From an optimization exercise on the open Yosys and OpenROAD flow, aimed at small area; shortcuts taken in it are not production practice.
In this exercise RTL edits were held to simulation tests only and were not proved equivalent to the original.
Not every run is shown, and edits may drop behaviour that the tests do not exercise.

[flow/config.mk]
export PLATFORM = sky130hd
export DESIGN_NAME = CPU
export DESIGN_NICKNAME = CPU
export VERILOG_FILES = /design/flow/design.v
export SDC_FILE = /design/flow/constraint.sdc
export NUM_CORES = 4
export LEC_CHECK = 0
export CAP_MARGIN = 20
export CORE_MARGIN = 2
export CORE_UTILIZATION = 40
export PLACE_DENSITY = 0.6
export SLEW_MARGIN = 20
[flow/constraint.sdc]
create_clock -name core_clock -period 18.0 [get_ports {clk}]
set_input_delay 3.6000 -clock core_clock [delete_from_list [all_inputs] [get_ports {clk}]]
set_output_delay 3.6000 -clock core_clock [all_outputs]
set_load 0.01 [all_outputs]
[flow/design.v]
module ula (
    input signed [15:0] A, B,
    input [2:0] param,
    output reg signed [15:0] S
);
    always @(*) begin
        case (param)
				3'b000: S = B;
            3'b001: S = A + B;  
            3'b010: S = A + B;  
            3'b011: S = A - B;  
            3'b100: S = A - B;  
            3'b101: S = A * B;  
				3'b110: S = 16'b0;
				3'b111: S = A;
            default: S = 16'b0;
        endcase
    end
endmodule
module memoria(input clk, input enable, input ativar_clear,
	input [3:0] endereco_reg1, input [3:0] endereco_reg2, 
	input [3:0] endereco_escrita, input [15:0] conteudo_escrita, 
	output [15:0] conteudo_reg1, output [15:0] conteudo_reg2);
	reg [15:0] banco_mem [15:0];
	integer i;  
	assign conteudo_reg1 = banco_mem[endereco_reg1];
	assign conteudo_reg2 = banco_mem[endereco_reg2];
	always@(posedge clk) begin  
		 if(ativar_clear) begin  
			 for (i = 0; i < 16; i = i + 1) begin
					banco_mem[i] <= 16'd0;
			 end
		 end
		 else if (enable) begin
			 banco_mem[endereco_escrita] <= conteudo_escrita; 
		 end
	end
endmodule
module binarioParaBCD (
    input [15:0] binario,
    output reg [3:0] dezenaDeMilhar, milhar, centena, dezena, unidade
);
    integer i;
    reg [19:0] bcd; 
    always @(binario) begin
        bcd = 20'b0;
        for (i = 15; i >= 0; i = i - 1) begin
            if (bcd[3:0] >= 5) bcd[3:0] = bcd[3:0] + 3;
            if (bcd[7:4] >= 5) bcd[7:4] = bcd[7:4] + 3;
            if (bcd[11:8] >= 5) bcd[11:8] = bcd[11:8] + 3;
            if (bcd[15:12] >= 5) bcd[15:12] = bcd[15:12] + 3;
            if (bcd[19:16] >= 5) bcd[19:16] = bcd[19:16] + 3;
            bcd = bcd << 1;
            bcd[0] = binario[i];
        end
        unidade = bcd[3:0];
        dezena = bcd[7:4];
        centena = bcd[11:8];
        milhar = bcd[15:12];
        dezenaDeMilhar = bcd[19:16];
    end
endmodule
module debounce_Botao(
    input clk, rst, botaoAgora,
    output reg botaoPressionado
);
    reg [19:0] contador;
    reg botaoAnterior;
    reg botaoEstavel;
    always @(posedge clk) begin
    if (rst) begin
        contador <= 20'b0;
        botaoAnterior <= 1'b0;
        botaoEstavel <= 1'b0;
        botaoPressionado <= 1'b0;
    end else begin
        if (botaoAgora != botaoAnterior) begin
            if (contador < 20'd50) begin
                contador <= contador + 1;
            end else begin
                botaoEstavel <= botaoAgora;
                contador <= 20'b0;
            end
        end else begin
            contador <= 20'b0;
    end
    botaoAnterior <= botaoEstavel;
    if (botaoEstavel && !botaoAnterior) begin
        botaoPressionado <= 1'b1;
    end else begin
        botaoPressionado <= 1'b0;
    end
    end
    end
endmodule
module lcd(
    input wire clk,
    input wire reset,       
    input wire sinal_start,
    input wire [2:0] entrada_op,
    input wire [3:0] entrada_end,  
    input wire signed [15:0] entrada_valor,
    output reg [7:0] saida_dados,  
    output reg lcd_rs,        
    output reg lcd_rw,  
    output reg lcd_e  
);
    reg [2:0] op_salva;
    reg [3:0] end_salvo;
    reg signed [15:0] val_salvo;  
    localparam [7:0] CMD_SET_FUNC = 8'h38;  
    localparam [7:0] CMD_LIGAR    = 8'h0C;  
    localparam [7:0] CMD_LIMPAR   = 8'h01;  
    localparam [7:0] CMD_MODO     = 8'h06;  
    localparam [31:0] T_INI_LONGO  = 32'd1_000;  
    localparam [31:0] T_CMD_CURTO  = 32'd20;  
    localparam [31:0] T_CMD_LENTO  = 32'd200;  
    localparam [31:0] T_PULSO      = 32'd6;  
    function [7:0] lista_cmds;
        input [1:0] i;
        case (i)
            2'd0: lista_cmds = CMD_SET_FUNC;
            2'd1: lista_cmds = CMD_LIGAR;
            2'd2: lista_cmds = CMD_LIMPAR;
            default: lista_cmds = CMD_MODO;
        endcase
    endfunction
    wire [15:0] val_absoluto = (val_salvo < 0) ? -val_salvo : val_salvo;  
    wire [3:0] dig_4, dig_3, dig_2, dig_1, dig_0;
    binarioParaBCD conversor (  
        .binario(val_absoluto),
        .dezenaDeMilhar(dig_4), .milhar(dig_3), .centena(dig_2), .dezena(dig_1), .unidade(dig_0)
    );
    reg [7:0] texto_tela [0:31];
    integer k;
    always @(*) begin  
        for(k=0; k<32; k=k+1) texto_tela[k] = " ";  
        case (op_salva)  
            3'b000: begin texto_tela[0]="L"; texto_tela[1]="O"; texto_tela[2]="A"; texto_tela[3]="D"; end
            3'b001: begin texto_tela[0]="A"; texto_tela[1]="D"; texto_tela[2]="D"; texto_tela[3]=" "; end
            3'b010: begin texto_tela[0]="A"; texto_tela[1]="D"; texto_tela[2]="D"; texto_tela[3]="I"; end
            3'b011: begin texto_tela[0]="S"; texto_tela[1]="U"; texto_tela[2]="B"; texto_tela[3]=" "; end
            3'b100: begin texto_tela[0]="S"; texto_tela[1]="U"; texto_tela[2]="B"; texto_tela[3]="I"; end
            3'b101: begin texto_tela[0]="M"; texto_tela[1]="U"; texto_tela[2]="L"; texto_tela[3]="T"; end
            3'b110: begin texto_tela[0]="C"; texto_tela[1]="L"; texto_tela[2]="R"; texto_tela[3]=" "; end
            3'b111: begin texto_tela[0]="D"; texto_tela[1]="P"; texto_tela[2]="L"; texto_tela[3]=" "; end
            default:begin texto_tela[0]="E"; texto_tela[1]="R"; texto_tela[2]="R"; texto_tela[3]="O"; end
        endcase
        texto_tela[10] = "[";
        texto_tela[11] = (end_salvo[3]) ? "1" : "0";  
        texto_tela[12] = (end_salvo[2]) ? "1" : "0";
        texto_tela[13] = (end_salvo[1]) ? "1" : "0";
        texto_tela[14] = (end_salvo[0]) ? "1" : "0";
        texto_tela[15] = "]";
        texto_tela[26] = (val_salvo < 0) ? "-" : "+";  
        texto_tela[27] = 8'h30 + dig_4;  
        texto_tela[28] = 8'h30 + dig_3;
        texto_tela[29] = 8'h30 + dig_2;
        texto_tela[30] = 8'h30 + dig_1;
        texto_tela[31] = 8'h30 + dig_0;
    end
    localparam [3:0]
		 EST_RESET        = 4'b0000, 
		 EST_AGUARDA_BOOT = 4'b0001, 
		 EST_OCIOSO       = 4'b0010,  
		 EST_SYNC_CPU     = 4'b0011,  
		 EST_PREPARA_BYTE = 4'b0100,  
		 EST_PULSO_E      = 4'b0101,  
		 EST_DELAY_GEN    = 4'b0110,  
		 EST_PROXIMO      = 4'b0111,  
		 EST_TRAVA_FIM    = 4'b1000;  
    localparam FASE_INIT = 1'b0;  
    localparam FASE_MSG  = 1'b1;
    reg [3:0] est_atual, est_prox;  
    reg [31:0] cnt, prox_cnt;
    reg fase_atual, prox_fase;       
    reg [5:0] index, prox_index;     
    reg [31:0] delay_alvo, prox_delay_alvo;  
    reg travar_entradas;
    reg [7:0] temp_dados, prox_temp_dados;  
    reg temp_rs, prox_temp_rs; 
    always @(posedge clk) begin  
        if(reset) begin
            est_atual  <= EST_RESET;
            cnt        <= 0;
            fase_atual <= FASE_INIT;
            index      <= 0;
            op_salva   <= 0;
            end_salvo  <= 0;
            val_salvo  <= 0;
            delay_alvo <= 0;
            temp_dados <= 0;
            temp_rs    <= 0;
        end
        else begin
            est_atual       <= est_prox;
            cnt             <= prox_cnt;
            fase_atual      <= prox_fase;
            index           <= prox_index;
            delay_alvo      <= prox_delay_alvo;
            temp_dados      <= prox_temp_dados;
            temp_rs         <= prox_temp_rs;
            if (travar_entradas) begin
                op_salva  <= entrada_op;
                end_salvo <= entrada_end;
                val_salvo <= entrada_valor;
            end
        end
    end
    always @(*) begin
        est_prox        = est_atual;
        prox_cnt        = cnt;
        prox_fase       = fase_atual;
        prox_index      = index;
        prox_delay_alvo = delay_alvo;
        prox_temp_dados = temp_dados;
        prox_temp_rs    = temp_rs;
        travar_entradas = 0;
        case(est_atual)
            EST_RESET: begin
                prox_cnt = 0;
                est_prox = EST_AGUARDA_BOOT;
            end
            EST_AGUARDA_BOOT: begin
                if (cnt < T_INI_LONGO)
                    prox_cnt = cnt + 1;
                else begin
                    prox_cnt   = 0;
                    prox_fase  = FASE_INIT;
                    prox_index = 0; 
                    est_prox   = EST_PREPARA_BYTE;  
                end
            end
            EST_OCIOSO: begin
                if (sinal_start) begin
                    prox_cnt = 0;
                    est_prox = EST_SYNC_CPU;
                end
            end
            EST_SYNC_CPU: begin
                if (cnt < 32'd40)
                    prox_cnt = cnt + 1;
                else begin
                    travar_entradas = 1;  
                    prox_fase       = FASE_MSG;
                    prox_index      = 0;
                    est_prox        = EST_PREPARA_BYTE;
                end
            end
            EST_PREPARA_BYTE: begin
                prox_cnt = 0;  
                if (fase_atual == FASE_INIT) begin
                    prox_temp_rs    = 0;
                    prox_temp_dados = lista_cmds(index[1:0]);
                    prox_delay_alvo = (index == 2) ? T_CMD_LENTO : T_CMD_CURTO;
                    est_prox        = EST_PULSO_E;
                end
                else begin
                    if (index == 0) begin  
                        prox_temp_rs = 0; 
                        prox_temp_dados = 8'h80; 
                        prox_delay_alvo = T_CMD_CURTO;
                        est_prox = EST_PULSO_E;
                    end
                    else if (index == 17) begin  
                        prox_temp_rs = 0; 
                        prox_temp_dados = 8'hC0;
                        prox_delay_alvo = T_CMD_CURTO;
                        est_prox = EST_PULSO_E;
                    end
                    else begin  
                        prox_temp_rs = 1;
                        if (index < 17)
                            prox_temp_dados = texto_tela[index - 1];
                        else
                            prox_temp_dados = texto_tela[index - 2];
                        prox_delay_alvo = T_CMD_CURTO;
                        est_prox = EST_PULSO_E;
                    end
                end
            end
            EST_PULSO_E: begin
                if (cnt < T_PULSO)
                    prox_cnt = cnt + 1;
                else begin
                    prox_cnt = 0;
                    est_prox = EST_DELAY_GEN;
                end
            end
            EST_DELAY_GEN: begin
                if (cnt < delay_alvo)
                    prox_cnt = cnt + 1;
                else
                    est_prox = EST_PROXIMO;
            end
            EST_PROXIMO: begin
                if (fase_atual == FASE_INIT) begin
                    if (index < 3) begin
                        prox_index = index + 1;
                        est_prox   = EST_PREPARA_BYTE;
                    end else begin
                        est_prox   = EST_OCIOSO;
                    end
                end
                else begin  
                    if (index < 33) begin
                        prox_index = index + 1;
                        est_prox   = EST_PREPARA_BYTE;
                    end else begin
                        est_prox   = EST_TRAVA_FIM;  
                    end
                end
            end
            EST_TRAVA_FIM: begin
                if (!sinal_start)
                    est_prox = EST_OCIOSO;
            end
            default: est_prox = EST_RESET;
        endcase
    end
    always @(*) begin  
        lcd_e       = 0;
        lcd_rw      = 0;
        lcd_rs      = temp_rs;      
        saida_dados = temp_dados;  
        if (est_atual == EST_PULSO_E)  
            lcd_e = 1;
    end
endmodule
module CPU (
    input clk,
    input rst,
    input botao_ligar_agora,
    input botao_enviar_agora,
    input [17:0] instrucao_completa,
    output reg flag_clear_memoria,  
    output reg flag_escrever,  
    output [7:0] lcd_data,
    output lcd_rs,
    output lcd_rw,
    output lcd_e,
    output lcd_on,
    output lcd_blon
);
    assign lcd_on = 1'b1;
    assign lcd_blon = 1'b1;
    localparam OP_LOAD = 3'b000;
    localparam OP_ADD = 3'b001;
    localparam OP_ADDI = 3'b010;
    localparam OP_SUB = 3'b011;
    localparam OP_SUBI = 3'b100;
    localparam OP_MUL = 3'b101;
    localparam OP_CLEAR = 3'b110;
    localparam OP_DISPLAY = 3'b111;
    localparam S_DESLIGADO = 2'd0,
               S_AGUARDANDO = 2'd1,
               S_EXECUTANDO = 2'd2;
    reg [1:0] estado;
    reg sistema_ligado;
    wire flag_ligar, flag_enviar;
    reg [2:0] lcd_opcode_latched;
    reg [3:0] lcd_logger_latched;
    reg [15:0] lcd_result_latched;
    reg [3:0] reg_1_endereco, reg_2_endereco, escrita_endereco;
    wire [15:0] reg_1_conteudo, reg_2_conteudo;
    reg [15:0] operador_1, operador_2;
    wire [15:0] conteudo_resultado;
    wire [2:0] opcode_chaves = instrucao_completa[17:15];
    wire sinal = instrucao_completa[6];
    wire [5:0] modulo_imediato_curto = instrucao_completa[5:0];
    wire [15:0] imediato_estendido;
    assign imediato_estendido =
        (sinal) ? -{10'd0, modulo_imediato_curto} :
                  {10'd0, modulo_imediato_curto};
		 memoria banco_memoria (
		 .clk(clk),
		 .enable(flag_escrever),
		 .ativar_clear(flag_clear_memoria || ~sistema_ligado),  
		 .endereco_reg1(reg_1_endereco),
		 .endereco_reg2(reg_2_endereco),
		 .endereco_escrita(escrita_endereco),
		 .conteudo_escrita(conteudo_resultado),
		 .conteudo_reg1   (reg_1_conteudo),
		 .conteudo_reg2   (reg_2_conteudo)
	);
    ula ula(
        .A(operador_1),
        .B(operador_2),
        .param(opcode_chaves),
        .S(conteudo_resultado)
    );
    lcd displayLCD(
			 .clk(clk),
			 .reset(~sistema_ligado),            
			 .sinal_start(flag_enviar),                
			 .entrada_op(lcd_opcode_latched),         
			 .entrada_end(lcd_logger_latched),         
			 .entrada_valor(lcd_result_latched),         
			 .saida_dados(lcd_data),                   
			 .lcd_rs(lcd_rs),
			 .lcd_rw(lcd_rw),
			 .lcd_e(lcd_e)
		);
    debounce_Botao detector_ligar (
        .clk(clk),
        .rst(rst),
        .botaoAgora(botao_ligar_agora),
        .botaoPressionado(flag_ligar)
    );
    debounce_Botao detector_enviar(
        .clk(clk),
        .rst(rst),
        .botaoAgora(botao_enviar_agora),
        .botaoPressionado(flag_enviar)
    );
    always@(posedge clk) begin
        if(rst)
            sistema_ligado <= 1'b0;
        else if(flag_ligar)
            sistema_ligado <= ~sistema_ligado;
    end
    always@(posedge clk) begin
        if(~sistema_ligado) begin
            estado <= S_DESLIGADO;
            lcd_opcode_latched <= 0;
            lcd_logger_latched <= 0;
            lcd_result_latched <= 0;
        end
        else begin
            case(estado)
                S_DESLIGADO: begin
                    estado <= S_AGUARDANDO;
                end
                S_AGUARDANDO: begin
                    if (flag_enviar) begin
                        lcd_opcode_latched <= opcode_chaves;
                        lcd_logger_latched <= escrita_endereco;  
                        if (opcode_chaves == OP_DISPLAY)
                            lcd_result_latched <= operador_1;  
                        else
                            lcd_result_latched <= conteudo_resultado;  
                        estado <= S_EXECUTANDO;
                    end
                end
                S_EXECUTANDO: begin
                    estado <= S_AGUARDANDO;
                end
            endcase
        end
    end
    always@(*) begin
        flag_escrever = 0;
        flag_clear_memoria = 0;
        reg_1_endereco = 0;
        reg_2_endereco = 0;
        escrita_endereco = 0;
        operador_1 = 0;
        operador_2 = 0;
        if (estado == S_AGUARDANDO || estado == S_EXECUTANDO) begin
            if (estado == S_EXECUTANDO) begin
                if (opcode_chaves == OP_CLEAR)
                    flag_clear_memoria = 1;
                else if (opcode_chaves != OP_DISPLAY)
                    flag_escrever = 1;
            end
            case (opcode_chaves)
                OP_LOAD: begin
                    escrita_endereco = instrucao_completa[14:11];
                    operador_1 = 16'd0;
                    operador_2 = imediato_estendido;
                end
                OP_ADD,
                OP_SUB: begin
                    escrita_endereco = instrucao_completa[14:11];
                    reg_1_endereco = instrucao_completa[10:7];
                    reg_2_endereco = instrucao_completa[3:0];
                    operador_1 = reg_1_conteudo;
                    operador_2 = reg_2_conteudo;
                end
                OP_ADDI,
                OP_SUBI,
                OP_MUL: begin
                    escrita_endereco = instrucao_completa[14:11];
                    reg_1_endereco = instrucao_completa[10:7];
                    operador_1 = reg_1_conteudo;
                    operador_2 = imediato_estendido;
                end
                OP_DISPLAY: begin
                    reg_1_endereco = instrucao_completa[14:11];
                    escrita_endereco = instrucao_completa[14:11];  
                    operador_1 = reg_1_conteudo;
                end
                default: begin
                end
            endcase
        end
    end
endmodule
[flow/run.sh]
#!/bin/bash
# synth_recipe.tcl (not shown) runs the flow's synth.tcl, then flattens the netlist and writes it again
# the make line also repeats each setting of config.mk as NAME=value (left out here)
make -C /OpenROAD-flow-scripts/flow DESIGN_CONFIG=/design/flow/config.mk WORK_HOME=/design/flow/orfs CLKGATE_MAP_FILE= SYNTH_SCRIPT=/design/flow/synth_recipe.tcl finish
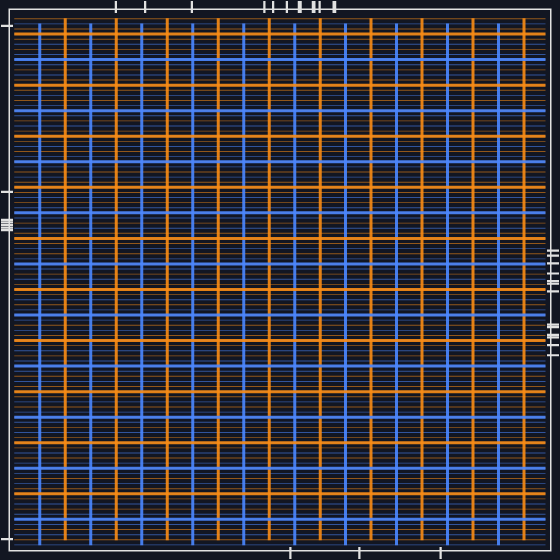
Run 1: floorplan with the power grid
Pins as bars on the die edge.
| colour | net |
|---|---|
| blue | VSS |
| orange | VDD |
signal pins: 37
met5 straps: 20
met4 straps: 20

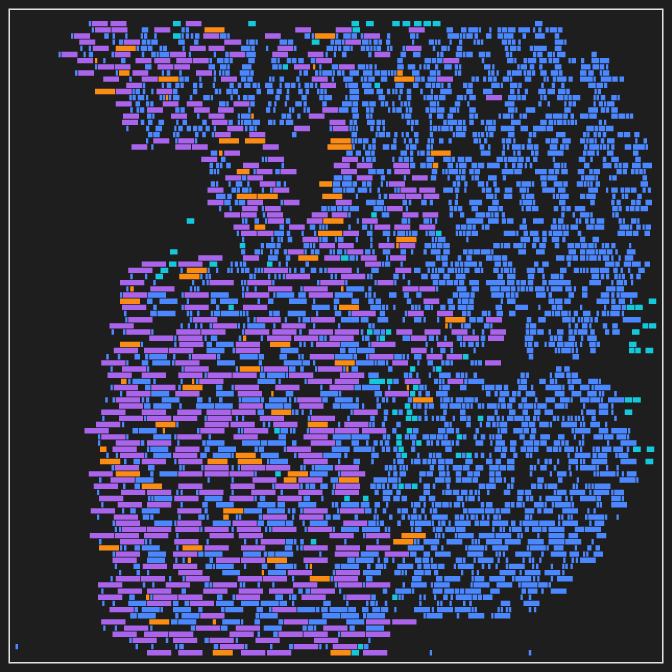
Run 1: cells coloured by class
| colour | class | cells | share of their area |
|---|---|---|---|
| blue | combinational and other logic | 2820 | 61% |
| cyan | other buffers and delay cells | 77 | 2.0% |
| orange | clock drivers and dummy loads | 80 | 4.4% |
| purple | flops | 422 | 33% |
Core Util, Final: 0.441
Seq/total area: 0.315

==> notes.md, run 1 <==
status complete, no violations; most frequent cells in the layout nor2_1 (465), nand2_1 (363), edfxtp_1 (256), inv_1 (192), dfxtp_1 (165); top post-synthesis cells by count nor2_1 (465), nand2_1 (364), edfxtp_1 (256); Critical Path Max Stage Delay 0.53 ns; TritonCTS clock tree done; clock buffer depth 3; Design Area, Final 35000 sq um; Max Cap Violations 0; FMAX 63.1 MHz; height of the die 288 um; routed wire length 92200 um; drt pass-1 iters 8; Crit Path Class reg2reg; Worst path most repeated cell ha_1; gpl congestion 0.887; Detailed Route Iter0 Violations 2508; top-count cell post-synth nor2_1; post-CTS setup buffers 0; root buf cell clkbuf_16; global-route wire length before repair 145000 um; Port Buf Inserts 33; Synth cell types 126; vias post-DR 26140; period utilisation layout 0.881; core area 79300 sq um; Ant. Diodes 0; Worst Path Required 18.46 ns; initial antenna violation count 4; Total GRT Usage 0.221; Initial Util 0.406; worst-path maximum fanout 12; sequential area share after synthesis 0.342; drt wl/cell 20.7 um; Final HPWL DP 63900 um; worst skew pair latency 0.58 ns; Core Rows 103; total clock sinks 422; largest net degree at the start of global routing 77; cells after synthesis 3420; slew margin rel. 0.241; clock-pin slew on the worst setup and hold paths 0.07 ns; GR Overflow Total 0; layout cells sized above 1 0.103; Async SR Flop Fraction 0; Top FF cell, synth edfxtp_1; Hold Path Class reg2reg; Post-DP Area 33500 sq um; CTS resizes 0; Top Ports 37; worst-margin pin slew 1.14 ns; Synth Area per Inst 9.40 sq um; number of global-route vias before repair 25364; yosys warns 7; Post-route DRC 0; crit start category flip-flop; Die Footprint 82700 sq um; number of CTS-inserted buffers 44; vias per inst 5.88; CP max-delay cell or3b_2; setup TNS 0 ns; remaining antenna violation count 0; biggest regs banco_memoria.banco_mem x256, displayLCD.cnt x32; CP arrival 16.31 ns; Post-synth EDFFs 256; final worst path period need 15.85 ns; most common cell after layout, fill and taps aside nor2_1; synthesized flop and latch total 422; NumNets Final 3618; Most flops, register banco_memoria.banco_mem; post-synth top area share 0.239; final hold vios 0; Synth area leaders edfxtp_1 (24%), dfxtp_1 (10%), mux4_2 (7.8%), ha_1 (5.9%), nor2_1 (5.4%); setup violators final 0; cell area after synthesis 32200 sq um; Die W 288 um; CP Capture Type flip-flop; Largest register FFs 256; Slew Viols, Final 0; top cell type by total area after synthesis edfxtp_1; Area Overhead vs Synth 8.80%; hold bufs inserted after CTS 0; Max H-tree Level 2; unrepaired setup endpoints after global routing no
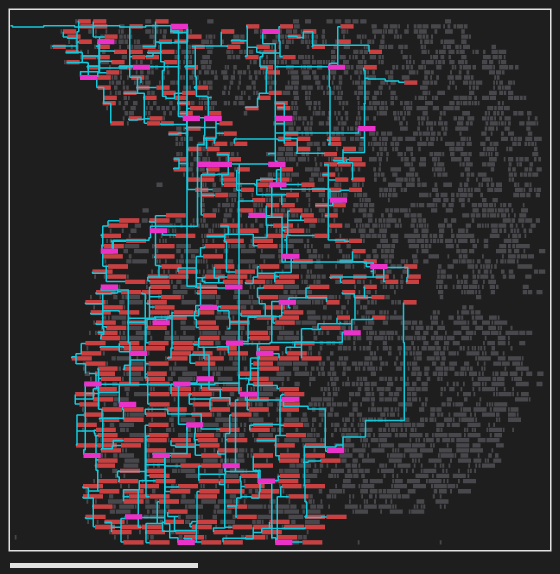
Run 1: clock network drawn from the DEF
Scale bar: 100 um.
[cyan] clock wires | length: 5860 um
[red] flip-flops | count: 422
[magenta] clock drivers | count: 44
routed clock nets: 45
Clock Skew: 0.0383 ns

-- run 1: kinds of logic after synthesis --
logic type / share of synthesized area
buf+inv: 0.0488
flops: 0.342
compound gates: 0.166
other cells: 0.000234
mux: 0.109
xor+xnor: 0.0414
simple gates: 0.182
fa+ha+maj: 0.110
-- run 1: path summary, 6_finish.rpt --
check / start / endpoint / slack (ns) / cells after the start
hold / removal: detector_ligar.contador[0]$_SDFF_PP0_ / detector_ligar.contador[0]$_SDFF_PP0_ / 0.44 / 1
setup reg to reg: displayLCD.val_salvo[0]$_SDFFE_PN0P_ / displayLCD.temp_dados[1]$_SDFFE_PN0P_ / 2.15 / 67
setup / recovery: displayLCD.val_salvo[0]$_SDFFE_PN0P_ / displayLCD.temp_dados[1]$_SDFFE_PN0P_ / 2.15 / 67
hold reg to reg: detector_ligar.contador[0]$_SDFF_PP0_ / detector_ligar.contador[0]$_SDFF_PP0_ / 0.44 / 1
-- run 1: through the flow --
stage               utilization  setup slack (ns)  hold slack, ns  std cells
detailed placement        0.423              2.25           0.431       4369
global placement          0.423              2.75           0.428       4369
floorplan                     -              4.23           0.413       3449
CTS                       0.441              2.22           0.443       4449
global route              0.441             0.445           0.461       4449
finish                    0.441              2.15           0.438       4449
-- run 1: area by class of cell --
class | instances | area, sq um
Fill cell | 7584 | 44300
Multi-Input combinational cell | 2618 | 19800
Sequential cell | 422 | 11000
Tap cell | 1050 | 1310
Clock buffer | 56 | 1190
Inverter | 202 | 759
Timing Repair Buffer | 77 | 673
Clock inverter | 24 | 287
-- run 1: critical path, delay by kind of cell (launching register included) --
kind                     cells  cell delay [ns]
AND/OR/NAND/NOR             20             4.03
XOR/XNOR                     9             2.52
AO/OA/AOI/OAI               18             4.62
adder cells (fa/ha/maj)     11             3.09
multiplexers                 3             0.54
buffers and inverters        6             0.59
flip-flops                   1             0.34
-- run 1: layer usage --
layer	up-vias	share of wire	track usage
met1	12715	0.43	0.303
met5	-	0.00055	0
met2	1023	0.46	0.358
met3	175	0.086	0.0388
li1	12219	-	-
met4	8	0.025	0.0652
==> run 2: a larger rewrite; changed files in full <==
==> flow/design.v <==
module ula (
    input clk,
    input ativo,           
    input carga_carry,     
    input x,               
    input y,               
    input inv,             
    input [5:0] mag,       
    input a_mul,           
    output s,              
    output p               
);
    reg c;
    reg [4:0] atraso;      
    reg [2:0] c_mul;
    wire yi = y ^ inv;
    assign s = x ^ yi ^ c;
    wire [3:0] soma = (mag[0] & a_mul) + (mag[1] & atraso[0]) + (mag[2] & atraso[1]) +
                      (mag[3] & atraso[2]) + (mag[4] & atraso[3]) + (mag[5] & atraso[4]) +
                      c_mul;
    assign p = soma[0];
    always @(posedge clk) begin
        if (ativo) begin
            c <= (x & yi) | (x & c) | (yi & c);
            atraso <= {atraso[3:0], a_mul};
            c_mul <= soma[3:1];
        end else begin
            c <= carga_carry;
            atraso <= 5'd0;
            c_mul <= 3'd0;
        end
    end
endmodule
module memoria(
    input clk,
    input clear,               
    input escreve,             
    input [3:0] endereco_escrita,
    input bit_escrita,
    input [3:0] endereco_a,
    input [3:0] endereco_b,
    output bit_a,
    output bit_b
);
    reg [15:0] banco [0:15];
    wire [15:0] pos0;
    genvar r;
    generate
        for (r = 0; r < 16; r = r + 1) begin : g_reg
            assign pos0[r] = banco[r][0];
            always @(posedge clk)
                banco[r] <= {clear ? 1'b0 :
                             (escreve && endereco_escrita == r) ? bit_escrita :
                             banco[r][0], banco[r][15:1]};
        end
    endgenerate
    assign bit_a = pos0[endereco_a];
    assign bit_b = pos0[endereco_b];
endmodule
module binarioParaBCD (
    input [15:0] valor,
    input [1:0] sel,           
    output maior_igual,
    output [15:0] diferenca
);
    reg [15:0] k;
    always @(*) begin
        case (sel)
            2'd0: k = 16'd10000;
            2'd1: k = 16'd1000;
            2'd2: k = 16'd100;
            default: k = 16'd10;
        endcase
    end
    wire [16:0] d = {1'b0, valor} - {1'b0, k};
    assign maior_igual = ~d[16];
    assign diferenca = d[15:0];
endmodule
module debounce_Botao(
    input clk, rst, botaoAgora,
    output reg botaoPressionado
);
    reg [5:0] contador;
    reg botaoAnterior;
    reg botaoEstavel;
    always @(posedge clk) begin
        if (rst) begin
            contador <= 6'd0;
            botaoAnterior <= 1'b0;
            botaoEstavel <= 1'b0;
            botaoPressionado <= 1'b0;
        end else begin
            if (botaoAgora != botaoAnterior) begin
                if (contador < 6'd50)
                    contador <= contador + 6'd1;
                else begin
                    botaoEstavel <= botaoAgora;
                    contador <= 6'd0;
                end
            end else
                contador <= 6'd0;
            botaoAnterior <= botaoEstavel;
            botaoPressionado <= botaoEstavel & ~botaoAnterior;
        end
    end
endmodule
module lcd(
    input wire clk,
    input wire reset,
    input wire sinal_start,
    input wire [2:0] entrada_op,
    input wire [3:0] entrada_end,
    input wire captura,           
    input wire bit_valor,         
    input wire le_sinal,          
    input wire bit_sinal,
    output wire quer_captura,     
    output wire [3:0] end_atual,
    output reg [7:0] saida_dados,
    output reg lcd_rs,
    output wire lcd_rw,
    output wire lcd_e
);
    localparam [3:0]
        EST_RESET        = 4'd0,
        EST_AGUARDA_BOOT = 4'd1,
        EST_OCIOSO       = 4'd2,
        EST_SYNC_CPU     = 4'd3,
        EST_PREPARA_BYTE = 4'd4,
        EST_PULSO_E      = 4'd5,
        EST_DELAY_GEN    = 4'd6,
        EST_PROXIMO      = 4'd7,
        EST_TRAVA_FIM    = 4'd8;
    localparam FASE_INIT = 1'b0;
    localparam FASE_MSG  = 1'b1;
    reg [3:0] est;
    reg [9:0] cnt;
    reg fase;
    reg [5:0] index;
    reg [2:0] op_salva;
    reg [3:0] end_salvo;
    reg sinal;
    reg [15:0] val;               
    reg [3:0] digito;             
    wire em_char = (est == EST_PULSO_E) || (est == EST_DELAY_GEN) || (est == EST_PROXIMO);
    wire extrai_janela = (fase == FASE_MSG) && em_char && (index >= 6'd28) && (index <= 6'd31);
    wire ge;
    wire [15:0] dif;
    binarioParaBCD conversor (.valor(val), .sel(index[1:0]), .maior_igual(ge), .diferenca(dif));
    assign quer_captura = (fase == FASE_MSG) && (index == 6'd0) &&
                          (em_char || est == EST_PREPARA_BYTE);
    always @(posedge clk) begin
        if (captura)
            val <= {bit_valor, val[15:1]};
        else if (extrai_janela && ge)
            val <= dif;
        if (le_sinal)
            sinal <= bit_sinal;
        if (est == EST_PREPARA_BYTE)
            digito <= 4'd0;
        else if (extrai_janela && ge)
            digito <= digito + 4'd1;
    end
    function [7:0] nome_op;
        input [2:0] op;
        input [1:0] i;
        reg [31:0] s;
        begin
            case (op)
                3'b000: s = "LOAD";
                3'b001: s = "ADD ";
                3'b010: s = "ADDI";
                3'b011: s = "SUB ";
                3'b100: s = "SUBI";
                3'b101: s = "MULT";
                3'b110: s = "CLR ";
                default: s = "DPL ";
            endcase
            case (i)
                2'd0: nome_op = s[31:24];
                2'd1: nome_op = s[23:16];
                2'd2: nome_op = s[15:8];
                default: nome_op = s[7:0];
            endcase
        end
    endfunction
    reg [7:0] prox_dados;
    reg prox_rs;
    always @(*) begin
        prox_rs = 1'b1;
        prox_dados = " ";
        if (fase == FASE_INIT) begin
            prox_rs = 1'b0;
            case (index[1:0])
                2'd0: prox_dados = 8'h38;
                2'd1: prox_dados = 8'h0C;
                2'd2: prox_dados = 8'h01;
                default: prox_dados = 8'h06;
            endcase
        end else begin
            case (index)
                6'd0: begin prox_rs = 1'b0; prox_dados = 8'h80; end
                6'd17: begin prox_rs = 1'b0; prox_dados = 8'hC0; end
                6'd1, 6'd2, 6'd3, 6'd4: prox_dados = nome_op(op_salva, index[1:0] - 2'd1);
                6'd11: prox_dados = "[";
                6'd12: prox_dados = end_salvo[3] ? "1" : "0";
                6'd13: prox_dados = end_salvo[2] ? "1" : "0";
                6'd14: prox_dados = end_salvo[1] ? "1" : "0";
                6'd15: prox_dados = end_salvo[0] ? "1" : "0";
                6'd16: prox_dados = "]";
                6'd28: prox_dados = sinal ? "-" : "+";
                6'd29, 6'd30, 6'd31, 6'd32: prox_dados = {4'h3, digito};
                6'd33: prox_dados = {4'h3, val[3:0]};
                default: prox_dados = " ";
            endcase
        end
    end
    wire [7:0] alvo = (fase == FASE_INIT && index[1:0] == 2'd2) ? 8'd200 : 8'd20;
    always @(posedge clk) begin
        if (reset) begin
            est <= EST_RESET;
            saida_dados <= 8'd0;
            lcd_rs <= 1'b0;
        end else begin
            case (est)
                EST_RESET: begin
                    cnt <= 10'd0;
                    est <= EST_AGUARDA_BOOT;
                end
                EST_AGUARDA_BOOT: begin
                    if (cnt < 10'd1000)
                        cnt <= cnt + 10'd1;
                    else begin
                        cnt <= 10'd0;
                        fase <= FASE_INIT;
                        index <= 6'd0;
                        est <= EST_PREPARA_BYTE;
                    end
                end
                EST_OCIOSO: begin
                    if (sinal_start) begin
                        cnt <= 10'd0;
                        est <= EST_SYNC_CPU;
                    end
                end
                EST_SYNC_CPU: begin
                    if (cnt < 10'd40)
                        cnt <= cnt + 10'd1;
                    else begin
                        op_salva <= entrada_op;
                        end_salvo <= entrada_end;
                        fase <= FASE_MSG;
                        index <= 6'd0;
                        est <= EST_PREPARA_BYTE;
                    end
                end
                EST_PREPARA_BYTE: begin
                    cnt <= 10'd0;
                    saida_dados <= prox_dados;
                    lcd_rs <= prox_rs;
                    est <= EST_PULSO_E;
                end
                EST_PULSO_E: begin
                    if (cnt < 10'd6)
                        cnt <= cnt + 10'd1;
                    else begin
                        cnt <= 10'd0;
                        est <= EST_DELAY_GEN;
                    end
                end
                EST_DELAY_GEN: begin
                    if (cnt < {2'b00, alvo})
                        cnt <= cnt + 10'd1;
                    else
                        est <= EST_PROXIMO;
                end
                EST_PROXIMO: begin
                    if (fase == FASE_INIT) begin
                        if (index < 6'd3) begin
                            index <= index + 6'd1;
                            est <= EST_PREPARA_BYTE;
                        end else
                            est <= EST_OCIOSO;
                    end else begin
                        if (index < 6'd33) begin
                            index <= index + 6'd1;
                            est <= EST_PREPARA_BYTE;
                        end else
                            est <= EST_TRAVA_FIM;
                    end
                end
                EST_TRAVA_FIM: begin
                    if (!sinal_start)
                        est <= EST_OCIOSO;
                end
                default: est <= EST_RESET;
            endcase
        end
    end
    assign end_atual = end_salvo;
    assign lcd_rw = 1'b0;
    assign lcd_e = (est == EST_PULSO_E);
endmodule
module CPU (
    input clk,
    input rst,
    input botao_ligar_agora,
    input botao_enviar_agora,
    input [17:0] instrucao_completa,
    output reg flag_clear_memoria,
    output reg flag_escrever,
    output [7:0] lcd_data,
    output lcd_rs,
    output lcd_rw,
    output lcd_e,
    output lcd_on,
    output lcd_blon
);
    assign lcd_on = 1'b1;
    assign lcd_blon = 1'b1;
    localparam OP_LOAD = 3'b000;
    localparam OP_ADD = 3'b001;
    localparam OP_ADDI = 3'b010;
    localparam OP_SUB = 3'b011;
    localparam OP_SUBI = 3'b100;
    localparam OP_MUL = 3'b101;
    localparam OP_CLEAR = 3'b110;
    localparam OP_DISPLAY = 3'b111;
    localparam S_DESLIGADO = 2'd0,
               S_AGUARDANDO = 2'd1,
               S_EXECUTANDO = 2'd2;
    reg [1:0] estado;
    reg sistema_ligado;
    wire flag_ligar, flag_enviar;
    debounce_Botao detector_ligar (
        .clk(clk), .rst(rst),
        .botaoAgora(botao_ligar_agora), .botaoPressionado(flag_ligar)
    );
    debounce_Botao detector_enviar (
        .clk(clk), .rst(rst),
        .botaoAgora(botao_enviar_agora), .botaoPressionado(flag_enviar)
    );
    always @(posedge clk) begin
        if (rst)
            sistema_ligado <= 1'b0;
        else if (flag_ligar)
            sistema_ligado <= ~sistema_ligado;
    end
    always @(posedge clk) begin
        if (~sistema_ligado)
            estado <= S_DESLIGADO;
        else begin
            case (estado)
                S_DESLIGADO: estado <= S_AGUARDANDO;
                S_AGUARDANDO: if (flag_enviar) estado <= S_EXECUTANDO;
                S_EXECUTANDO: estado <= S_AGUARDANDO;
                default: estado <= estado;
            endcase
        end
    end
    wire [2:0] opcode_chaves = instrucao_completa[17:15];
    always @(*) begin
        flag_clear_memoria = (estado == S_EXECUTANDO) && (opcode_chaves == OP_CLEAR);
        flag_escrever = (estado == S_EXECUTANDO) && !(opcode_chaves[2] && opcode_chaves[1]);
    end
    wire inicia = sistema_ligado && (estado == S_AGUARDANDO) && flag_enviar;
    reg [17:0] ir;
    always @(posedge clk)
        if (inicia) ir <= instrucao_completa;
    wire [2:0] op = ir[17:15];
    wire [3:0] rd = ir[14:11];
    wire [3:0] ra = ir[10:7];
    wire [3:0] rb = ir[3:0];
    wire sgn = ir[6];
    wire [5:0] mag = ir[5:0];
    reg [3:0] fase;         
    reg pendente, rodando;
    always @(posedge clk) begin
        if (~sistema_ligado) begin
            fase <= 4'd0;
            pendente <= 1'b0;
            rodando <= 1'b0;
        end else begin
            fase <= fase + 4'd1;
            if (fase == 4'd15) begin
                rodando <= pendente;
                pendente <= inicia;
            end else if (inicia)
                pendente <= 1'b1;
        end
    end
    wire quer_captura;
    reg captura;
    wire le_sinal = quer_captura && (fase == 4'd15) && !captura;
    always @(posedge clk) begin
        if (~sistema_ligado)
            captura <= 1'b0;
        else if (fase == 4'd15)
            captura <= le_sinal;
    end
    wire [3:0] end_lcd;
    wire bit_a, bit_b;
    wire soma, prod;
    wire leitura_lcd = quer_captura | captura;
    wire limpa = ~sistema_ligado | (rodando && op == OP_CLEAR);
    wire escreve = rodando && (op[2] == 1'b0 || op[1] == 1'b0);
    wire m_k = (fase < 4'd6) ? mag[fase[2:0]] : 1'b0;
    reg x, y, inv;
    reg sinal_lcd;
    always @(*) begin
        x = bit_a; y = m_k; inv = sgn;
        case (op)
            OP_LOAD: begin x = 1'b0; y = m_k; inv = sgn; end
            OP_ADD:  begin x = bit_a; y = bit_b; inv = 1'b0; end
            OP_ADDI: begin x = bit_a; y = m_k; inv = sgn; end
            OP_SUB:  begin x = bit_a; y = bit_b; inv = 1'b1; end
            OP_SUBI: begin x = bit_a; y = m_k; inv = ~sgn; end
            default: begin x = 1'b0; y = prod; inv = sgn; end
        endcase
        if (captura) begin
            x = 1'b0; y = bit_a; inv = sinal_lcd;
        end
    end
    always @(posedge clk)
        if (le_sinal) sinal_lcd <= bit_a;
    ula ula (
        .clk(clk),
        .ativo(rodando | captura),
        .carga_carry(le_sinal ? bit_a : inv),
        .x(x), .y(y), .inv(inv),
        .mag(mag), .a_mul(bit_a),
        .s(soma), .p(prod)
    );
    memoria banco_memoria (
        .clk(clk),
        .clear(limpa),
        .escreve(escreve),
        .endereco_escrita(rd),
        .bit_escrita(soma),
        .endereco_a(leitura_lcd ? end_lcd : ra),
        .endereco_b(rb),
        .bit_a(bit_a),
        .bit_b(bit_b)
    );
    lcd displayLCD (
        .clk(clk),
        .reset(~sistema_ligado),
        .sinal_start(flag_enviar),
        .entrada_op(op),
        .entrada_end(op == OP_CLEAR ? 4'd0 : rd),
        .captura(captura),
        .bit_valor(soma),
        .le_sinal(le_sinal),
        .bit_sinal(bit_a),
        .quer_captura(quer_captura),
        .end_atual(end_lcd),
        .saida_dados(lcd_data),
        .lcd_rs(lcd_rs),
        .lcd_rw(lcd_rw),
        .lcd_e(lcd_e)
    );
endmodule
==> run 2 against run 1 <==
  * Still clean on timing, DRC and antenna
  * Count of clock-buffer cells in the layout decreased by 6
  * Utilization rose by 2.8 points
  * Setup slack improved by 7.4 ns
  * Largest cell class is now sequential cells
==> notes.md, run 2 <==
CP arrival 4.84 ns; GR peak layer met1; Die Footprint 31600 sq um; top post-synthesis cells by count dfxtp_1 (310), nor2_1 (85), nand2_1 (67); root buf cell clkbuf_16; Top Ports 37; M3 GR Usage 0.0336; routed wire length 21200 um; hold bufs inserted after CTS 0; Core Util, Final 0.469; Post-route DRC 0; core area 29700 sq um; drt wl/cell 14.4 um; top-count cell post-synth dfxtp_1; NumNets Final 1107; top routing layer used met4; status complete, no violations; Hold Path Class reg2reg; Synth Area per Inst 11.9 sq um; most frequent cells in the layout dfxtp_1 (310), nor2_1 (84), nand2_1 (67), edfxtp_1 (59), o21ai_0 (45); Max H-tree Level 2; setup violators final 0; fillcell total 2660; yosys warns 7; drt pass-1 iters 5; initial antenna violation count 0; number of CTS-inserted buffers 36; Crit Path Class in2out; global-route wire length before repair 34600 um; vias per inst 4.90; remaining antenna violation count 0; Initial Util 0.407; post-synth top area share 0.513; cells after synthesis 1013; CTS resizes 0; Top FF cell, synth dfxtp_1; M1 WL 10900 um; worst-margin pin slew 0.941 ns; M1 GR Usage 0.200; total clock sinks 369; worst-path maximum fanout 3; height of the die 178 um; clock-pin slew on the worst setup and hold paths 0.06 ns; Hold Crit Depth 0; Die W 178 um; area of the multi-input gates 3850 sq um; Synth area leaders dfxtp_1 (51%), edfxtp_1 (15%), ha_1 (3.0%), nor2_1 (2.6%), mux2i_1 (2.4%); Post-synth EDFFs 59; clock buffer depth 3; final worst path period need 8.44 ns; period utilisation layout 0.469; cell area after synthesis 12100 sq um; post-CTS setup buffers 0; setup TNS 0 ns; sequential area share after synthesis 0.660; vias post-DR 7191; Sequential Area 7980 sq um; biggest regs banco_memoria.banco x256, ir x18, displayLCD.val x16; most common cell after layout, fill and taps aside dfxtp_1; Async SR Flop Fraction 0; slew margin rel. 0.368; Synth cell types 65; Worst Path Required 14.40 ns; grt met2 use 0.198; met3 wire len 1270 um; Area Overhead vs Synth 15.4%; Ant. Diodes 0; Total GRT Usage 0.137; synthesized flop and latch total 369; largest net degree at the start of global routing 36; Detailed Route Iter0 Violations 404; Largest register FFs 256; Slew Viols, Final 0; Core Rows 63; Most flops, register banco_memoria.banco; Final HPWL DP 14100 um; number of global-route vias before repair 6738; Max Cap Violations 0; final hold vios 0; FMAX 118 MHz; met2 wire len 8530 um; TritonCTS clock tree done; GR Overflow Total 0; Reg2Reg Depth 18; gpl congestion 0.853; layout cells sized above 1 0.0743; CP Capture Type output pin; top cell type by total area after synthesis dfxtp_1; crit start category input port; Port Buf Inserts 33; unrepaired setup endpoints after global routing no
## run 2: cell types whose count changed after synthesis, sizes merged, moves of 110 or more
| cell | before | now |
|---|---|---|
| edfxtp | 256 | 59 |
| dfxtp | 166 | 310 |
| inv | 199 | 32 |
| nand2 | 366 | 67 |
| a21oi | 148 | 38 |
| ha | 151 | 29 |
| nor2 | 469 | 85 |
| clkbuf | 178 | 32 |
## run 2: worst max-delay path, cell delays in order
cell and delay, ns:
clkdlybuf4s50_1 0.50, nand2_1 0.06, nor3_1 0.13, clkdlybuf4s50_1 0.56
## run 2: cell type report
class,instances,area share
Multi-Input combinational cell,574,0.276
Tap cell,390,0.0350
Sequential cell,369,0.572
Inverter,32,0.00861
Timing Repair Buffer,37,0.0258
Clock inverter,15,0.00915
Clock buffer,50,0.0734
## run 2: cell families (layout without fill, tap and decap cells)
kind of cell / Yosys count / count (layout) / share of synthesized area
other cells: 2 / 3 / 0.000621
simple gates: 287 / 287 / 0.114
compound gates: 166 / 166 / 0.0917
mux: 41 / 41 / 0.0412
flops: 369 / 369 / 0.660
xor+xnor: 42 / 42 / 0.0304
fa+ha+maj: 35 / 35 / 0.0399
buf+inv: 71 / 134 / 0.0230
## run 2: per-stage QoR
step	cell area [sq um]	cells	setup WS (ns)	hold WS, ns
3_3_place_gp	12800	1401	9.54	0.310
5_1_grt	14000	1467	9.50	0.325
6_report	14000	1467	9.56	0.321
2_1_floorplan	12100	1014	10.50	0.310
4_1_cts	13900	1466	9.55	0.320
3_5_place_dp	12800	1401	9.55	0.312
## run 2: path summary, 6_finish.rpt
check,to,from,slack [ns]
worst min-delay path,banco_memoria.banco[1][3]$_DFF_P_,banco_memoria.banco[1][4]$_DFF_P_,0.32
worst max register to register,displayLCD.val[15]$_DFFE_PN_,displayLCD.index[0]$_SDFFCE_PP0P_,12.22
worst min register to register,banco_memoria.banco[1][3]$_DFF_P_,banco_memoria.banco[1][4]$_DFF_P_,0.32
worst max-delay path,flag_clear_memoria,instrucao_completa[17],9.56
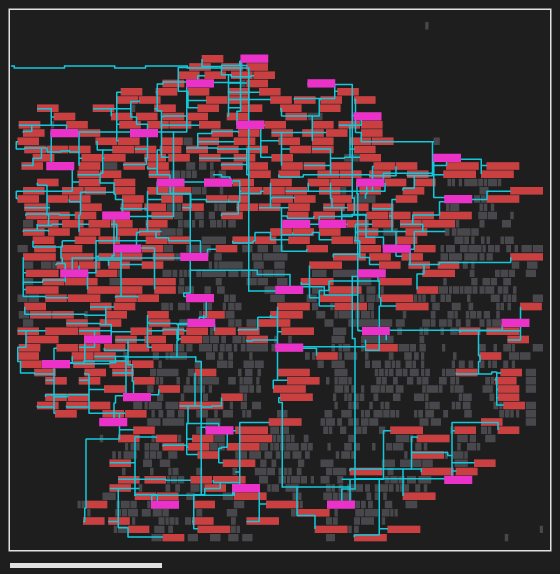
Run 2: clock network drawn from the DEF
Scale bar: 50 um.
[red] flip-flops | count: 369
[cyan] clock wires | length: 3990 um
[magenta] clock drivers | count: 36
routed clock nets: 37
worst skew pair latency: 0.53 ns
Clock Skew: 0.0171 ns

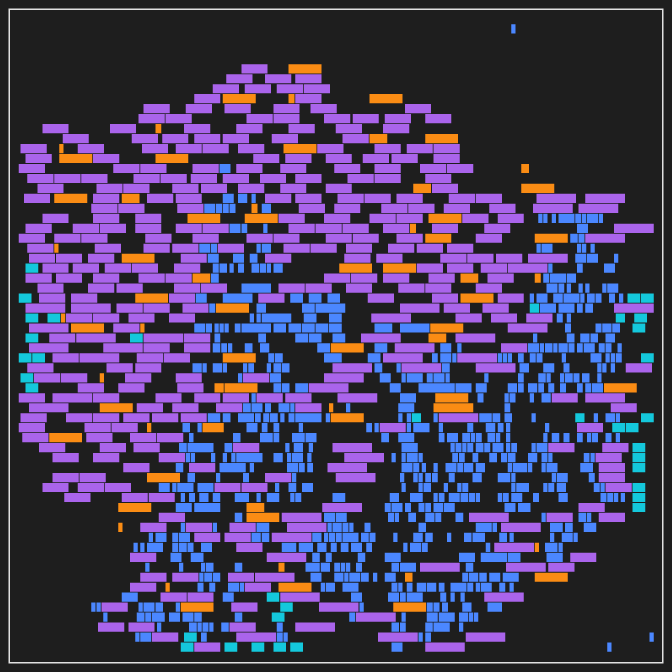
Run 2: cells coloured by class
| colour | class | cells | share of their area |
|---|---|---|---|
| purple | flops | 369 | 59% |
| orange | clock drivers and dummy loads | 65 | 8.6% |
| cyan | other buffers and delay cells | 37 | 2.7% |
| blue | combinational and other logic | 606 | 30% |

==> run 3: a larger rewrite; changed files in full <==
==> flow/design.v <==
module ula (
    input clk,
    input ativo,           
    input carga_carry,     
    input x,               
    input y,               
    input inv,             
    input [5:0] mag,       
    input a_mul,           
    output s,              
    output p               
);
    reg c;
    reg [4:0] atraso;      
    reg [2:0] c_mul;
    wire yi = y ^ inv;
    assign s = x ^ yi ^ c;
    wire [3:0] soma = (mag[0] & a_mul) + (mag[1] & atraso[0]) + (mag[2] & atraso[1]) +
                      (mag[3] & atraso[2]) + (mag[4] & atraso[3]) + (mag[5] & atraso[4]) +
                      c_mul;
    assign p = soma[0];
    always @(posedge clk) begin
        if (ativo) begin
            c <= (x & yi) | (x & c) | (yi & c);
            atraso <= {atraso[3:0], a_mul};
            c_mul <= soma[3:1];
        end else begin
            c <= carga_carry;
            atraso <= 5'd0;
            c_mul <= 3'd0;
        end
    end
endmodule
module memoria(
    input clk,
    input clear,               
    input escreve,             
    input [3:0] endereco_escrita,
    input bit_escrita,
    input [3:0] endereco_a,
    input [3:0] endereco_b,
    output bit_a,
    output bit_b
);
    reg [15:0] banco [0:15];
    wire [15:0] pos0;
    genvar r;
    generate
        for (r = 0; r < 16; r = r + 1) begin : g_reg
            assign pos0[r] = banco[r][0];
            always @(posedge clk)
                banco[r] <= {clear ? 1'b0 :
                             (escreve && endereco_escrita == r) ? bit_escrita :
                             banco[r][0], banco[r][15:1]};
        end
    endgenerate
    assign bit_a = pos0[endereco_a];
    assign bit_b = pos0[endereco_b];
endmodule
module binarioParaBCD (
    input [15:0] valor,
    input [1:0] sel,           
    output maior_igual,
    output [15:0] diferenca
);
    reg [15:0] k;
    always @(*) begin
        case (sel)
            2'd0: k = 16'd10000;
            2'd1: k = 16'd1000;
            2'd2: k = 16'd100;
            default: k = 16'd10;
        endcase
    end
    wire [16:0] d = {1'b0, valor} - {1'b0, k};
    assign maior_igual = ~d[16];
    assign diferenca = d[15:0];
endmodule
module debounce_Botao(
    input clk, rst, botaoAgora,
    output reg botaoPressionado
);
    localparam [5:0] CONTA_50 = 6'b010011;
    reg [5:0] contador;
    reg botaoAnterior;
    reg botaoEstavel;
    wire diferente = botaoAgora != botaoAnterior;
    wire fim = contador == CONTA_50;
    always @(posedge clk) begin
        if (rst) begin
            contador <= 6'd0;
            botaoAnterior <= 1'b0;
            botaoEstavel <= 1'b0;
            botaoPressionado <= 1'b0;
        end else begin
            if (diferente && !fim)
                contador <= {contador[4:0], ~(contador[5] ^ contador[4])};
            else
                contador <= 6'd0;
            if (diferente && fim)
                botaoEstavel <= botaoAgora;
            botaoAnterior <= botaoEstavel;
            botaoPressionado <= botaoEstavel & ~botaoAnterior;
        end
    end
endmodule
module lcd(
    input wire clk,
    input wire reset,
    input wire sinal_start,
    input wire [2:0] entrada_op,
    input wire [3:0] entrada_end,
    input wire captura,           
    input wire bit_valor,         
    input wire le_sinal,          
    input wire bit_sinal,
    output wire quer_captura,     
    output wire [3:0] end_atual,
    output reg [7:0] saida_dados,
    output reg lcd_rs,
    output wire lcd_rw,
    output wire lcd_e
);
    localparam [1:0]
        EST_ESPERA = 2'd0,        
        EST_OCIOSO = 2'd1,
        EST_SLOT   = 2'd2;
    localparam FASE_INIT = 1'b0;
    localparam FASE_MSG  = 1'b1;
    reg [1:0] est;
    reg [9:0] c;
    reg fase;
    reg [5:0] index;              
    reg [2:0] op_salva;
    reg [3:0] end_salvo;
    reg sinal;
    reg [15:0] val;               
    reg [3:0] conta;              
    reg [3:0] digito;             
    wire boot = index[2];         
    wire extrai_janela = (est == EST_SLOT) && (fase == FASE_MSG) &&
                         (index[5:2] == 4'd7);       
    wire ge;
    wire [15:0] dif;
    binarioParaBCD conversor (.valor(val), .sel(index[1:0]), .maior_igual(ge), .diferenca(dif));
    wire extrai = extrai_janela && ge;
    assign quer_captura = (est == EST_SLOT) && (fase == FASE_MSG) && (index == 6'd0);
    wire longo = (fase == FASE_INIT) && (index[1:0] == 2'd2);
    wire fim_init = (fase == FASE_INIT) && (index[1:0] == 2'd3) && (c[7:0] == 8'd28);
    wire fim_slot = longo ? (c[7:0] == 8'd209) : (c[7:0] == 8'd29);
    wire fim_msg = (fase == FASE_MSG) && (index == 6'd33);
    wire fim_espera = boot ? (c == 10'd1002) : (c == 10'd41);
    always @(posedge clk) begin
        if (captura)
            val <= {bit_valor, val[15:1]};
        else if (extrai)
            val <= dif;
        if (le_sinal)
            sinal <= bit_sinal;
    end
    always @(posedge clk) begin
        if (reset) begin
            est <= EST_ESPERA;
            c <= 10'd0;
            fase <= FASE_INIT;
            index <= 6'd4;
        end else begin
            c <= c + 10'd1;
            case (est)
                EST_ESPERA: begin
                    if (fim_espera) begin
                        c <= 10'd0;
                        index <= 6'd0;
                        est <= EST_SLOT;
                        if (!boot) begin
                            fase <= FASE_MSG;
                            op_salva <= entrada_op;
                            end_salvo <= entrada_end;
                        end else
                            fase <= FASE_INIT;
                    end
                end
                EST_OCIOSO: begin
                    if (sinal_start) begin
                        c <= 10'd0;
                        est <= EST_ESPERA;
                    end
                end
                default: begin  
                    if (fim_init)
                        est <= EST_OCIOSO;
                    else if (fim_slot) begin
                        if (fim_msg)
                            est <= EST_OCIOSO;
                        else begin
                            c <= 10'd0;
                            index <= index + 6'd1;
                        end
                    end
                end
            endcase
        end
    end
    always @(posedge clk) begin
        if (est == EST_SLOT && fim_slot) begin
            conta <= 4'd0;
            digito <= conta;
        end else if (extrai)
            conta <= conta + 4'd1;
    end
    function [7:0] nome_op;
        input [2:0] op;
        input [1:0] i;
        reg [31:0] s;
        begin
            case (op)
                3'b000: s = "LOAD";
                3'b001: s = "ADD ";
                3'b010: s = "ADDI";
                3'b011: s = "SUB ";
                3'b100: s = "SUBI";
                3'b101: s = "MULT";
                3'b110: s = "CLR ";
                default: s = "DPL ";
            endcase
            case (i)
                2'd0: nome_op = s[31:24];
                2'd1: nome_op = s[23:16];
                2'd2: nome_op = s[15:8];
                default: nome_op = s[7:0];
            endcase
        end
    endfunction
    always @(*) begin
        lcd_rs = 1'b1;
        saida_dados = " ";
        if (fase == FASE_INIT) begin
            lcd_rs = 1'b0;
            case (index[2:0])
                3'd0: saida_dados = 8'h38;
                3'd1: saida_dados = 8'h0C;
                3'd2: saida_dados = 8'h01;
                3'd3: saida_dados = 8'h06;
                default: saida_dados = 8'h00;
            endcase
        end else begin
            case (index)
                6'd0: begin lcd_rs = 1'b0; saida_dados = 8'h80; end
                6'd17: begin lcd_rs = 1'b0; saida_dados = 8'hC0; end
                6'd1, 6'd2, 6'd3, 6'd4: saida_dados = nome_op(op_salva, index[1:0] - 2'd1);
                6'd11: saida_dados = "[";
                6'd12: saida_dados = end_salvo[3] ? "1" : "0";
                6'd13: saida_dados = end_salvo[2] ? "1" : "0";
                6'd14: saida_dados = end_salvo[1] ? "1" : "0";
                6'd15: saida_dados = end_salvo[0] ? "1" : "0";
                6'd16: saida_dados = "]";
                6'd28: saida_dados = sinal ? "-" : "+";
                6'd29, 6'd30, 6'd31, 6'd32: saida_dados = {4'h3, digito};
                6'd33: saida_dados = {4'h3, val[3:0]};
                default: saida_dados = " ";
            endcase
        end
    end
    assign end_atual = end_salvo;
    assign lcd_rw = 1'b0;
    assign lcd_e = (est == EST_SLOT) && (c[9:3] == 7'd0) && (c[2:0] != 3'd7);
endmodule
module CPU (
    input clk,
    input rst,
    input botao_ligar_agora,
    input botao_enviar_agora,
    input [17:0] instrucao_completa,
    output reg flag_clear_memoria,
    output reg flag_escrever,
    output [7:0] lcd_data,
    output lcd_rs,
    output lcd_rw,
    output lcd_e,
    output lcd_on,
    output lcd_blon
);
    assign lcd_on = 1'b1;
    assign lcd_blon = 1'b1;
    localparam OP_LOAD = 3'b000;
    localparam OP_ADD = 3'b001;
    localparam OP_ADDI = 3'b010;
    localparam OP_SUB = 3'b011;
    localparam OP_SUBI = 3'b100;
    localparam OP_MUL = 3'b101;
    localparam OP_CLEAR = 3'b110;
    localparam OP_DISPLAY = 3'b111;
    localparam S_DESLIGADO = 2'd0,
               S_AGUARDANDO = 2'd1,
               S_EXECUTANDO = 2'd2;
    reg [1:0] estado;
    reg sistema_ligado;
    wire flag_ligar, flag_enviar;
    debounce_Botao detector_ligar (
        .clk(clk), .rst(rst),
        .botaoAgora(botao_ligar_agora), .botaoPressionado(flag_ligar)
    );
    debounce_Botao detector_enviar (
        .clk(clk), .rst(rst),
        .botaoAgora(botao_enviar_agora), .botaoPressionado(flag_enviar)
    );
    always @(posedge clk) begin
        if (rst)
            sistema_ligado <= 1'b0;
        else if (flag_ligar)
            sistema_ligado <= ~sistema_ligado;
    end
    always @(posedge clk) begin
        if (~sistema_ligado)
            estado <= S_DESLIGADO;
        else begin
            case (estado)
                S_DESLIGADO: estado <= S_AGUARDANDO;
                S_AGUARDANDO: if (flag_enviar) estado <= S_EXECUTANDO;
                S_EXECUTANDO: estado <= S_AGUARDANDO;
                default: estado <= estado;
            endcase
        end
    end
    wire [2:0] opcode_chaves = instrucao_completa[17:15];
    always @(*) begin
        flag_clear_memoria = (estado == S_EXECUTANDO) && (opcode_chaves == OP_CLEAR);
        flag_escrever = (estado == S_EXECUTANDO) && !(opcode_chaves[2] && opcode_chaves[1]);
    end
    wire inicia = sistema_ligado && (estado == S_AGUARDANDO) && flag_enviar;
    reg [17:0] ir;
    always @(posedge clk)
        if (inicia) ir <= instrucao_completa;
    wire [2:0] op = ir[17:15];
    wire [3:0] rd = ir[14:11];
    wire [3:0] ra = ir[10:7];
    wire [3:0] rb = ir[3:0];
    wire sgn = ir[6];
    wire [5:0] mag = ir[5:0];
    reg [3:0] fase;         
    reg pendente, rodando;
    always @(posedge clk) begin
        if (~sistema_ligado) begin
            fase <= 4'd0;
            pendente <= 1'b0;
            rodando <= 1'b0;
        end else begin
            fase <= fase + 4'd1;
            if (fase == 4'd15) begin
                rodando <= pendente;
                pendente <= inicia;
            end else if (inicia)
                pendente <= 1'b1;
        end
    end
    wire quer_captura;
    reg captura;
    wire le_sinal = quer_captura && (fase == 4'd15) && !captura;
    always @(posedge clk) begin
        if (~sistema_ligado)
            captura <= 1'b0;
        else if (fase == 4'd15)
            captura <= le_sinal;
    end
    wire [3:0] end_lcd;
    wire bit_a, bit_b;
    wire soma, prod;
    wire leitura_lcd = quer_captura | captura;
    wire limpa = ~sistema_ligado | (rodando && op == OP_CLEAR);
    wire escreve = rodando && (op[2] == 1'b0 || op[1] == 1'b0);
    wire m_k = (fase < 4'd6) ? mag[fase[2:0]] : 1'b0;
    reg x, y, inv;
    reg sinal_lcd;
    always @(*) begin
        x = bit_a; y = m_k; inv = sgn;
        case (op)
            OP_LOAD: begin x = 1'b0; y = m_k; inv = sgn; end
            OP_ADD:  begin x = bit_a; y = bit_b; inv = 1'b0; end
            OP_ADDI: begin x = bit_a; y = m_k; inv = sgn; end
            OP_SUB:  begin x = bit_a; y = bit_b; inv = 1'b1; end
            OP_SUBI: begin x = bit_a; y = m_k; inv = ~sgn; end
            default: begin x = 1'b0; y = prod; inv = sgn; end
        endcase
        if (captura) begin
            x = 1'b0; y = bit_a; inv = sinal_lcd;
        end
    end
    always @(posedge clk)
        if (le_sinal) sinal_lcd <= bit_a;
    ula ula (
        .clk(clk),
        .ativo(rodando | captura),
        .carga_carry(le_sinal ? bit_a : inv),
        .x(x), .y(y), .inv(inv),
        .mag(mag), .a_mul(bit_a),
        .s(soma), .p(prod)
    );
    memoria banco_memoria (
        .clk(clk),
        .clear(limpa),
        .escreve(escreve),
        .endereco_escrita(rd),
        .bit_escrita(soma),
        .endereco_a(leitura_lcd ? end_lcd : ra),
        .endereco_b(rb),
        .bit_a(bit_a),
        .bit_b(bit_b)
    );
    lcd displayLCD (
        .clk(clk),
        .reset(~sistema_ligado),
        .sinal_start(flag_enviar),
        .entrada_op(op),
        .entrada_end(op == OP_CLEAR ? 4'd0 : rd),
        .captura(captura),
        .bit_valor(soma),
        .le_sinal(le_sinal),
        .bit_sinal(bit_a),
        .quer_captura(quer_captura),
        .end_atual(end_lcd),
        .saida_dados(lcd_data),
        .lcd_rs(lcd_rs),
        .lcd_rw(lcd_rw),
        .lcd_e(lcd_e)
    );
endmodule
==> run 3 against run 2 <==
  * First-iteration DRC count is 9.2% higher
  * Global-route usage fell by 0.21 points
  * Worst hold slack got worse by 0.012 ns
  * Register-to-register slack worse by 0.34 ns
  * Non-clock buffer count decreased by 1
  * Sequential share of layout area shrank 0.14 points
  * Clock skew rose by 0.017 ns
  * Count of clock-buffer cells in the layout shrank 4
  * Design area fell by 3.2%
  * Setup slack got worse by 0.022 ns
  * Via count fell by 6.5%
  * Critical endpoint unchanged
  * Largest cell class unchanged
==> notes.md, run 3 <==
Hold Crit Depth 0; worst skew pair latency 0.54 ns; Synth cell types 67; Most flops, register banco_memoria.banco; CP arrival 4.86 ns; core area 28600 sq um; WHS Endpoint banco_memoria.banco[12][0]$_DFF_P_; post-CTS setup buffers 0; Final WS setup 9.54 ns; Hold Path Class reg2reg; cell area after synthesis 11600 sq um; top post-synthesis cells by count dfxtp_1 (316), nor2_1 (86), nand2_1 (67); slew margin rel. 0.489; worst reg2reg startpoint displayLCD.index[0]$_SDFFE_PN0P_; Hold Path Origin banco_memoria.banco[12][1]$_DFF_P_; Slew Viols, Final 0; most frequent cells in the layout dfxtp_1 (316), nor2_1 (85), nand2_1 (67), edfxtp_1 (46), a21oi_1 (44); CP cell instances clkdlybuf4s50_1 -> nand2_1 -> nor3_1 -> clkdlybuf4s50_1; worst-path maximum fanout 3; cells after synthesis 972; Largest register FFs 256; Post-Layout Cell Count 1422; synthesized flop and latch total 362; Die Footprint 30300 sq um; yosys warns 7; unrepaired setup endpoints after global routing no; clock buffer depth 3; Synth area leaders dfxtp_1 (55%), edfxtp_1 (12%), ha_1 (3.2%), nor2_1 (2.8%), mux2i_1 (2.5%); Synth Area per Inst 11.9 sq um; total clock sinks 362; Worst path most repeated cell clkdlybuf4s50_1; Detailed Route Iter0 Violations 441; Top FF cell, synth dfxtp_1; NumNets Final 1073; largest net degree at the start of global routing 38; TritonCTS clock tree done; CP Launch Point instrucao_completa[17]; number of CTS-inserted buffers 36; CP Capture Type output pin; Async SR Flop Fraction 0; biggest regs banco_memoria.banco x256, ir x18, displayLCD.val x16; layout cells sized above 1 0.0809; pre-CTS setup slack 9.53 ns; period utilisation layout 0.470; Max H-tree Level 2; Design Area, Final 13500 sq um; clock-pin slew on the worst setup and hold paths 0.07 ns; crit start category input port; routed wire length 20000 um; status complete, no violations; global-route wire length before repair 33400 um; initial antenna violation count 0; setup TNS 0 ns; hold bufs inserted after CTS 0; Clock Skew 0.0342 ns; fillcell total 2557; Post-synth EDFFs 46; top-count cell post-synth dfxtp_1; remaining antenna violation count 0; CP max-delay cell clkdlybuf4s50_1; Post-route DRC 0; hold slack 0.309 ns; Reg-to-Reg End banco_memoria.banco[13][15]$_SDFF_PP0_; final hold vios 0; Critical Path Max Stage Delay 0.55 ns; gpl congestion 0.816; Top Ports 37; drt wl/cell 14.0 um; Area Overhead vs Synth 16.6%; Max Cap Violations 0; FMAX 118 MHz; vias per inst 4.73; final worst path period need 8.46 ns; CTS resizes 0; drt pass-1 iters 5; Crit Path Class in2out; setup violators final 0; Placed Cells 1361; Post-DP Area 12300 sq um; most common cell after layout, fill and taps aside dfxtp_1; register-to-register path setup slack 11.88 ns; Port Buf Inserts 33; sequential area share after synthesis 0.665; Initial Util 0.405; Ant. Diodes 0; worst-margin pin slew 0.766 ns; Final HPWL DP 13500 um; top cell type by total area after synthesis dfxtp_1; number of global-route vias before repair 6513; Reg2Reg Depth 20; root buf cell clkbuf_16; vias post-DR 6726; post-synth top area share 0.546; GR Overflow Total 0; Core Rows 62; Worst Path Required 14.40 ns
-- run 3: cell type report --
cell class                      instances  area [sq um]  share of cell area
Timing Repair Buffer                   36           353              0.0261
Inverter                               38           143              0.0106
Clock inverter                         15           248              0.0183
Multi-Input combinational cell        541          3600               0.266
Sequential cell                       362          7710               0.570
Clock buffer                           46           980              0.0725
Tap cell                              384           480              0.0356
-- run 3: logic make-up (layout without fill, tap and decap cells) --
kind of cell / after synthesis / in the layout / share of synthesized area
flops: 362 / 362 / 0.665
simple gates: 284 / 284 / 0.119
compound gates: 145 / 145 / 0.0792
buf+inv: 70 / 135 / 0.0252
mux: 41 / 41 / 0.0439
fa+ha+maj: 36 / 36 / 0.0428
xor+xnor: 32 / 32 / 0.0242
other cells: 2 / 3 / 0.000648
-- run 3: per-stage QoR --
stage / util
floorplan: -
global placement: 0.429
finish: 0.472
global route: 0.472
CTS: 0.472
detailed placement: 0.429
-- run 3: how the worst max path moves through the flow --
| stage | to | depth (start not counted) |
|---|---|---|
| floorplan | flag_clear_memoria | 1 |
| global placement | flag_clear_memoria | 4 |
| detailed placement | flag_clear_memoria | 4 |
| CTS | flag_clear_memoria | 4 |
| global route | flag_clear_memoria | 4 |
| finish | flag_clear_memoria | 4 |
-- run 3: worst max-delay path, delay by kind of cell --
family / cells / cell delay, ns
buf+inv: 2 / 1.07
simple gates: 2 / 0.19
-- run 3: layer usage --
| layer | vias up | track usage | wire [um] |
|---|---|---|---|
| li1 | 3405 | - | - |
| met1 | 3169 | 0.197 | 10100 |
| met2 | 117 | 0.200 | 8600 |
| met3 | 35 | 0.0280 | 835 |
| met4 | 0 | 0.0473 | 407 |
| met5 | - | 0 | 0 |
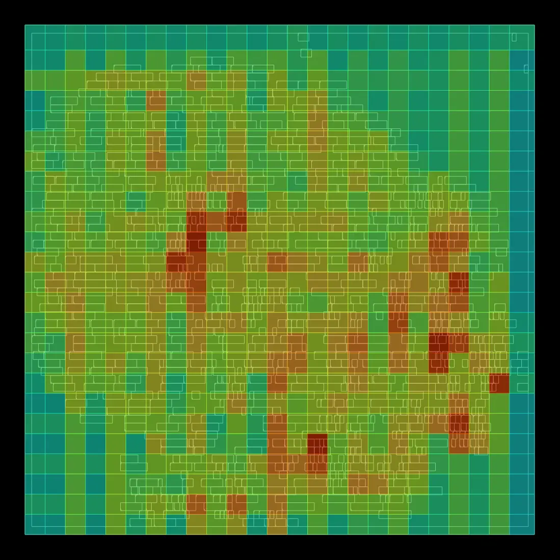
Run 3: track usage over the die
Core Util, Final: 0.472
Total GRT Usage: 0.135
M1 GR Usage: 0.197

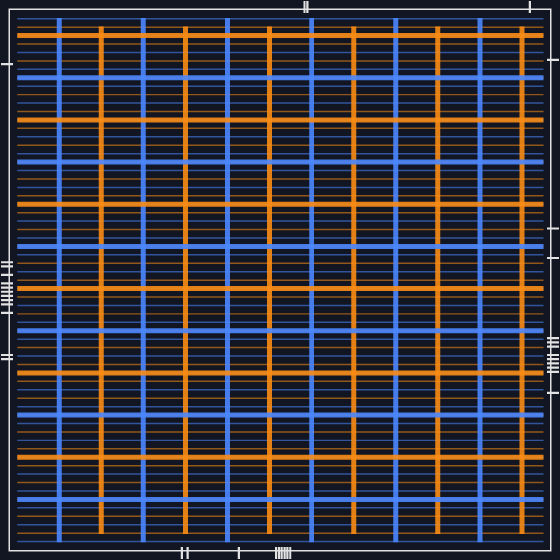
Run 3: floorplan with the power grid
Pins as bars on the die edge.
| colour | net |
|---|---|
| blue | VSS |
| orange | VDD |
met4 straps: 12
met1 rails: 63
rows: 62
Die W: 174 um
height of the die: 174 um

## Run 4: what changed since run 3
--- a/flow/design.v
+++ b/flow/design.v
@@ -126,28 +126,25 @@
         EST_OCIOSO = 2'd1,
         EST_SLOT   = 2'd2;
-    localparam FASE_INIT = 1'b0;
-    localparam FASE_MSG  = 1'b1;
     reg [1:0] est;
     reg [9:0] c;
-    reg fase;
-    reg [5:0] index;              
+    reg [5:0] index;
     reg [2:0] op_salva;
     reg [3:0] end_salvo;
     reg sinal;
     reg [15:0] val;               
-    reg [3:0] conta;              
     reg [3:0] digito;             
+    wire init = index[5:3] == 3'b111;
     wire boot = index[2];         
-    wire extrai_janela = (est == EST_SLOT) && (fase == FASE_MSG) &&
-                         (index[5:2] == 4'd7);       
+    wire extrai_janela = (est == EST_SLOT) && (index[5:2] == 4'd7);   
     wire ge;
     wire [15:0] dif;
     binarioParaBCD conversor (.valor(val), .sel(index[1:0]), .maior_igual(ge), .diferenca(dif));
     wire extrai = extrai_janela && ge;
-    assign quer_captura = (est == EST_SLOT) && (fase == FASE_MSG) && (index == 6'd0);
-    wire longo = (fase == FASE_INIT) && (index[1:0] == 2'd2);
-    wire fim_init = (fase == FASE_INIT) && (index[1:0] == 2'd3) && (c[7:0] == 8'd28);
-    wire fim_slot = longo ? (c[7:0] == 8'd209) : (c[7:0] == 8'd29);
-    wire fim_msg = (fase == FASE_MSG) && (index == 6'd33);
+    assign quer_captura = (est == EST_SLOT) && (index == 6'd0);
+    wire longo = index == 6'd58;
+    wire fim_init = (index == 6'd59) && (c[7:0] == 8'd28);
+    wire fim_slot = !init ? (c[5:0] == 6'd29) :
+                    longo ? (c[7:0] == 8'd209) : (c[7:0] == 8'd29);
+    wire fim_msg = index == 6'd33;
     wire fim_espera = boot ? (c == 10'd1002) : (c == 10'd41);
     always @(posedge clk) begin
@@ -163,20 +160,19 @@
             est <= EST_ESPERA;
             c <= 10'd0;
-            fase <= FASE_INIT;
-            index <= 6'd4;
+            index <= 6'd60;
         end else begin
-            c <= c + 10'd1;
+            c[5:0] <= c[5:0] + 6'd1;
+            c[9:6] <= c[9:6] + {3'd0, (&c[5:0]) | extrai};
             case (est)
                 EST_ESPERA: begin
                     if (fim_espera) begin
                         c <= 10'd0;
-                        index <= 6'd0;
                         est <= EST_SLOT;
                         if (!boot) begin
-                            fase <= FASE_MSG;
+                            index <= 6'd0;
                             op_salva <= entrada_op;
                             end_salvo <= entrada_end;
                         end else
-                            fase <= FASE_INIT;
+                            index <= 6'd56;
                     end
                 end
@@ -202,11 +198,7 @@
         end
     end
-    always @(posedge clk) begin
-        if (est == EST_SLOT && fim_slot) begin
-            conta <= 4'd0;
-            digito <= conta;
-        end else if (extrai)
-            conta <= conta + 4'd1;
-    end
+    always @(posedge clk)
+        if (est == EST_SLOT && fim_slot)
+            digito <= c[9:6];
     function [7:0] nome_op;
         input [2:0] op;
@@ -235,15 +227,11 @@
         lcd_rs = 1'b1;
         saida_dados = " ";
-        if (fase == FASE_INIT) begin
-            lcd_rs = 1'b0;
-            case (index[2:0])
-                3'd0: saida_dados = 8'h38;
-                3'd1: saida_dados = 8'h0C;
-                3'd2: saida_dados = 8'h01;
-                3'd3: saida_dados = 8'h06;
-                default: saida_dados = 8'h00;
-            endcase
-        end else begin
+        begin
             case (index)
+                6'd56: begin lcd_rs = 1'b0; saida_dados = 8'h38; end
+                6'd57: begin lcd_rs = 1'b0; saida_dados = 8'h0C; end
+                6'd58: begin lcd_rs = 1'b0; saida_dados = 8'h01; end
+                6'd59: begin lcd_rs = 1'b0; saida_dados = 8'h06; end
+                6'd60: begin lcd_rs = 1'b0; saida_dados = 8'h00; end
                 6'd0: begin lcd_rs = 1'b0; saida_dados = 8'h80; end
                 6'd17: begin lcd_rs = 1'b0; saida_dados = 8'hC0; end
@@ -264,5 +252,6 @@
     assign end_atual = end_salvo;
     assign lcd_rw = 1'b0;
-    assign lcd_e = (est == EST_SLOT) && (c[9:3] == 7'd0) && (c[2:0] != 3'd7);
+    assign lcd_e = (est == EST_SLOT) && (c[5:3] == 3'd0) && (c[2:0] != 3'd7) &&
+                   (!init || c[7:6] == 2'd0);
 endmodule
 module CPU (
--- a/flow/config.mk
+++ b/flow/config.mk
@@ -6,7 +6,9 @@
 export NUM_CORES = 4
 export LEC_CHECK = 0
-export CAP_MARGIN = 20
+export CAP_MARGIN = 0
 export CORE_MARGIN = 2
 export CORE_UTILIZATION = 40
+export CTS_CLUSTER_DIAMETER = 60
+export CTS_CLUSTER_SIZE = 20
 export PLACE_DENSITY = 0.6
-export SLEW_MARGIN = 20
+export SLEW_MARGIN = 0
==> run 4 against run 3 <==
  * Utilization fell by 1.3 points
  * Maximum frequency barely moved
  * Worst hold slack better by 0.0069 ns
  * Critical path type unchanged
  * Count of clock-buffer cells in the layout down 15
  * First-iteration DRC count grew 3.4%
  * Wire length fell by 4.1%
  * Die area fell by 2.8%
  * Sequential share of layout area up 2.8 points
==> notes.md, run 4 <==
final hold vios 0; sequential area share after synthesis 0.676; Post-Synth Simple-Gate Area 0.116; hold slack 0.316 ns; top post-synthesis cells by count dfxtp_1 (311), nand2_1 (60), nor2_1 (55); largest family of logic cells by synthesized area simple AND/OR/NAND/NOR gates; clock buffer depth 3; height of the die 172 um; GR Overflow Total 0; cell area after synthesis 11200 sq um; number of CTS-inserted buffers 25; Slew Viols, Final 0; Die W 172 um; Post-DP Area 11900 sq um; met2 wire len 9000 um; status complete, no violations; routed wire length 19200 um; global-route wire length before repair 31300 um; Synth area leaders dfxtp_1 (55%), edfxtp_1 (12%), ha_1 (3.2%), a21oi_1 (2.4%), nand2_1 (2.0%); vias per inst 4.80; Crit Path Class in2out; CP arrival 4.86 ns; Initial Util 0.406; worst-margin pin slew 1.23 ns; Max H-tree Level 1; NumNets Final 999; M1 WL 9100 um; final worst path period need 8.46 ns; post-CTS setup buffers 0; Design Area, Final 12700 sq um; setup TNS 0 ns; largest net degree at the start of global routing 35; Core Rows 61; fillcell total 2492; Max Cap Violations 0; root buf cell clkbuf_16; met3 wire len 711 um; post-synth top area share 0.554; pre-CTS setup slack 9.54 ns; Hold Path Class reg2reg; TritonCTS clock tree done; clock-pin slew on the worst setup and hold paths 0.08 ns; post-synthesis mux area share 0.0363; fraction of synthesized cell area in xor and xnor cells 0.0171; remaining antenna violation count 0; most frequent cells in the layout dfxtp_1 (311), nand2_1 (60), nor2_1 (54), a21oi_1 (53), edfxtp_1 (46); Ant. Diodes 0; top-count cell post-synth dfxtp_1; layout cells sized above 1 0.0618; Post-synth EDFFs 46; slew margin rel. 0.171; gpl congestion 0.816; Post-route DRC 0; biggest regs banco_memoria.banco x256, ir x18, displayLCD.val x16; Area Overhead vs Synth 13.1%; Most flops, register banco_memoria.banco; worst-path maximum fanout 3; period utilisation layout 0.470; most common cell after layout, fill and taps aside dfxtp_1; vias post-DR 6396; top routing layer used met4; Final WS setup 9.54 ns; Port Buf Inserts 33; adder-cell share of the synthesized area 0.0429; crit start category input port; cells after synthesis 912; unrepaired setup endpoints after global routing no; drt pass-1 iters 5; post-synthesis compound-gate area fraction 0.0878; CTS resizes 0; Largest register FFs 256; FMAX 118 MHz; CP Capture Type output pin; total clock sinks 357; hold bufs inserted after CTS 0; Async SR Flop Fraction 0; Synth Area per Inst 12.3 sq um; worst skew pair latency 0.54 ns; Die Footprint 29500 sq um; core area 27700 sq um; Detailed Route Iter0 Violations 456; Top FF cell, synth dfxtp_1; Synth cell types 68; initial antenna violation count 0; synthesized flop and latch total 357; Worst Path Required 14.40 ns; Top Ports 37; yosys warns 7; Final HPWL DP 13500 um; number of global-route vias before repair 6112; setup violators final 0; top cell type by total area after synthesis dfxtp_1; Clock Skew 0.0169 ns
[run 4: routing by layer]
metal  global-route usage  vias to the layer above
met5                    0                        -
met4               0.0387                        0
met3               0.0228                       23
met2                0.223                      102
met1                0.180                     3037
li1                     -                     3234
[run 4: worst max-delay path, stage by stage]
cell	delay [ns]
clkdlybuf4s50_1	0.50
nand2_1	0.06
nor3_1	0.14
clkdlybuf4s50_1	0.56
[run 4: cell type report]
cell class / instances / area, sq um / area share
clock buffers: 31 / 669 / 0.0526
repair buffers: 34 / 338 / 0.0266
clock inverters: 9 / 119 / 0.00935
inverters: 32 / 120 / 0.00945
well taps: 378 / 473 / 0.0372
multi-input cells: 492 / 3390 / 0.267
flip-flops and latches: 357 / 7610 / 0.598
[run 4: cells by family after synthesis]
group	count (synthesis)
DFF	357
and+or+nand+nor	254
AOI/OAI and AO/OA	151
buffers and inverters	64
adders and majority gates	35
muxes	27
xor gates and xnor gates	22
other	2
[run 4: through the flow]
stage                     utilization  cells
final                           0.459   1333
after global routing            0.459   1333
after CTS                       0.459   1333
after detailed placement        0.431   1293
after global placement          0.431   1293
after floorplan                     -    913
[run 4: final timing paths]
check / start / to / slack (ns) / depth (start not counted)
worst min-delay path: banco_memoria.banco[9][5]$_DFF_P_ / banco_memoria.banco[9][4]$_DFF_P_ / 0.32 / 0
worst min register to register: banco_memoria.banco[9][5]$_DFF_P_ / banco_memoria.banco[9][4]$_DFF_P_ / 0.32 / 0
worst max-delay path: instrucao_completa[16] / flag_clear_memoria / 9.54 / 4
worst max register to register: displayLCD.index[0]$_SDFFE_PN0P_ / banco_memoria.banco[14][15]$_SDFF_PP0_ / 12.04 / 18
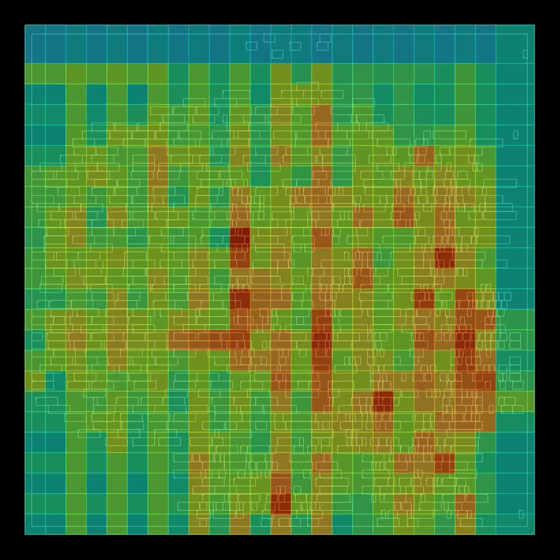
Run 4: track usage over the die
grt met2 use: 0.223
M1 GR Usage: 0.180
M3 GR Usage: 0.0228
Total GRT Usage: 0.134
drt wl/cell: 14.4 um

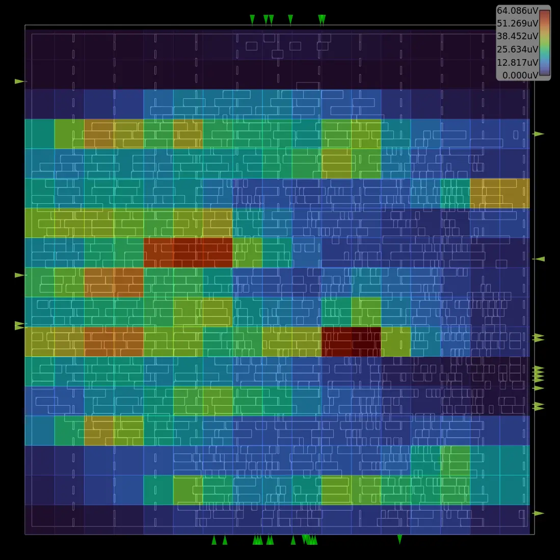
Run 4: supply voltage drop heat map

## Run 5: what changed since run 4
==> flow/config.mk (replaced) <==
export PLATFORM = sky130hd
export DESIGN_NAME = CPU
export DESIGN_NICKNAME = CPU
export VERILOG_FILES = /design/flow/design.v
export SDC_FILE = /design/flow/constraint.sdc
export NUM_CORES = 4
export LEC_CHECK = 0
export CAP_MARGIN = 20
export CORE_MARGIN = 2
export CORE_UTILIZATION = 40
export CTS_CLUSTER_DIAMETER = 90
export CTS_CLUSTER_SIZE = 32
export PLACE_DENSITY = 0.6
export SLEW_MARGIN = 20
==> run 5 against run 4 <==
  * Synthesized cell count unchanged
  * Count of clock-buffer cells in the layout decreased by 10
  * Design area decreased by 2.0%
  * Critical path depth unchanged
  * First-iteration DRC count decreased by 22%
  * Register-to-register slack got worse by 0.02 ns
  * Wire length decreased by 1.3%
  * Non-clock buffer count unchanged
  * Maximum frequency about the same
  * Critical endpoint unchanged
  * Worst hold slack improved by 0.0064 ns
==> notes.md, run 5 <==
status complete, no violations; Worst Path Required 14.40 ns; total clock sinks 357; Reg2Reg Depth 18; number of CTS-inserted buffers 16; TritonCTS clock tree done; FMAX 118 MHz; clock buffer depth 3; crit start category input port; biggest regs banco_memoria.banco x256, ir x18, displayLCD.val x16; Hold Path Class reg2reg; final hold vios 0; setup TNS 0 ns; Hold Path Origin banco_memoria.banco[14][1]$_DFF_P_; unrepaired setup endpoints after global routing no; Sequential Area 7610 sq um; Largest register FFs 256; Ant. Diodes 0; number of global-route vias before repair 5968; register-to-register path setup slack 12.02 ns; top cell type by total area after synthesis dfxtp_1; final worst path period need 8.46 ns; cell area after synthesis 11200 sq um; height of the die 172 um; core area 27700 sq um; top post-synthesis cells by count dfxtp_1 (311), nand2_1 (60), nor2_1 (55); Die Footprint 29500 sq um; Area Overhead vs Synth 10.8%; Synth cell types 68; worst-margin pin slew 1.05 ns; clock-pin slew on the worst setup and hold paths 0.12 ns; drt pass-1 iters 8; CP Capture Type output pin; Core Util, Final 0.450; Post-route DRC 0; Post-Layout Cell Count 1319; Initial Util 0.406; Reg-to-Reg End banco_memoria.banco[6][15]$_SDFF_PP0_; vias per inst 4.80; root buf cell clkbuf_16; most frequent cells in the layout dfxtp_1 (311), nand2_1 (60), nor2_1 (54), a21oi_1 (53), edfxtp_1 (46); CTS resizes 0; period utilisation layout 0.470; top-count cell post-synth dfxtp_1; sequential area share after synthesis 0.676; Total GRT Usage 0.132; vias post-DR 6328; post-CTS setup buffers 0; Top FF cell, synth dfxtp_1; worst-path maximum fanout 3; post-synth top area share 0.554; layout cells sized above 1 0.0510; NumNets Final 990; Detailed Route Iter0 Violations 357; Top Ports 37; hold slack 0.323 ns; Port Buf Inserts 33; Crit Path Class in2out; Hold Crit Depth 0; CP arrival 4.86 ns; Max Cap Violations 0
## run 5: worst max path at each step
stage / slack, ns / endpoint / cells after the start / start
final: 9.54 / flag_clear_memoria / 4 / instrucao_completa[16]
after global routing: 9.47 / flag_clear_memoria / 4 / instrucao_completa[17]
after CTS: 9.53 / flag_clear_memoria / 4 / instrucao_completa[17]
after detailed placement: 9.54 / flag_clear_memoria / 4 / instrucao_completa[17]
after global placement: 9.54 / flag_clear_memoria / 4 / instrucao_completa[16]
after floorplan: 10.50 / flag_clear_memoria / 1 / instrucao_completa[15]
## run 5: critical path, stage by stage
cell and delay (ns):
clkdlybuf4s50_1 0.50, nand2_1 0.06, nor3_1 0.14, clkdlybuf4s50_1 0.56
## run 5: per-layer routing
metal / routed length, um / vias to the layer above / GRT usage
met1: 9120 / 2994 / 0.183
met2: 8720 / 94 / 0.216
li1: - / 3215 / -
met5: 0 / - / 0
met3: 760 / 25 / 0.0200
met4: 316 / 0 / 0.0317
## run 5: through the flow
step	worst slack, ns
after global routing	9.47
final	9.54
after CTS	9.53
after global placement	9.54
after floorplan	10.50
after detailed placement	9.54
## run 5: final cells by class
type / count / share of cell area
clock buffer: 21 / 0.0354
clock inverter: 5 / 0.00643
inverter: 32 / 0.00964
multi-input combinational: 492 / 0.273
sequential: 357 / 0.611
tap: 378 / 0.0380
timing repair buffer: 34 / 0.0271
## run 5: kinds of logic after synthesis
kind of cell,synth area share
flip-flops,0.676
AND/OR/NAND/NOR,0.116
AO/OA/AOI/OAI,0.0878
buffers and inverters,0.0228
adder cells (fa/ha/maj),0.0429
multiplexers,0.0363
XOR/XNOR,0.0171
other,0.000668
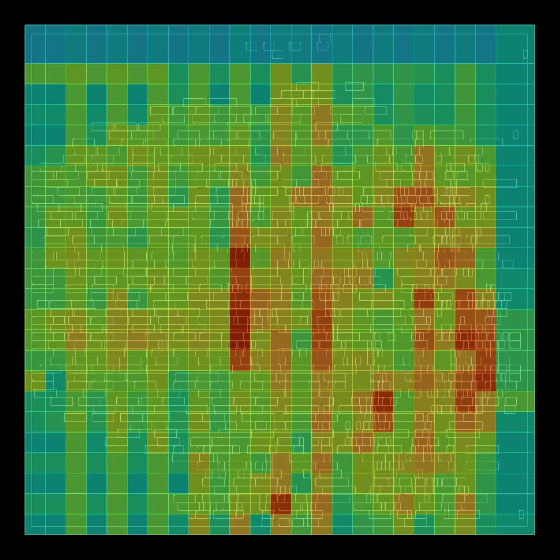
Run 5: track usage over the die
M3 GR Usage: 0.0200
grt met2 use: 0.216
drt wl/cell: 14.3 um
M1 GR Usage: 0.183

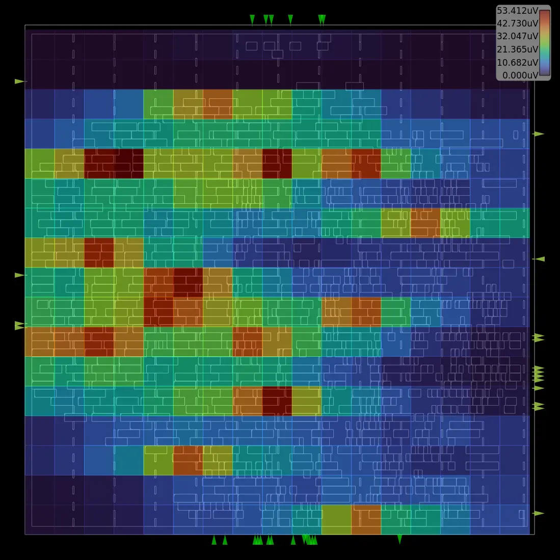
Run 5: supply voltage drop heat map

## Run 6: what changed since run 5
--- a/flow/config.mk
+++ b/flow/config.mk
@@ -9,6 +9,6 @@
 export CORE_MARGIN = 2
 export CORE_UTILIZATION = 40
-export CTS_CLUSTER_DIAMETER = 90
-export CTS_CLUSTER_SIZE = 32
+export CTS_CLUSTER_DIAMETER = 80
+export CTS_CLUSTER_SIZE = 25
 export PLACE_DENSITY = 0.6
 export SLEW_MARGIN = 20
==> run 6 against run 5 <==
  * Still clean on timing, DRC and antenna
  * Via count rose by 0.46%
  * Worst hold slack gained 0.0040 ns
  * Non-clock buffer count unchanged
  * Sequential share of layout area down 0.21 points
  * Maximum frequency is essentially flat
  * Critical endpoint unchanged
==> notes.md, run 6 <==
status complete, no violations; Ant. Diodes 0; worst-margin pin slew 1.06 ns; FMAX 118 MHz; setup TNS 0 ns; CP Capture Type output pin; post-CTS setup buffers 0; initial antenna violation count 0; most frequent cells in the layout dfxtp_1 (311), nand2_1 (60), nor2_1 (54), a21oi_1 (53), edfxtp_1 (46); Die Footprint 29500 sq um; final hold vios 0; Top FF cell, synth dfxtp_1; clock-pin slew on the worst setup and hold paths 0.09 ns; pre-CTS setup slack 9.54 ns; worst skew pair latency 0.51 ns; cell area after synthesis 11200 sq um; remaining antenna violation count 0; total clock sinks 357; Largest register FFs 256; Max Cap Violations 0; crit start category input port; Max H-tree Level 1; Hold Path Class reg2reg; Core Rows 61; Post-synth EDFFs 46; CP max-delay cell clkdlybuf4s50_1; number of global-route vias before repair 5999; Slew Viols, Final 0; Synth area leaders dfxtp_1 (55%), edfxtp_1 (12%), ha_1 (3.2%), a21oi_1 (2.4%), nand2_1 (2.0%); GR Overflow Total 0; NumNets Final 993; Worst path most repeated cell clkdlybuf4s50_1; most common cell after layout, fill and taps aside dfxtp_1; Port Buf Inserts 33; hold bufs inserted after CTS 0; Async SR Flop Fraction 0; cells after synthesis 912; Post-route DRC 0; drt pass-1 iters 5; Reg2Reg Depth 18; fillcell total 2538; root buf cell clkbuf_16; slew margin rel. 0.292; final worst path period need 8.46 ns; largest net degree at the start of global routing 35; Area Overhead vs Synth 11.1%; vias per inst 4.80; layout cells sized above 1 0.0539; Final WS setup 9.54 ns; Crit Path Class in2out; vias post-DR 6357; M1 WL 9340 um; drt wl/cell 14.3 um; number of CTS-inserted buffers 19; TritonCTS clock tree done; post-synth top area share 0.554; Detailed Route Iter0 Violations 380; yosys warns 7; clock buffer depth 3; Total GRT Usage 0.132; Clock Skew 0.0136 ns; core area 27700 sq um; top post-synthesis cells by count dfxtp_1 (311), nand2_1 (60), nor2_1 (55); Synth cell types 68; CTS resizes 0; period utilisation layout 0.470; Top Ports 37; synthesized flop and latch total 357; met3 wire len 571 um; top-count cell post-synth dfxtp_1; Final HPWL DP 13400 um; top routing layer used met4; CP arrival 4.86 ns; gpl congestion 0.816; Hold Crit Depth 0; top cell type by total area after synthesis dfxtp_1; worst-path maximum fanout 3; CP cell instances clkdlybuf4s50_1 -> nand2_1 -> nor3_1 -> clkdlybuf4s50_1; routed wire length 19000 um; sequential area share after synthesis 0.676; global-route wire length before repair 31100 um; Initial Util 0.406; Most flops, register banco_memoria.banco; setup violators final 0; Worst Path Required 14.40 ns; unrepaired setup endpoints after global routing no; Synth Area per Inst 12.3 sq um; biggest regs banco_memoria.banco x256, ir x18, displayLCD.val x16; Critical Path Max Stage Delay 0.56 ns; met2 wire len 8760 um
## run 6: layout make-up
| type | instances | area [sq um] | area share |
|---|---|---|---|
| Sequential cell | 357 | 7610 | 0.609 |
| Timing Repair Buffer | 34 | 338 | 0.0270 |
| Tap cell | 378 | 473 | 0.0378 |
| Multi-Input combinational cell | 492 | 3400 | 0.272 |
| Clock inverter | 6 | 66.3 | 0.00530 |
| Clock buffer | 25 | 498 | 0.0398 |
| Inverter | 32 | 120 | 0.00961 |
## run 6: logic make-up (layout without fill, tap and decap cells)
family                     Yosys count  after routing  synth area share
xor gates and xnor gates            22             22            0.0171
buffers and inverters               64             97            0.0228
AOI/OAI and AO/OA                  151            151            0.0878
and+or+nand+nor                    254            254             0.116
DFF                                357            357             0.676
other                                2              3          0.000668
muxes                               27             27            0.0363
adders and majority gates           35             35            0.0429
## run 6: path summary, 6_finish.rpt
kind / slack, ns / end / startpoint
worst min-delay path: 0.33 / banco_memoria.banco[5][8]$_DFF_P_ / banco_memoria.banco[5][9]$_DFF_P_
worst max register to register: 11.99 / banco_memoria.banco[12][15]$_SDFF_PP0_ / displayLCD.index[0]$_SDFFE_PN0P_
worst min register to register: 0.33 / banco_memoria.banco[5][8]$_DFF_P_ / banco_memoria.banco[5][9]$_DFF_P_
worst max-delay path: 9.54 / flag_clear_memoria / instrucao_completa[16]
## run 6: worst max-delay path: cells and delay by family
family                 cells  cell delay [ns]
AND/OR/NAND/NOR            2             0.20
buffers and inverters      2             1.06
## run 6: per-stage QoR
step	hold slack, ns	utilization	instance area, sq um	std cells
floorplan	0.310	-	11300	913
global placement	0.310	0.431	11900	1293
detailed placement	0.312	0.431	11900	1293
CTS	0.324	0.451	12500	1324
global route	0.333	0.451	12500	1324
finish	0.327	0.451	12500	1324
## run 6: per-layer routing
layer,vias up,GRT usage
met5,-,0
li1,3230,-
met1,2996,0.185
met4,0,0.0321
met2,100,0.216
met3,31,0.0163
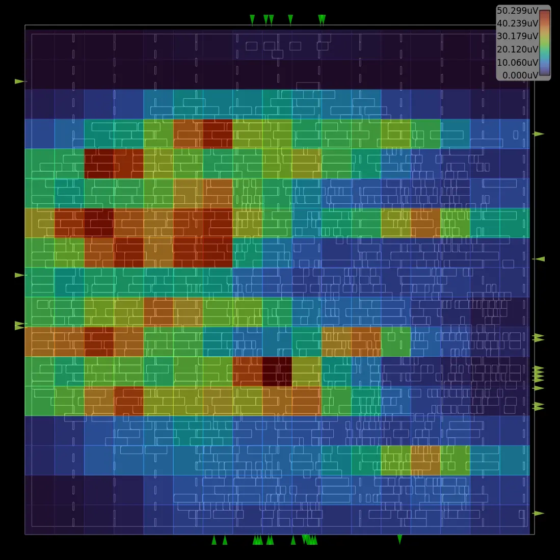
Run 6: supply voltage drop heat map

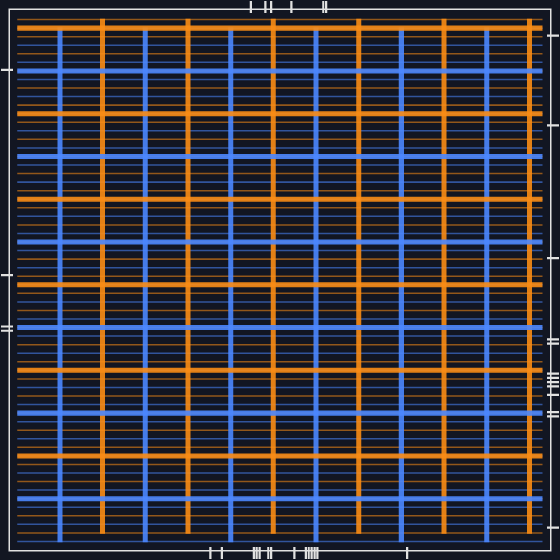
Run 6: floorplan with the power grid
Pins as bars on the die edge.
| colour | net |
|---|---|
| blue | VSS |
| orange | VDD |
rows: 61
signal pins: 37
Die W: 172 um

## Run 7: what changed since run 6
--- a/flow/config.mk
+++ b/flow/config.mk
@@ -8,7 +8,7 @@
 export CAP_MARGIN = 20
 export CORE_MARGIN = 2
-export CORE_UTILIZATION = 40
-export CTS_CLUSTER_DIAMETER = 80
+export CORE_UTILIZATION = 65
+export CTS_CLUSTER_DIAMETER = 60
 export CTS_CLUSTER_SIZE = 25
-export PLACE_DENSITY = 0.6
+export PLACE_DENSITY = 0.8
 export SLEW_MARGIN = 20
==> run 7 against run 6 <==
  * Critical endpoint unchanged
  * Register-to-register slack gained 0.09 ns
  * Wire length is 3.1% higher
  * Setup slack gained 0.020 ns
  * Worst hold slack lost 0.0014 ns
  * Count of clock-buffer cells in the layout is 4 higher
  * Synthesized cell count is the same
  * Via count is 2.3% higher
  * Maximum frequency rose by 0.24%
  * Synthesized area stayed put
  * Critical path depth unchanged
==> notes.md, run 7 <==
Synth area leaders dfxtp_1 (55%), edfxtp_1 (12%), ha_1 (3.2%), a21oi_1 (2.4%), nand2_1 (2.0%); final hold vios 0; FMAX 118 MHz; most frequent cells in the layout dfxtp_1 (311), nand2_1 (60), nor2_1 (54), a21oi_1 (53), edfxtp_1 (46); Port Buf Inserts 33; core area 17100 sq um; top-count cell post-synth dfxtp_1; pre-CTS setup slack 9.57 ns; layout cells sized above 1 0.0558; root buf cell clkbuf_16; number of global-route vias before repair 6152; vias per inst 5.54; largest net degree at the start of global routing 35; Die Footprint 18400 sq um; Post-synth EDFFs 46; CP Capture Type output pin; post-CTS setup buffers 0; gpl congestion 0.874; Die W 136 um; Ant. Diodes 0; top cell type by total area after synthesis dfxtp_1; unrepaired setup endpoints after global routing no; Clock Skew 0.0176 ns; slew margin rel. 0.338; Max H-tree Level 1; Largest register FFs 256; cells after synthesis 912; Async SR Flop Fraction 0; GR Overflow Total 0; Crit Path Class in2out; period utilisation layout 0.469; drt pass-1 iters 5; synthesized flop and latch total 357; CP arrival 4.84 ns; CP cell instances clkdlybuf4s50_1 -> nand2_1 -> nor3_1 -> clkdlybuf4s50_1; most common cell after layout, fill and taps aside dfxtp_1; remaining antenna violation count 0; yosys warns 7; Post-DP Area 11700 sq um; Final HPWL DP 13300 um; TritonCTS clock tree done; Post-route DRC 0; Hold Path Class reg2reg; Core Util, Final 0.724; Detailed Route Iter0 Violations 510; CTS resizes 0; Worst path most repeated cell clkdlybuf4s50_1; CP max-delay cell clkdlybuf4s50_1; Slew Viols, Final 0; clock buffer depth 3; NumNets Final 994; status complete, no violations; setup TNS 0 ns; setup violators final 0; Max Cap Violations 0; final worst path period need 8.44 ns; Design Area, Final 12400 sq um; Synth Area per Inst 12.3 sq um; Top FF cell, synth dfxtp_1; crit start category input port; sequential area share after synthesis 0.676; worst skew pair latency 0.52 ns; clock-pin slew on the worst setup and hold paths 0.09 ns; cell area after synthesis 11200 sq um; Initial Util 0.657; global-route wire length before repair 31500 um; Most flops, register banco_memoria.banco; top post-synthesis cells by count dfxtp_1 (311), nand2_1 (60), nor2_1 (55); worst-path maximum fanout 3; worst-margin pin slew 0.967 ns; Area Overhead vs Synth 10.2%; height of the die 136 um; Final WS setup 9.56 ns; Synth cell types 68; initial antenna violation count 1; Core Rows 48; number of CTS-inserted buffers 20; Critical Path Max Stage Delay 0.56 ns; biggest regs banco_memoria.banco x256, ir x18, displayLCD.val x16; hold bufs inserted after CTS 0; Top Ports 37; total clock sinks 357; post-synth top area share 0.554; Worst Path Required 14.40 ns
run 7: cells by family (layout without fill, tap and decap cells):
kind of cell,after synthesis,after routing,share of synthesized area
AOI/OAI and AO/OA,151,151,0.0878
buffers and inverters,64,100,0.0228
and+or+nand+nor,254,254,0.116
adders and majority gates,35,35,0.0429
muxes,27,27,0.0363
DFF,357,357,0.676
xor gates and xnor gates,22,22,0.0171
other,2,3,0.000668
run 7: worst max-delay path: cells and delay by family:
| family | cells | cell delay [ns] |
|---|---|---|
| AND/OR/NAND/NOR | 2 | 0.19 |
| buffers and inverters | 2 | 1.06 |
run 7: final timing paths:
| check | start | end | slack, ns | cells after the start |
|---|---|---|---|---|
| setup / recovery | instrucao_completa[16] | flag_clear_memoria | 9.56 | 4 |
| setup reg to reg | displayLCD.index[0]$_SDFFE_PN0P_ | banco_memoria.banco[12][15]$_SDFF_PP0_ | 12.08 | 18 |
| hold / removal | banco_memoria.banco[4][12]$_DFF_P_ | banco_memoria.banco[4][11]$_DFF_P_ | 0.33 | 0 |
| hold reg to reg | banco_memoria.banco[4][12]$_DFF_P_ | banco_memoria.banco[4][11]$_DFF_P_ | 0.33 | 0 |
run 7: metal layers:
metal,GRT usage,vias up,wire (um)
li1,-,3230,-
met1,0.298,3049,8820
met4,0.0729,2,565
met2,0.357,180,9180
met3,0.0344,41,997
met5,0,-,13
run 7: layout make-up:
cell class / instances / area (sq um)
Fill cell: 1180 / 4720
Clock buffer: 29 / 566
Timing Repair Buffer: 34 / 338
Clock inverter: 5 / 77.6
Inverter: 32 / 120
Sequential cell: 357 / 7610
Tap cell: 225 / 282
Multi-Input combinational cell: 492 / 3400
run 7: through the flow:
step	cells	hold WS, ns
after floorplan	913	0.310
after global placement	1140	0.310
after detailed placement	1140	0.312
after CTS	1174	0.327
after global routing	1174	0.331
final	1174	0.325
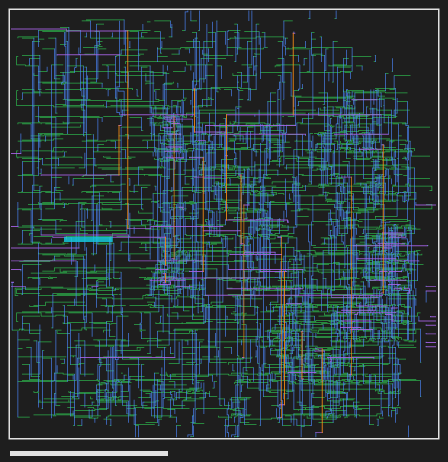
Run 7: routed metal, one colour a layer
Scale bar: 50 um.
| colour | layer | wire length |
|---|---|---|
| cyan | metal 5 | 13.8 um |
| green | metal 1 | 8820 um |
| orange | metal 4 | 565 um |
| blue | metal 2 | 9180 um |
| purple | metal 3 | 998 um |
Total GRT Usage: 0.217
routed wire length: 19600 um
drt wl/cell: 16.7 um
vias post-DR: 6502

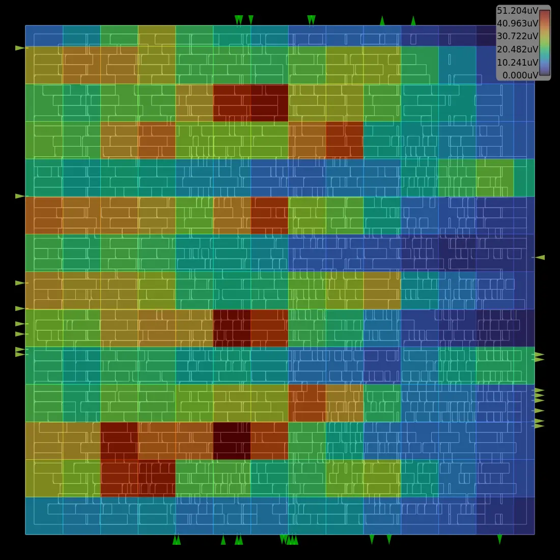
Run 7: supply voltage drop heat map

## Run 8: what changed since run 7
==> flow/flow/run.sh (new file) <==
#!/bin/bash
# The standard layout (standard.sh), with two changes: the ports are
# buffered with the smallest buffer (buf_1) instead of the default choice,
# and clock tree synthesis inserts no dummy loads. Everything else,
# synthesis included, is the standard flow. Its output goes to
# standard.log in the work folder.
export BUFFER_PORTS_ARGS="-buffer_cell sky130_fd_sc_hd__buf_1"
export CTS_ARGS="-sink_clustering_enable -repair_clock_nets -dont_use_dummy_load -sink_clustering_size 36 -sink_clustering_max_diameter 60"
bash standard.sh > standard.log 2>&1
==> flow/standard.sh (new file) <==
#!/bin/bash
# synth_recipe.tcl (not shown) runs the flow's synth.tcl, then flattens the netlist and writes it again
# the make line also repeats each setting of config.mk as NAME=value (left out here)
make -C /OpenROAD-flow-scripts/flow DESIGN_CONFIG=/design/flow/config.mk WORK_HOME=/design/flow/orfs CLKGATE_MAP_FILE= SYNTH_SCRIPT=/design/flow/synth_recipe.tcl "${@:-finish}"
--- a/flow/config.mk
+++ b/flow/config.mk
@@ -9,6 +9,6 @@
 export CORE_MARGIN = 2
 export CORE_UTILIZATION = 65
-export CTS_CLUSTER_DIAMETER = 60
+export CTS_CLUSTER_DIAMETER = 80
 export CTS_CLUSTER_SIZE = 25
-export PLACE_DENSITY = 0.8
+export PLACE_DENSITY = 0.85
 export SLEW_MARGIN = 20
removed: flow/run.sh
==> run 8 against run 7 <==
  * Count of clock-buffer cells in the layout decreased by 13
  * Still clean
  * Critical path type unchanged
  * Register-to-register slack improved by 0.07 ns
  * Wire length decreased by 0.85%
==> notes.md, run 8 <==
status complete, no violations; slew margin rel. 0.313; gpl congestion 0.887; Post-synth EDFFs 46; Largest register FFs 256; Detailed Route Iter0 Violations 500; routed wire length 19400 um; number of global-route vias before repair 6182; Synth Area per Inst 12.3 sq um; clock buffer depth 3; total clock sinks 357; Hold Crit Depth 0; Top FF cell, synth dfxtp_1; Post-route DRC 0; Max H-tree Level 1; top post-synthesis cells by count dfxtp_1 (311), nand2_1 (60), nor2_1 (55); global-route wire length before repair 31400 um; biggest regs banco_memoria.banco x256, ir x18, displayLCD.val x16; Synth cell types 68; Worst Path Required 14.40 ns; Slew Viols, Final 0; final hold vios 0; Ant. Diodes 0; number of CTS-inserted buffers 16; hold bufs inserted after CTS 0; Top Ports 37; Area Overhead vs Synth 6.19%; drt wl/cell 16.8 um; final worst path period need 7.68 ns; root buf cell clkbuf_16; remaining antenna violation count 0; CP Capture Type output pin; crit start category input port; Reg2Reg Depth 19; most frequent cells in the layout dfxtp_1 (311), nand2_1 (60), nor2_1 (54), a21oi_1 (53), edfxtp_1 (46); Async SR Flop Fraction 0; worst-path maximum fanout 3; TritonCTS clock tree done; setup violators final 0; FMAX 130 MHz; Most flops, register banco_memoria.banco; Core Rows 48; largest net degree at the start of global routing 37; unrepaired setup endpoints after global routing no; layout cells sized above 1 0.0451; vias per inst 5.58; Port Buf Inserts 33; Synth area leaders dfxtp_1 (55%), edfxtp_1 (12%), ha_1 (3.2%), a21oi_1 (2.4%), nand2_1 (2.0%); sequential area share after synthesis 0.676; period utilisation layout 0.427; initial antenna violation count 0; Crit Path Class in2out; top-count cell post-synth dfxtp_1; GR Overflow Total 0; post-synth top area share 0.554; CP arrival 4.08 ns; Placed Cells 1140; drt pass-1 iters 5; Total GRT Usage 0.218; hold slack 0.304 ns; yosys warns 7; top cell type by total area after synthesis dfxtp_1; Hold Path Class reg2reg; clock-pin slew on the worst setup and hold paths 0.12 ns; setup TNS 0 ns; NumNets Final 991; worst-margin pin slew 1.03 ns; Final HPWL DP 13400 um; CTS resizes 0; Clock Skew 0.0765 ns; cells after synthesis 912; cell area after synthesis 11200 sq um; Die Footprint 18400 sq um; synthesized flop and latch total 357; post-CTS setup buffers 0; Post-Layout Cell Count 1157; most common cell after layout, fill and taps aside dfxtp_1; Initial Util 0.657; Max Cap Violations 0; vias post-DR 6461
## run 8: area by class of cell
type	count	area, sq um
Inverter	32	120
Multi-Input combinational cell	492	3390
Fill cell	1204	5170
Tap cell	225	282
Sequential cell	357	7610
Timing Repair Buffer	35	139
Clock buffer	16	400
## run 8: per-stage QoR
stage	utilization	setup slack [ns]	cell area, sq um
floorplan	-	10.50	11300
global placement	0.674	10.34	11500
detailed placement	0.674	10.33	11500
CTS	0.697	10.32	11900
global route	0.698	10.22	11900
finish	0.698	10.32	11900
## run 8: worst paths after layout
kind | from | endpoint | slack, ns
max reg2reg | displayLCD.index[0]$_SDFFE_PN0P_ | displayLCD.val[15]$_DFFE_PN_ | 12.15
min reg2reg | banco_memoria.banco[0][2]$_DFF_P_ | banco_memoria.banco[0][1]$_DFF_P_ | 0.30
min | banco_memoria.banco[0][2]$_DFF_P_ | banco_memoria.banco[0][1]$_DFF_P_ | 0.30
max | instrucao_completa[17] | flag_clear_memoria | 10.32
## run 8: logic make-up after synthesis
group           Yosys count  share of synthesized area
fa+ha+maj                35                     0.0429
flops                   357                      0.676
other cells               2                   0.000668
mux                      27                     0.0363
simple gates            254                      0.116
compound gates          151                     0.0878
xor+xnor                 22                     0.0171
buf+inv                  64                     0.0228
## run 8: critical path: stages
cell	delay (ns)
buf_1	0.12
nand2_1	0.07
nor3_1	0.12
buf_1	0.17
## run 8: metal layers
metal  global-route usage  vias to the layer above  wire length (um)
met2                0.368                      161              9400
met5                    0                        -                 0
met3               0.0314                       35               918
met4               0.0735                        0               544
li1                     -                     3194                 -
met1                0.290                     3071              8550
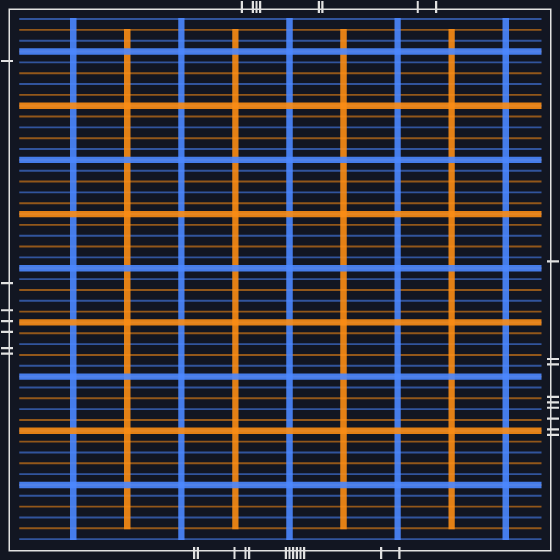
Run 8: floorplan with the power grid
Pins as bars on the die edge.
| colour | net |
|---|---|
| blue | VSS |
| orange | VDD |
met5 straps: 9
met4 straps: 9
signal pins: 37
rows: 48
met1 rails: 49
Die W: 136 um
core area: 17100 sq um

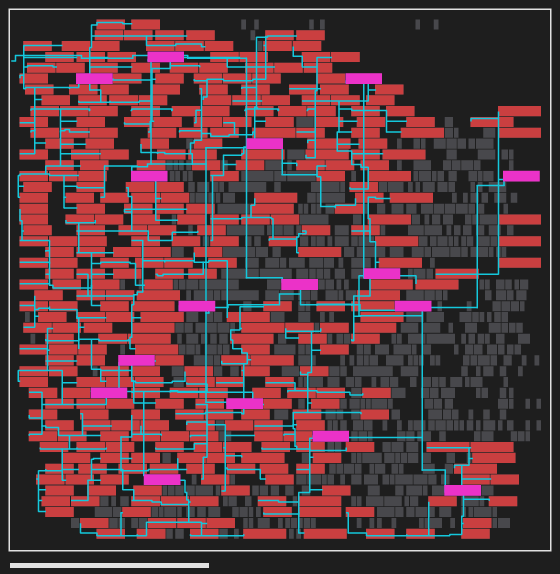
Run 8: clock network drawn from the DEF
Scale bar: 50 um.
[red] flip-flops | count: 357
[magenta] clock drivers | count: 16
[cyan] clock wires | length: 2960 um
routed clock nets: 17
worst skew pair latency: 0.52 ns

## Run 9: what changed since run 8
--- a/flow/flow/run.sh
+++ b/flow/flow/run.sh
@@ -6,4 +6,4 @@
 # standard.log in the work folder.
 export BUFFER_PORTS_ARGS="-buffer_cell sky130_fd_sc_hd__buf_1"
-export CTS_ARGS="-sink_clustering_enable -repair_clock_nets -dont_use_dummy_load -sink_clustering_size 36 -sink_clustering_max_diameter 60"
+export CTS_ARGS="-sink_clustering_enable -repair_clock_nets -dont_use_dummy_load -sink_clustering_size 30 -sink_clustering_max_diameter 70"
 bash standard.sh > standard.log 2>&1
--- a/flow/config.mk
+++ b/flow/config.mk
@@ -8,7 +8,7 @@
 export CAP_MARGIN = 20
 export CORE_MARGIN = 2
-export CORE_UTILIZATION = 65
+export CORE_UTILIZATION = 40
 export CTS_CLUSTER_DIAMETER = 80
 export CTS_CLUSTER_SIZE = 25
-export PLACE_DENSITY = 0.85
+export PLACE_DENSITY = 0.6
 export SLEW_MARGIN = 20
==> run 9 against run 8 <==
  * Synthesized area unchanged
  * Wire length down 1.9%
  * Non-clock buffer count is 1 lower
  * Clock skew shrank 0.037 ns
  * Sequential share of layout area down 1.1 points
  * Worst hold slack worse by 0.012 ns
  * Sequential cell count did not move
  * Register-to-register slack worse by 0.03 ns
  * First-iteration DRC count decreased by 28%
  * Final cell count is 13% higher
  * Critical path type unchanged
  * Highest routed layer unchanged
==> notes.md, run 9 <==
status complete, no violations; Final WS setup 10.31 ns; number of CTS-inserted buffers 17; Detailed Route Iter0 Violations 358; Final HPWL DP 13300 um; largest net degree at the start of global routing 35; clock buffer depth 3; Port Buf Inserts 33; unrepaired setup endpoints after global routing no; synthesized flop and latch total 357; Buf+Inv Stages, Crit Path 2; top cell type by total area after synthesis dfxtp_1; layout cells sized above 1 0.0461; hold bufs inserted after CTS 0; post-CTS setup buffers 0; core area 27700 sq um; height of the die 172 um; Slew Viols, Final 0; slew margin rel. 0.280; drt wl/cell 14.5 um; number of global-route vias before repair 5859; Largest register FFs 256; Die Footprint 29500 sq um; Synth area leaders dfxtp_1 (55%), edfxtp_1 (12%), ha_1 (3.2%), a21oi_1 (2.4%), nand2_1 (2.0%); Worst path most repeated cell buf_1; Async SR Flop Fraction 0; remaining antenna violation count 0; worst-path maximum fanout 3; vias post-DR 6431; most frequent cells in the layout dfxtp_1 (311), nand2_1 (60), nor2_1 (54), a21oi_1 (53), edfxtp_1 (46); Max H-tree Level 1; initial antenna violation count 0; Post-synth EDFFs 46; hold slack 0.292 ns; total clock sinks 357; NumNets Final 991; Worst Path Required 14.40 ns; yosys warns 7; GR Overflow Total 0; worst-margin pin slew 1.05 ns; Placed Cells 1293; Crit Path Class in2out; CP arrival 4.09 ns; setup TNS 0 ns; crit start category input port; Post-DP Area 11700 sq um; Initial Util 0.406; cells after synthesis 912; Die W 172 um; Post-route DRC 0; Top Ports 37; gpl congestion 0.822; drt pass-1 iters 6; Synth cell types 68; CP cell instances buf_1 -> nand2_1 -> nor3_1 -> buf_1; setup violators final 0; clock-pin slew on the worst setup and hold paths 0.10 ns; final worst path period need 7.69 ns; Design Area, Final 12200 sq um; Most flops, register banco_memoria.banco; biggest regs banco_memoria.banco x256, ir x18, displayLCD.val x16; Critical Path Max Stage Delay 0.17 ns; TritonCTS clock tree done; sequential area share after synthesis 0.676; CP delay by family, top buffers and inverters; global-route wire length before repair 30700 um; final hold vios 0; post-synth top area share 0.554; Area Overhead vs Synth 8.08%; Top FF cell, synth dfxtp_1; FMAX 130 MHz; CP max-delay cell buf_1; Core Rows 61; period utilisation layout 0.427; CTS resizes 0; Post-Layout Cell Count 1310; Max Cap Violations 0; register-to-register path setup slack 12.12 ns; Synth Area per Inst 12.3 sq um; Hold Path Class reg2reg; most common cell after layout, fill and taps aside dfxtp_1; CP Capture Type output pin
run 9: cell counts after synthesis:
No cell type changed its count.
run 9: final timing paths:
kind,from,to,cells after the start
min,banco_memoria.banco[8][12]$_DFF_P_,banco_memoria.banco[8][11]$_DFF_P_,0
min reg2reg,banco_memoria.banco[8][12]$_DFF_P_,banco_memoria.banco[8][11]$_DFF_P_,0
max reg2reg,displayLCD.index[0]$_SDFFE_PN0P_,banco_memoria.banco[13][15]$_SDFF_PP0_,18
max,instrucao_completa[17],flag_clear_memoria,4
run 9: per-layer routing:
metal	track usage	up-vias	wire (um)
met5	0	-	0
met4	0.0354	0	408
met3	0.0219	29	796
met2	0.217	141	8800
met1	0.179	3056	9050
li1	-	3205	-
run 9: logic make-up after synthesis:
| family | Yosys count | synth area share |
|---|---|---|
| AOI/OAI and AO/OA | 151 | 0.0878 |
| xor gates and xnor gates | 22 | 0.0171 |
| adders and majority gates | 35 | 0.0429 |
| buffers and inverters | 64 | 0.0228 |
| DFF | 357 | 0.676 |
| muxes | 27 | 0.0363 |
| other | 2 | 0.000668 |
| and+or+nand+nor | 254 | 0.116 |
run 9: final cells by class:
type | count | area [sq um]
Multi-Input combinational cell | 492 | 3400
Tap cell | 378 | 473
Timing Repair Buffer | 34 | 131
Sequential cell | 357 | 7610
Clock buffer | 17 | 425
Fill cell | 2574 | 15500
Inverter | 32 | 120
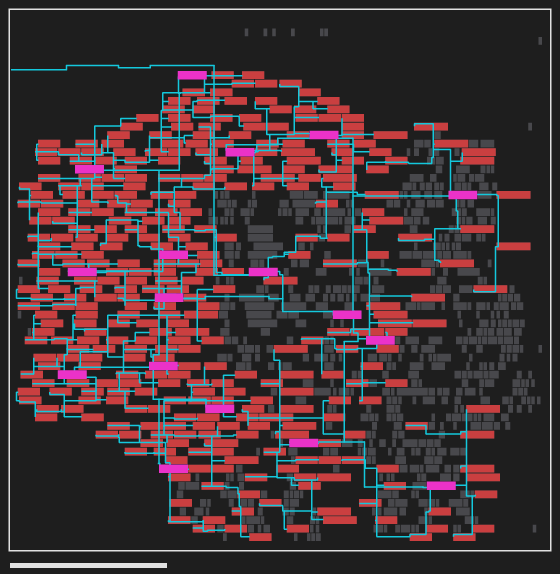
Run 9: clock network drawn from the DEF
Scale bar: 50 um.
[magenta] clock drivers | count: 17
[red] flip-flops | count: 357
[cyan] clock wires | length: 3350 um
routed clock nets: 18
Clock Skew: 0.0399 ns
worst skew pair latency: 0.50 ns

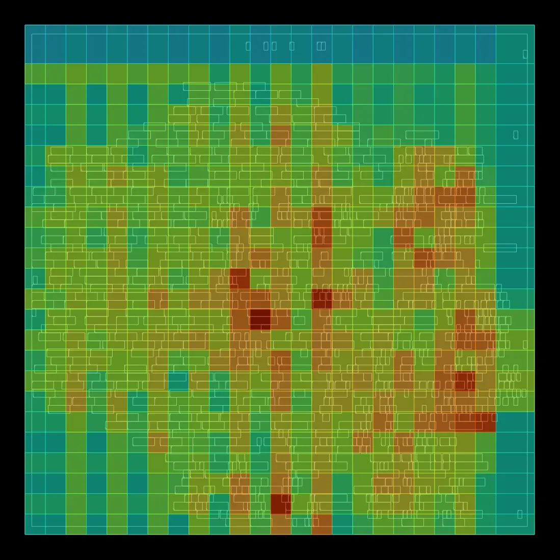
Run 9: track usage over the die
M3 GR Usage: 0.0219
Core Util, Final: 0.439
M1 GR Usage: 0.179
GR peak layer: met2
Total GRT Usage: 0.132


==> screenshots <==
Routed metal, one colour a layer.
(a)
Scale bar: 50 um.
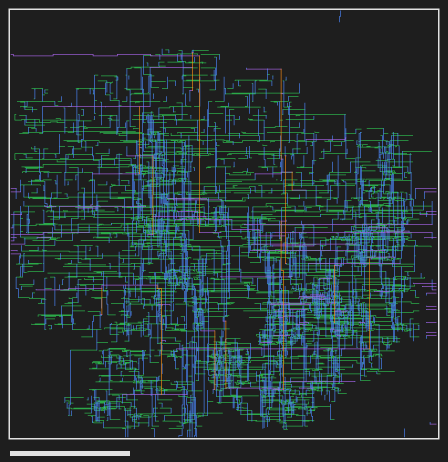
(b)
Scale bar: 50 um.
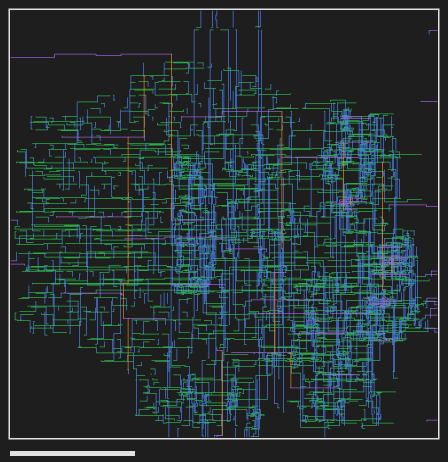
(c)
Scale bar: 100 um.
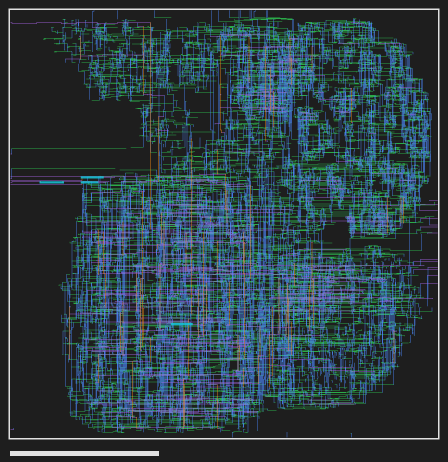
- run 9 = (b)
- run 2 = (a)
- run 1 = (c)
Of these, largest die: (c)
Of these, most wire: (c)


==> notes/layouts.md <==
Pictures saved along the way, in no particular order.

Supply voltage drop heat map.
picture 1
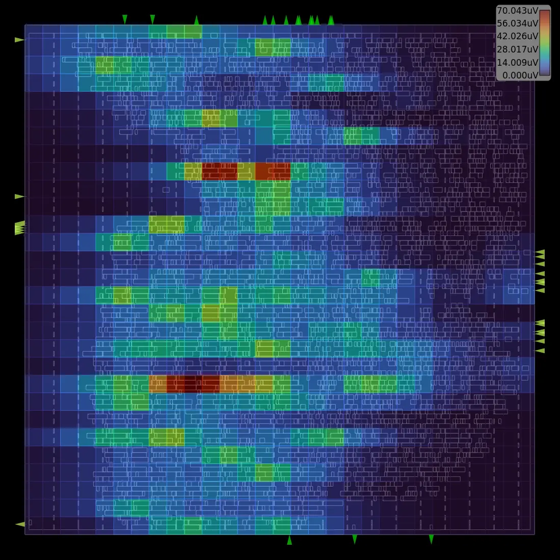
picture 2
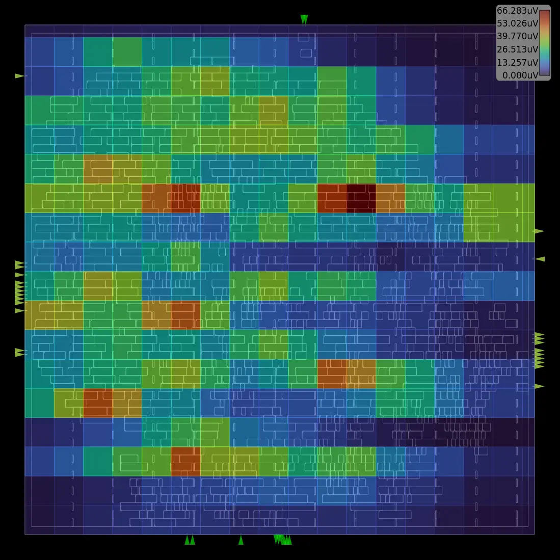
picture 3
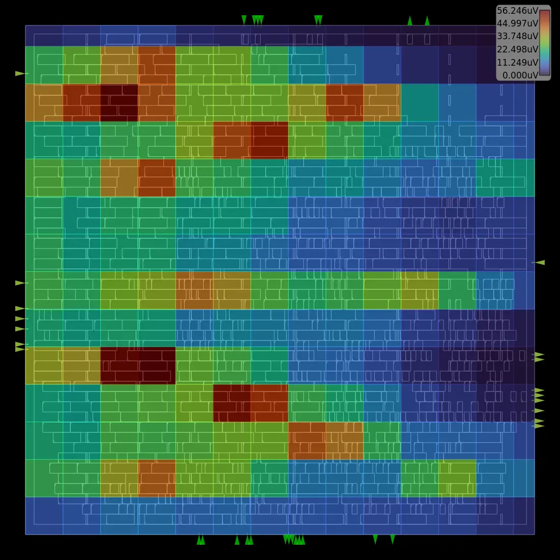
run 1 -> picture 1
run 3 -> picture 2
run 8 -> picture 3

separate check: timing with driven ports:
The flow's constraints put no driver on any port. The routed layouts listed below were extracted and timed again, unchanged, in two steps. Step 1, drivers: a clkbuf_16 drives clk and a buf_2 each remaining input, both assumed. Step 2, shift: input delay + t, output delay - t, t = (earliest + latest rising clock arrival at the registers) / 2. This alone moves slack from input paths to output paths. a / b / c = ideal ports / drivers / drivers and shift; a / b = the first two.
run | t, ns | slack for setup (ns) | clock arrival spread, ns | worst register clock-pin slew, ns | worst slew at a driven data input, ns
run 1 | 0.619 | 2.149 / 2.149 / 2.149 | 0.039 / 0.039 | 0.07 / 0.07 | 0.08
run 2 | 0.567 | 9.559 / 9.528 / 9.528 | 0.018 / 0.018 | 0.07 / 0.07 | 0.05
run 3 | 0.566 | 9.537 / 9.497 / 9.497 | 0.035 / 0.035 | 0.07 / 0.07 | 0.04
run 4 | 0.583 | 9.540 / 9.508 / 9.508 | 0.018 / 0.019 | 0.08 / 0.08 | 0.05
run 5 | 0.548 | 9.537 / 9.505 / 9.505 | 0.021 / 0.021 | 0.12 / 0.12 | 0.04
run 6 | 0.548 | 9.537 / 9.505 / 9.505 | 0.014 / 0.015 | 0.10 / 0.10 | 0.05
run 7 | 0.553 | 9.557 / 9.525 / 9.525 | 0.018 / 0.018 | 0.10 / 0.10 | 0.05
run 8 | 0.524 | 10.319 / 10.293 / 10.293 | 0.088 / 0.088 | 0.12 / 0.12 | 0.05
run 9 | 0.529 | 10.306 / 10.281 / 10.281 | 0.042 / 0.042 | 0.11 / 0.11 | 0.06
After both steps setup and hold are still met in every run listed. For run 3, which loses most, drivers alone change the setup slack by -0.040 ns; drivers and shift together by -0.040 ns.
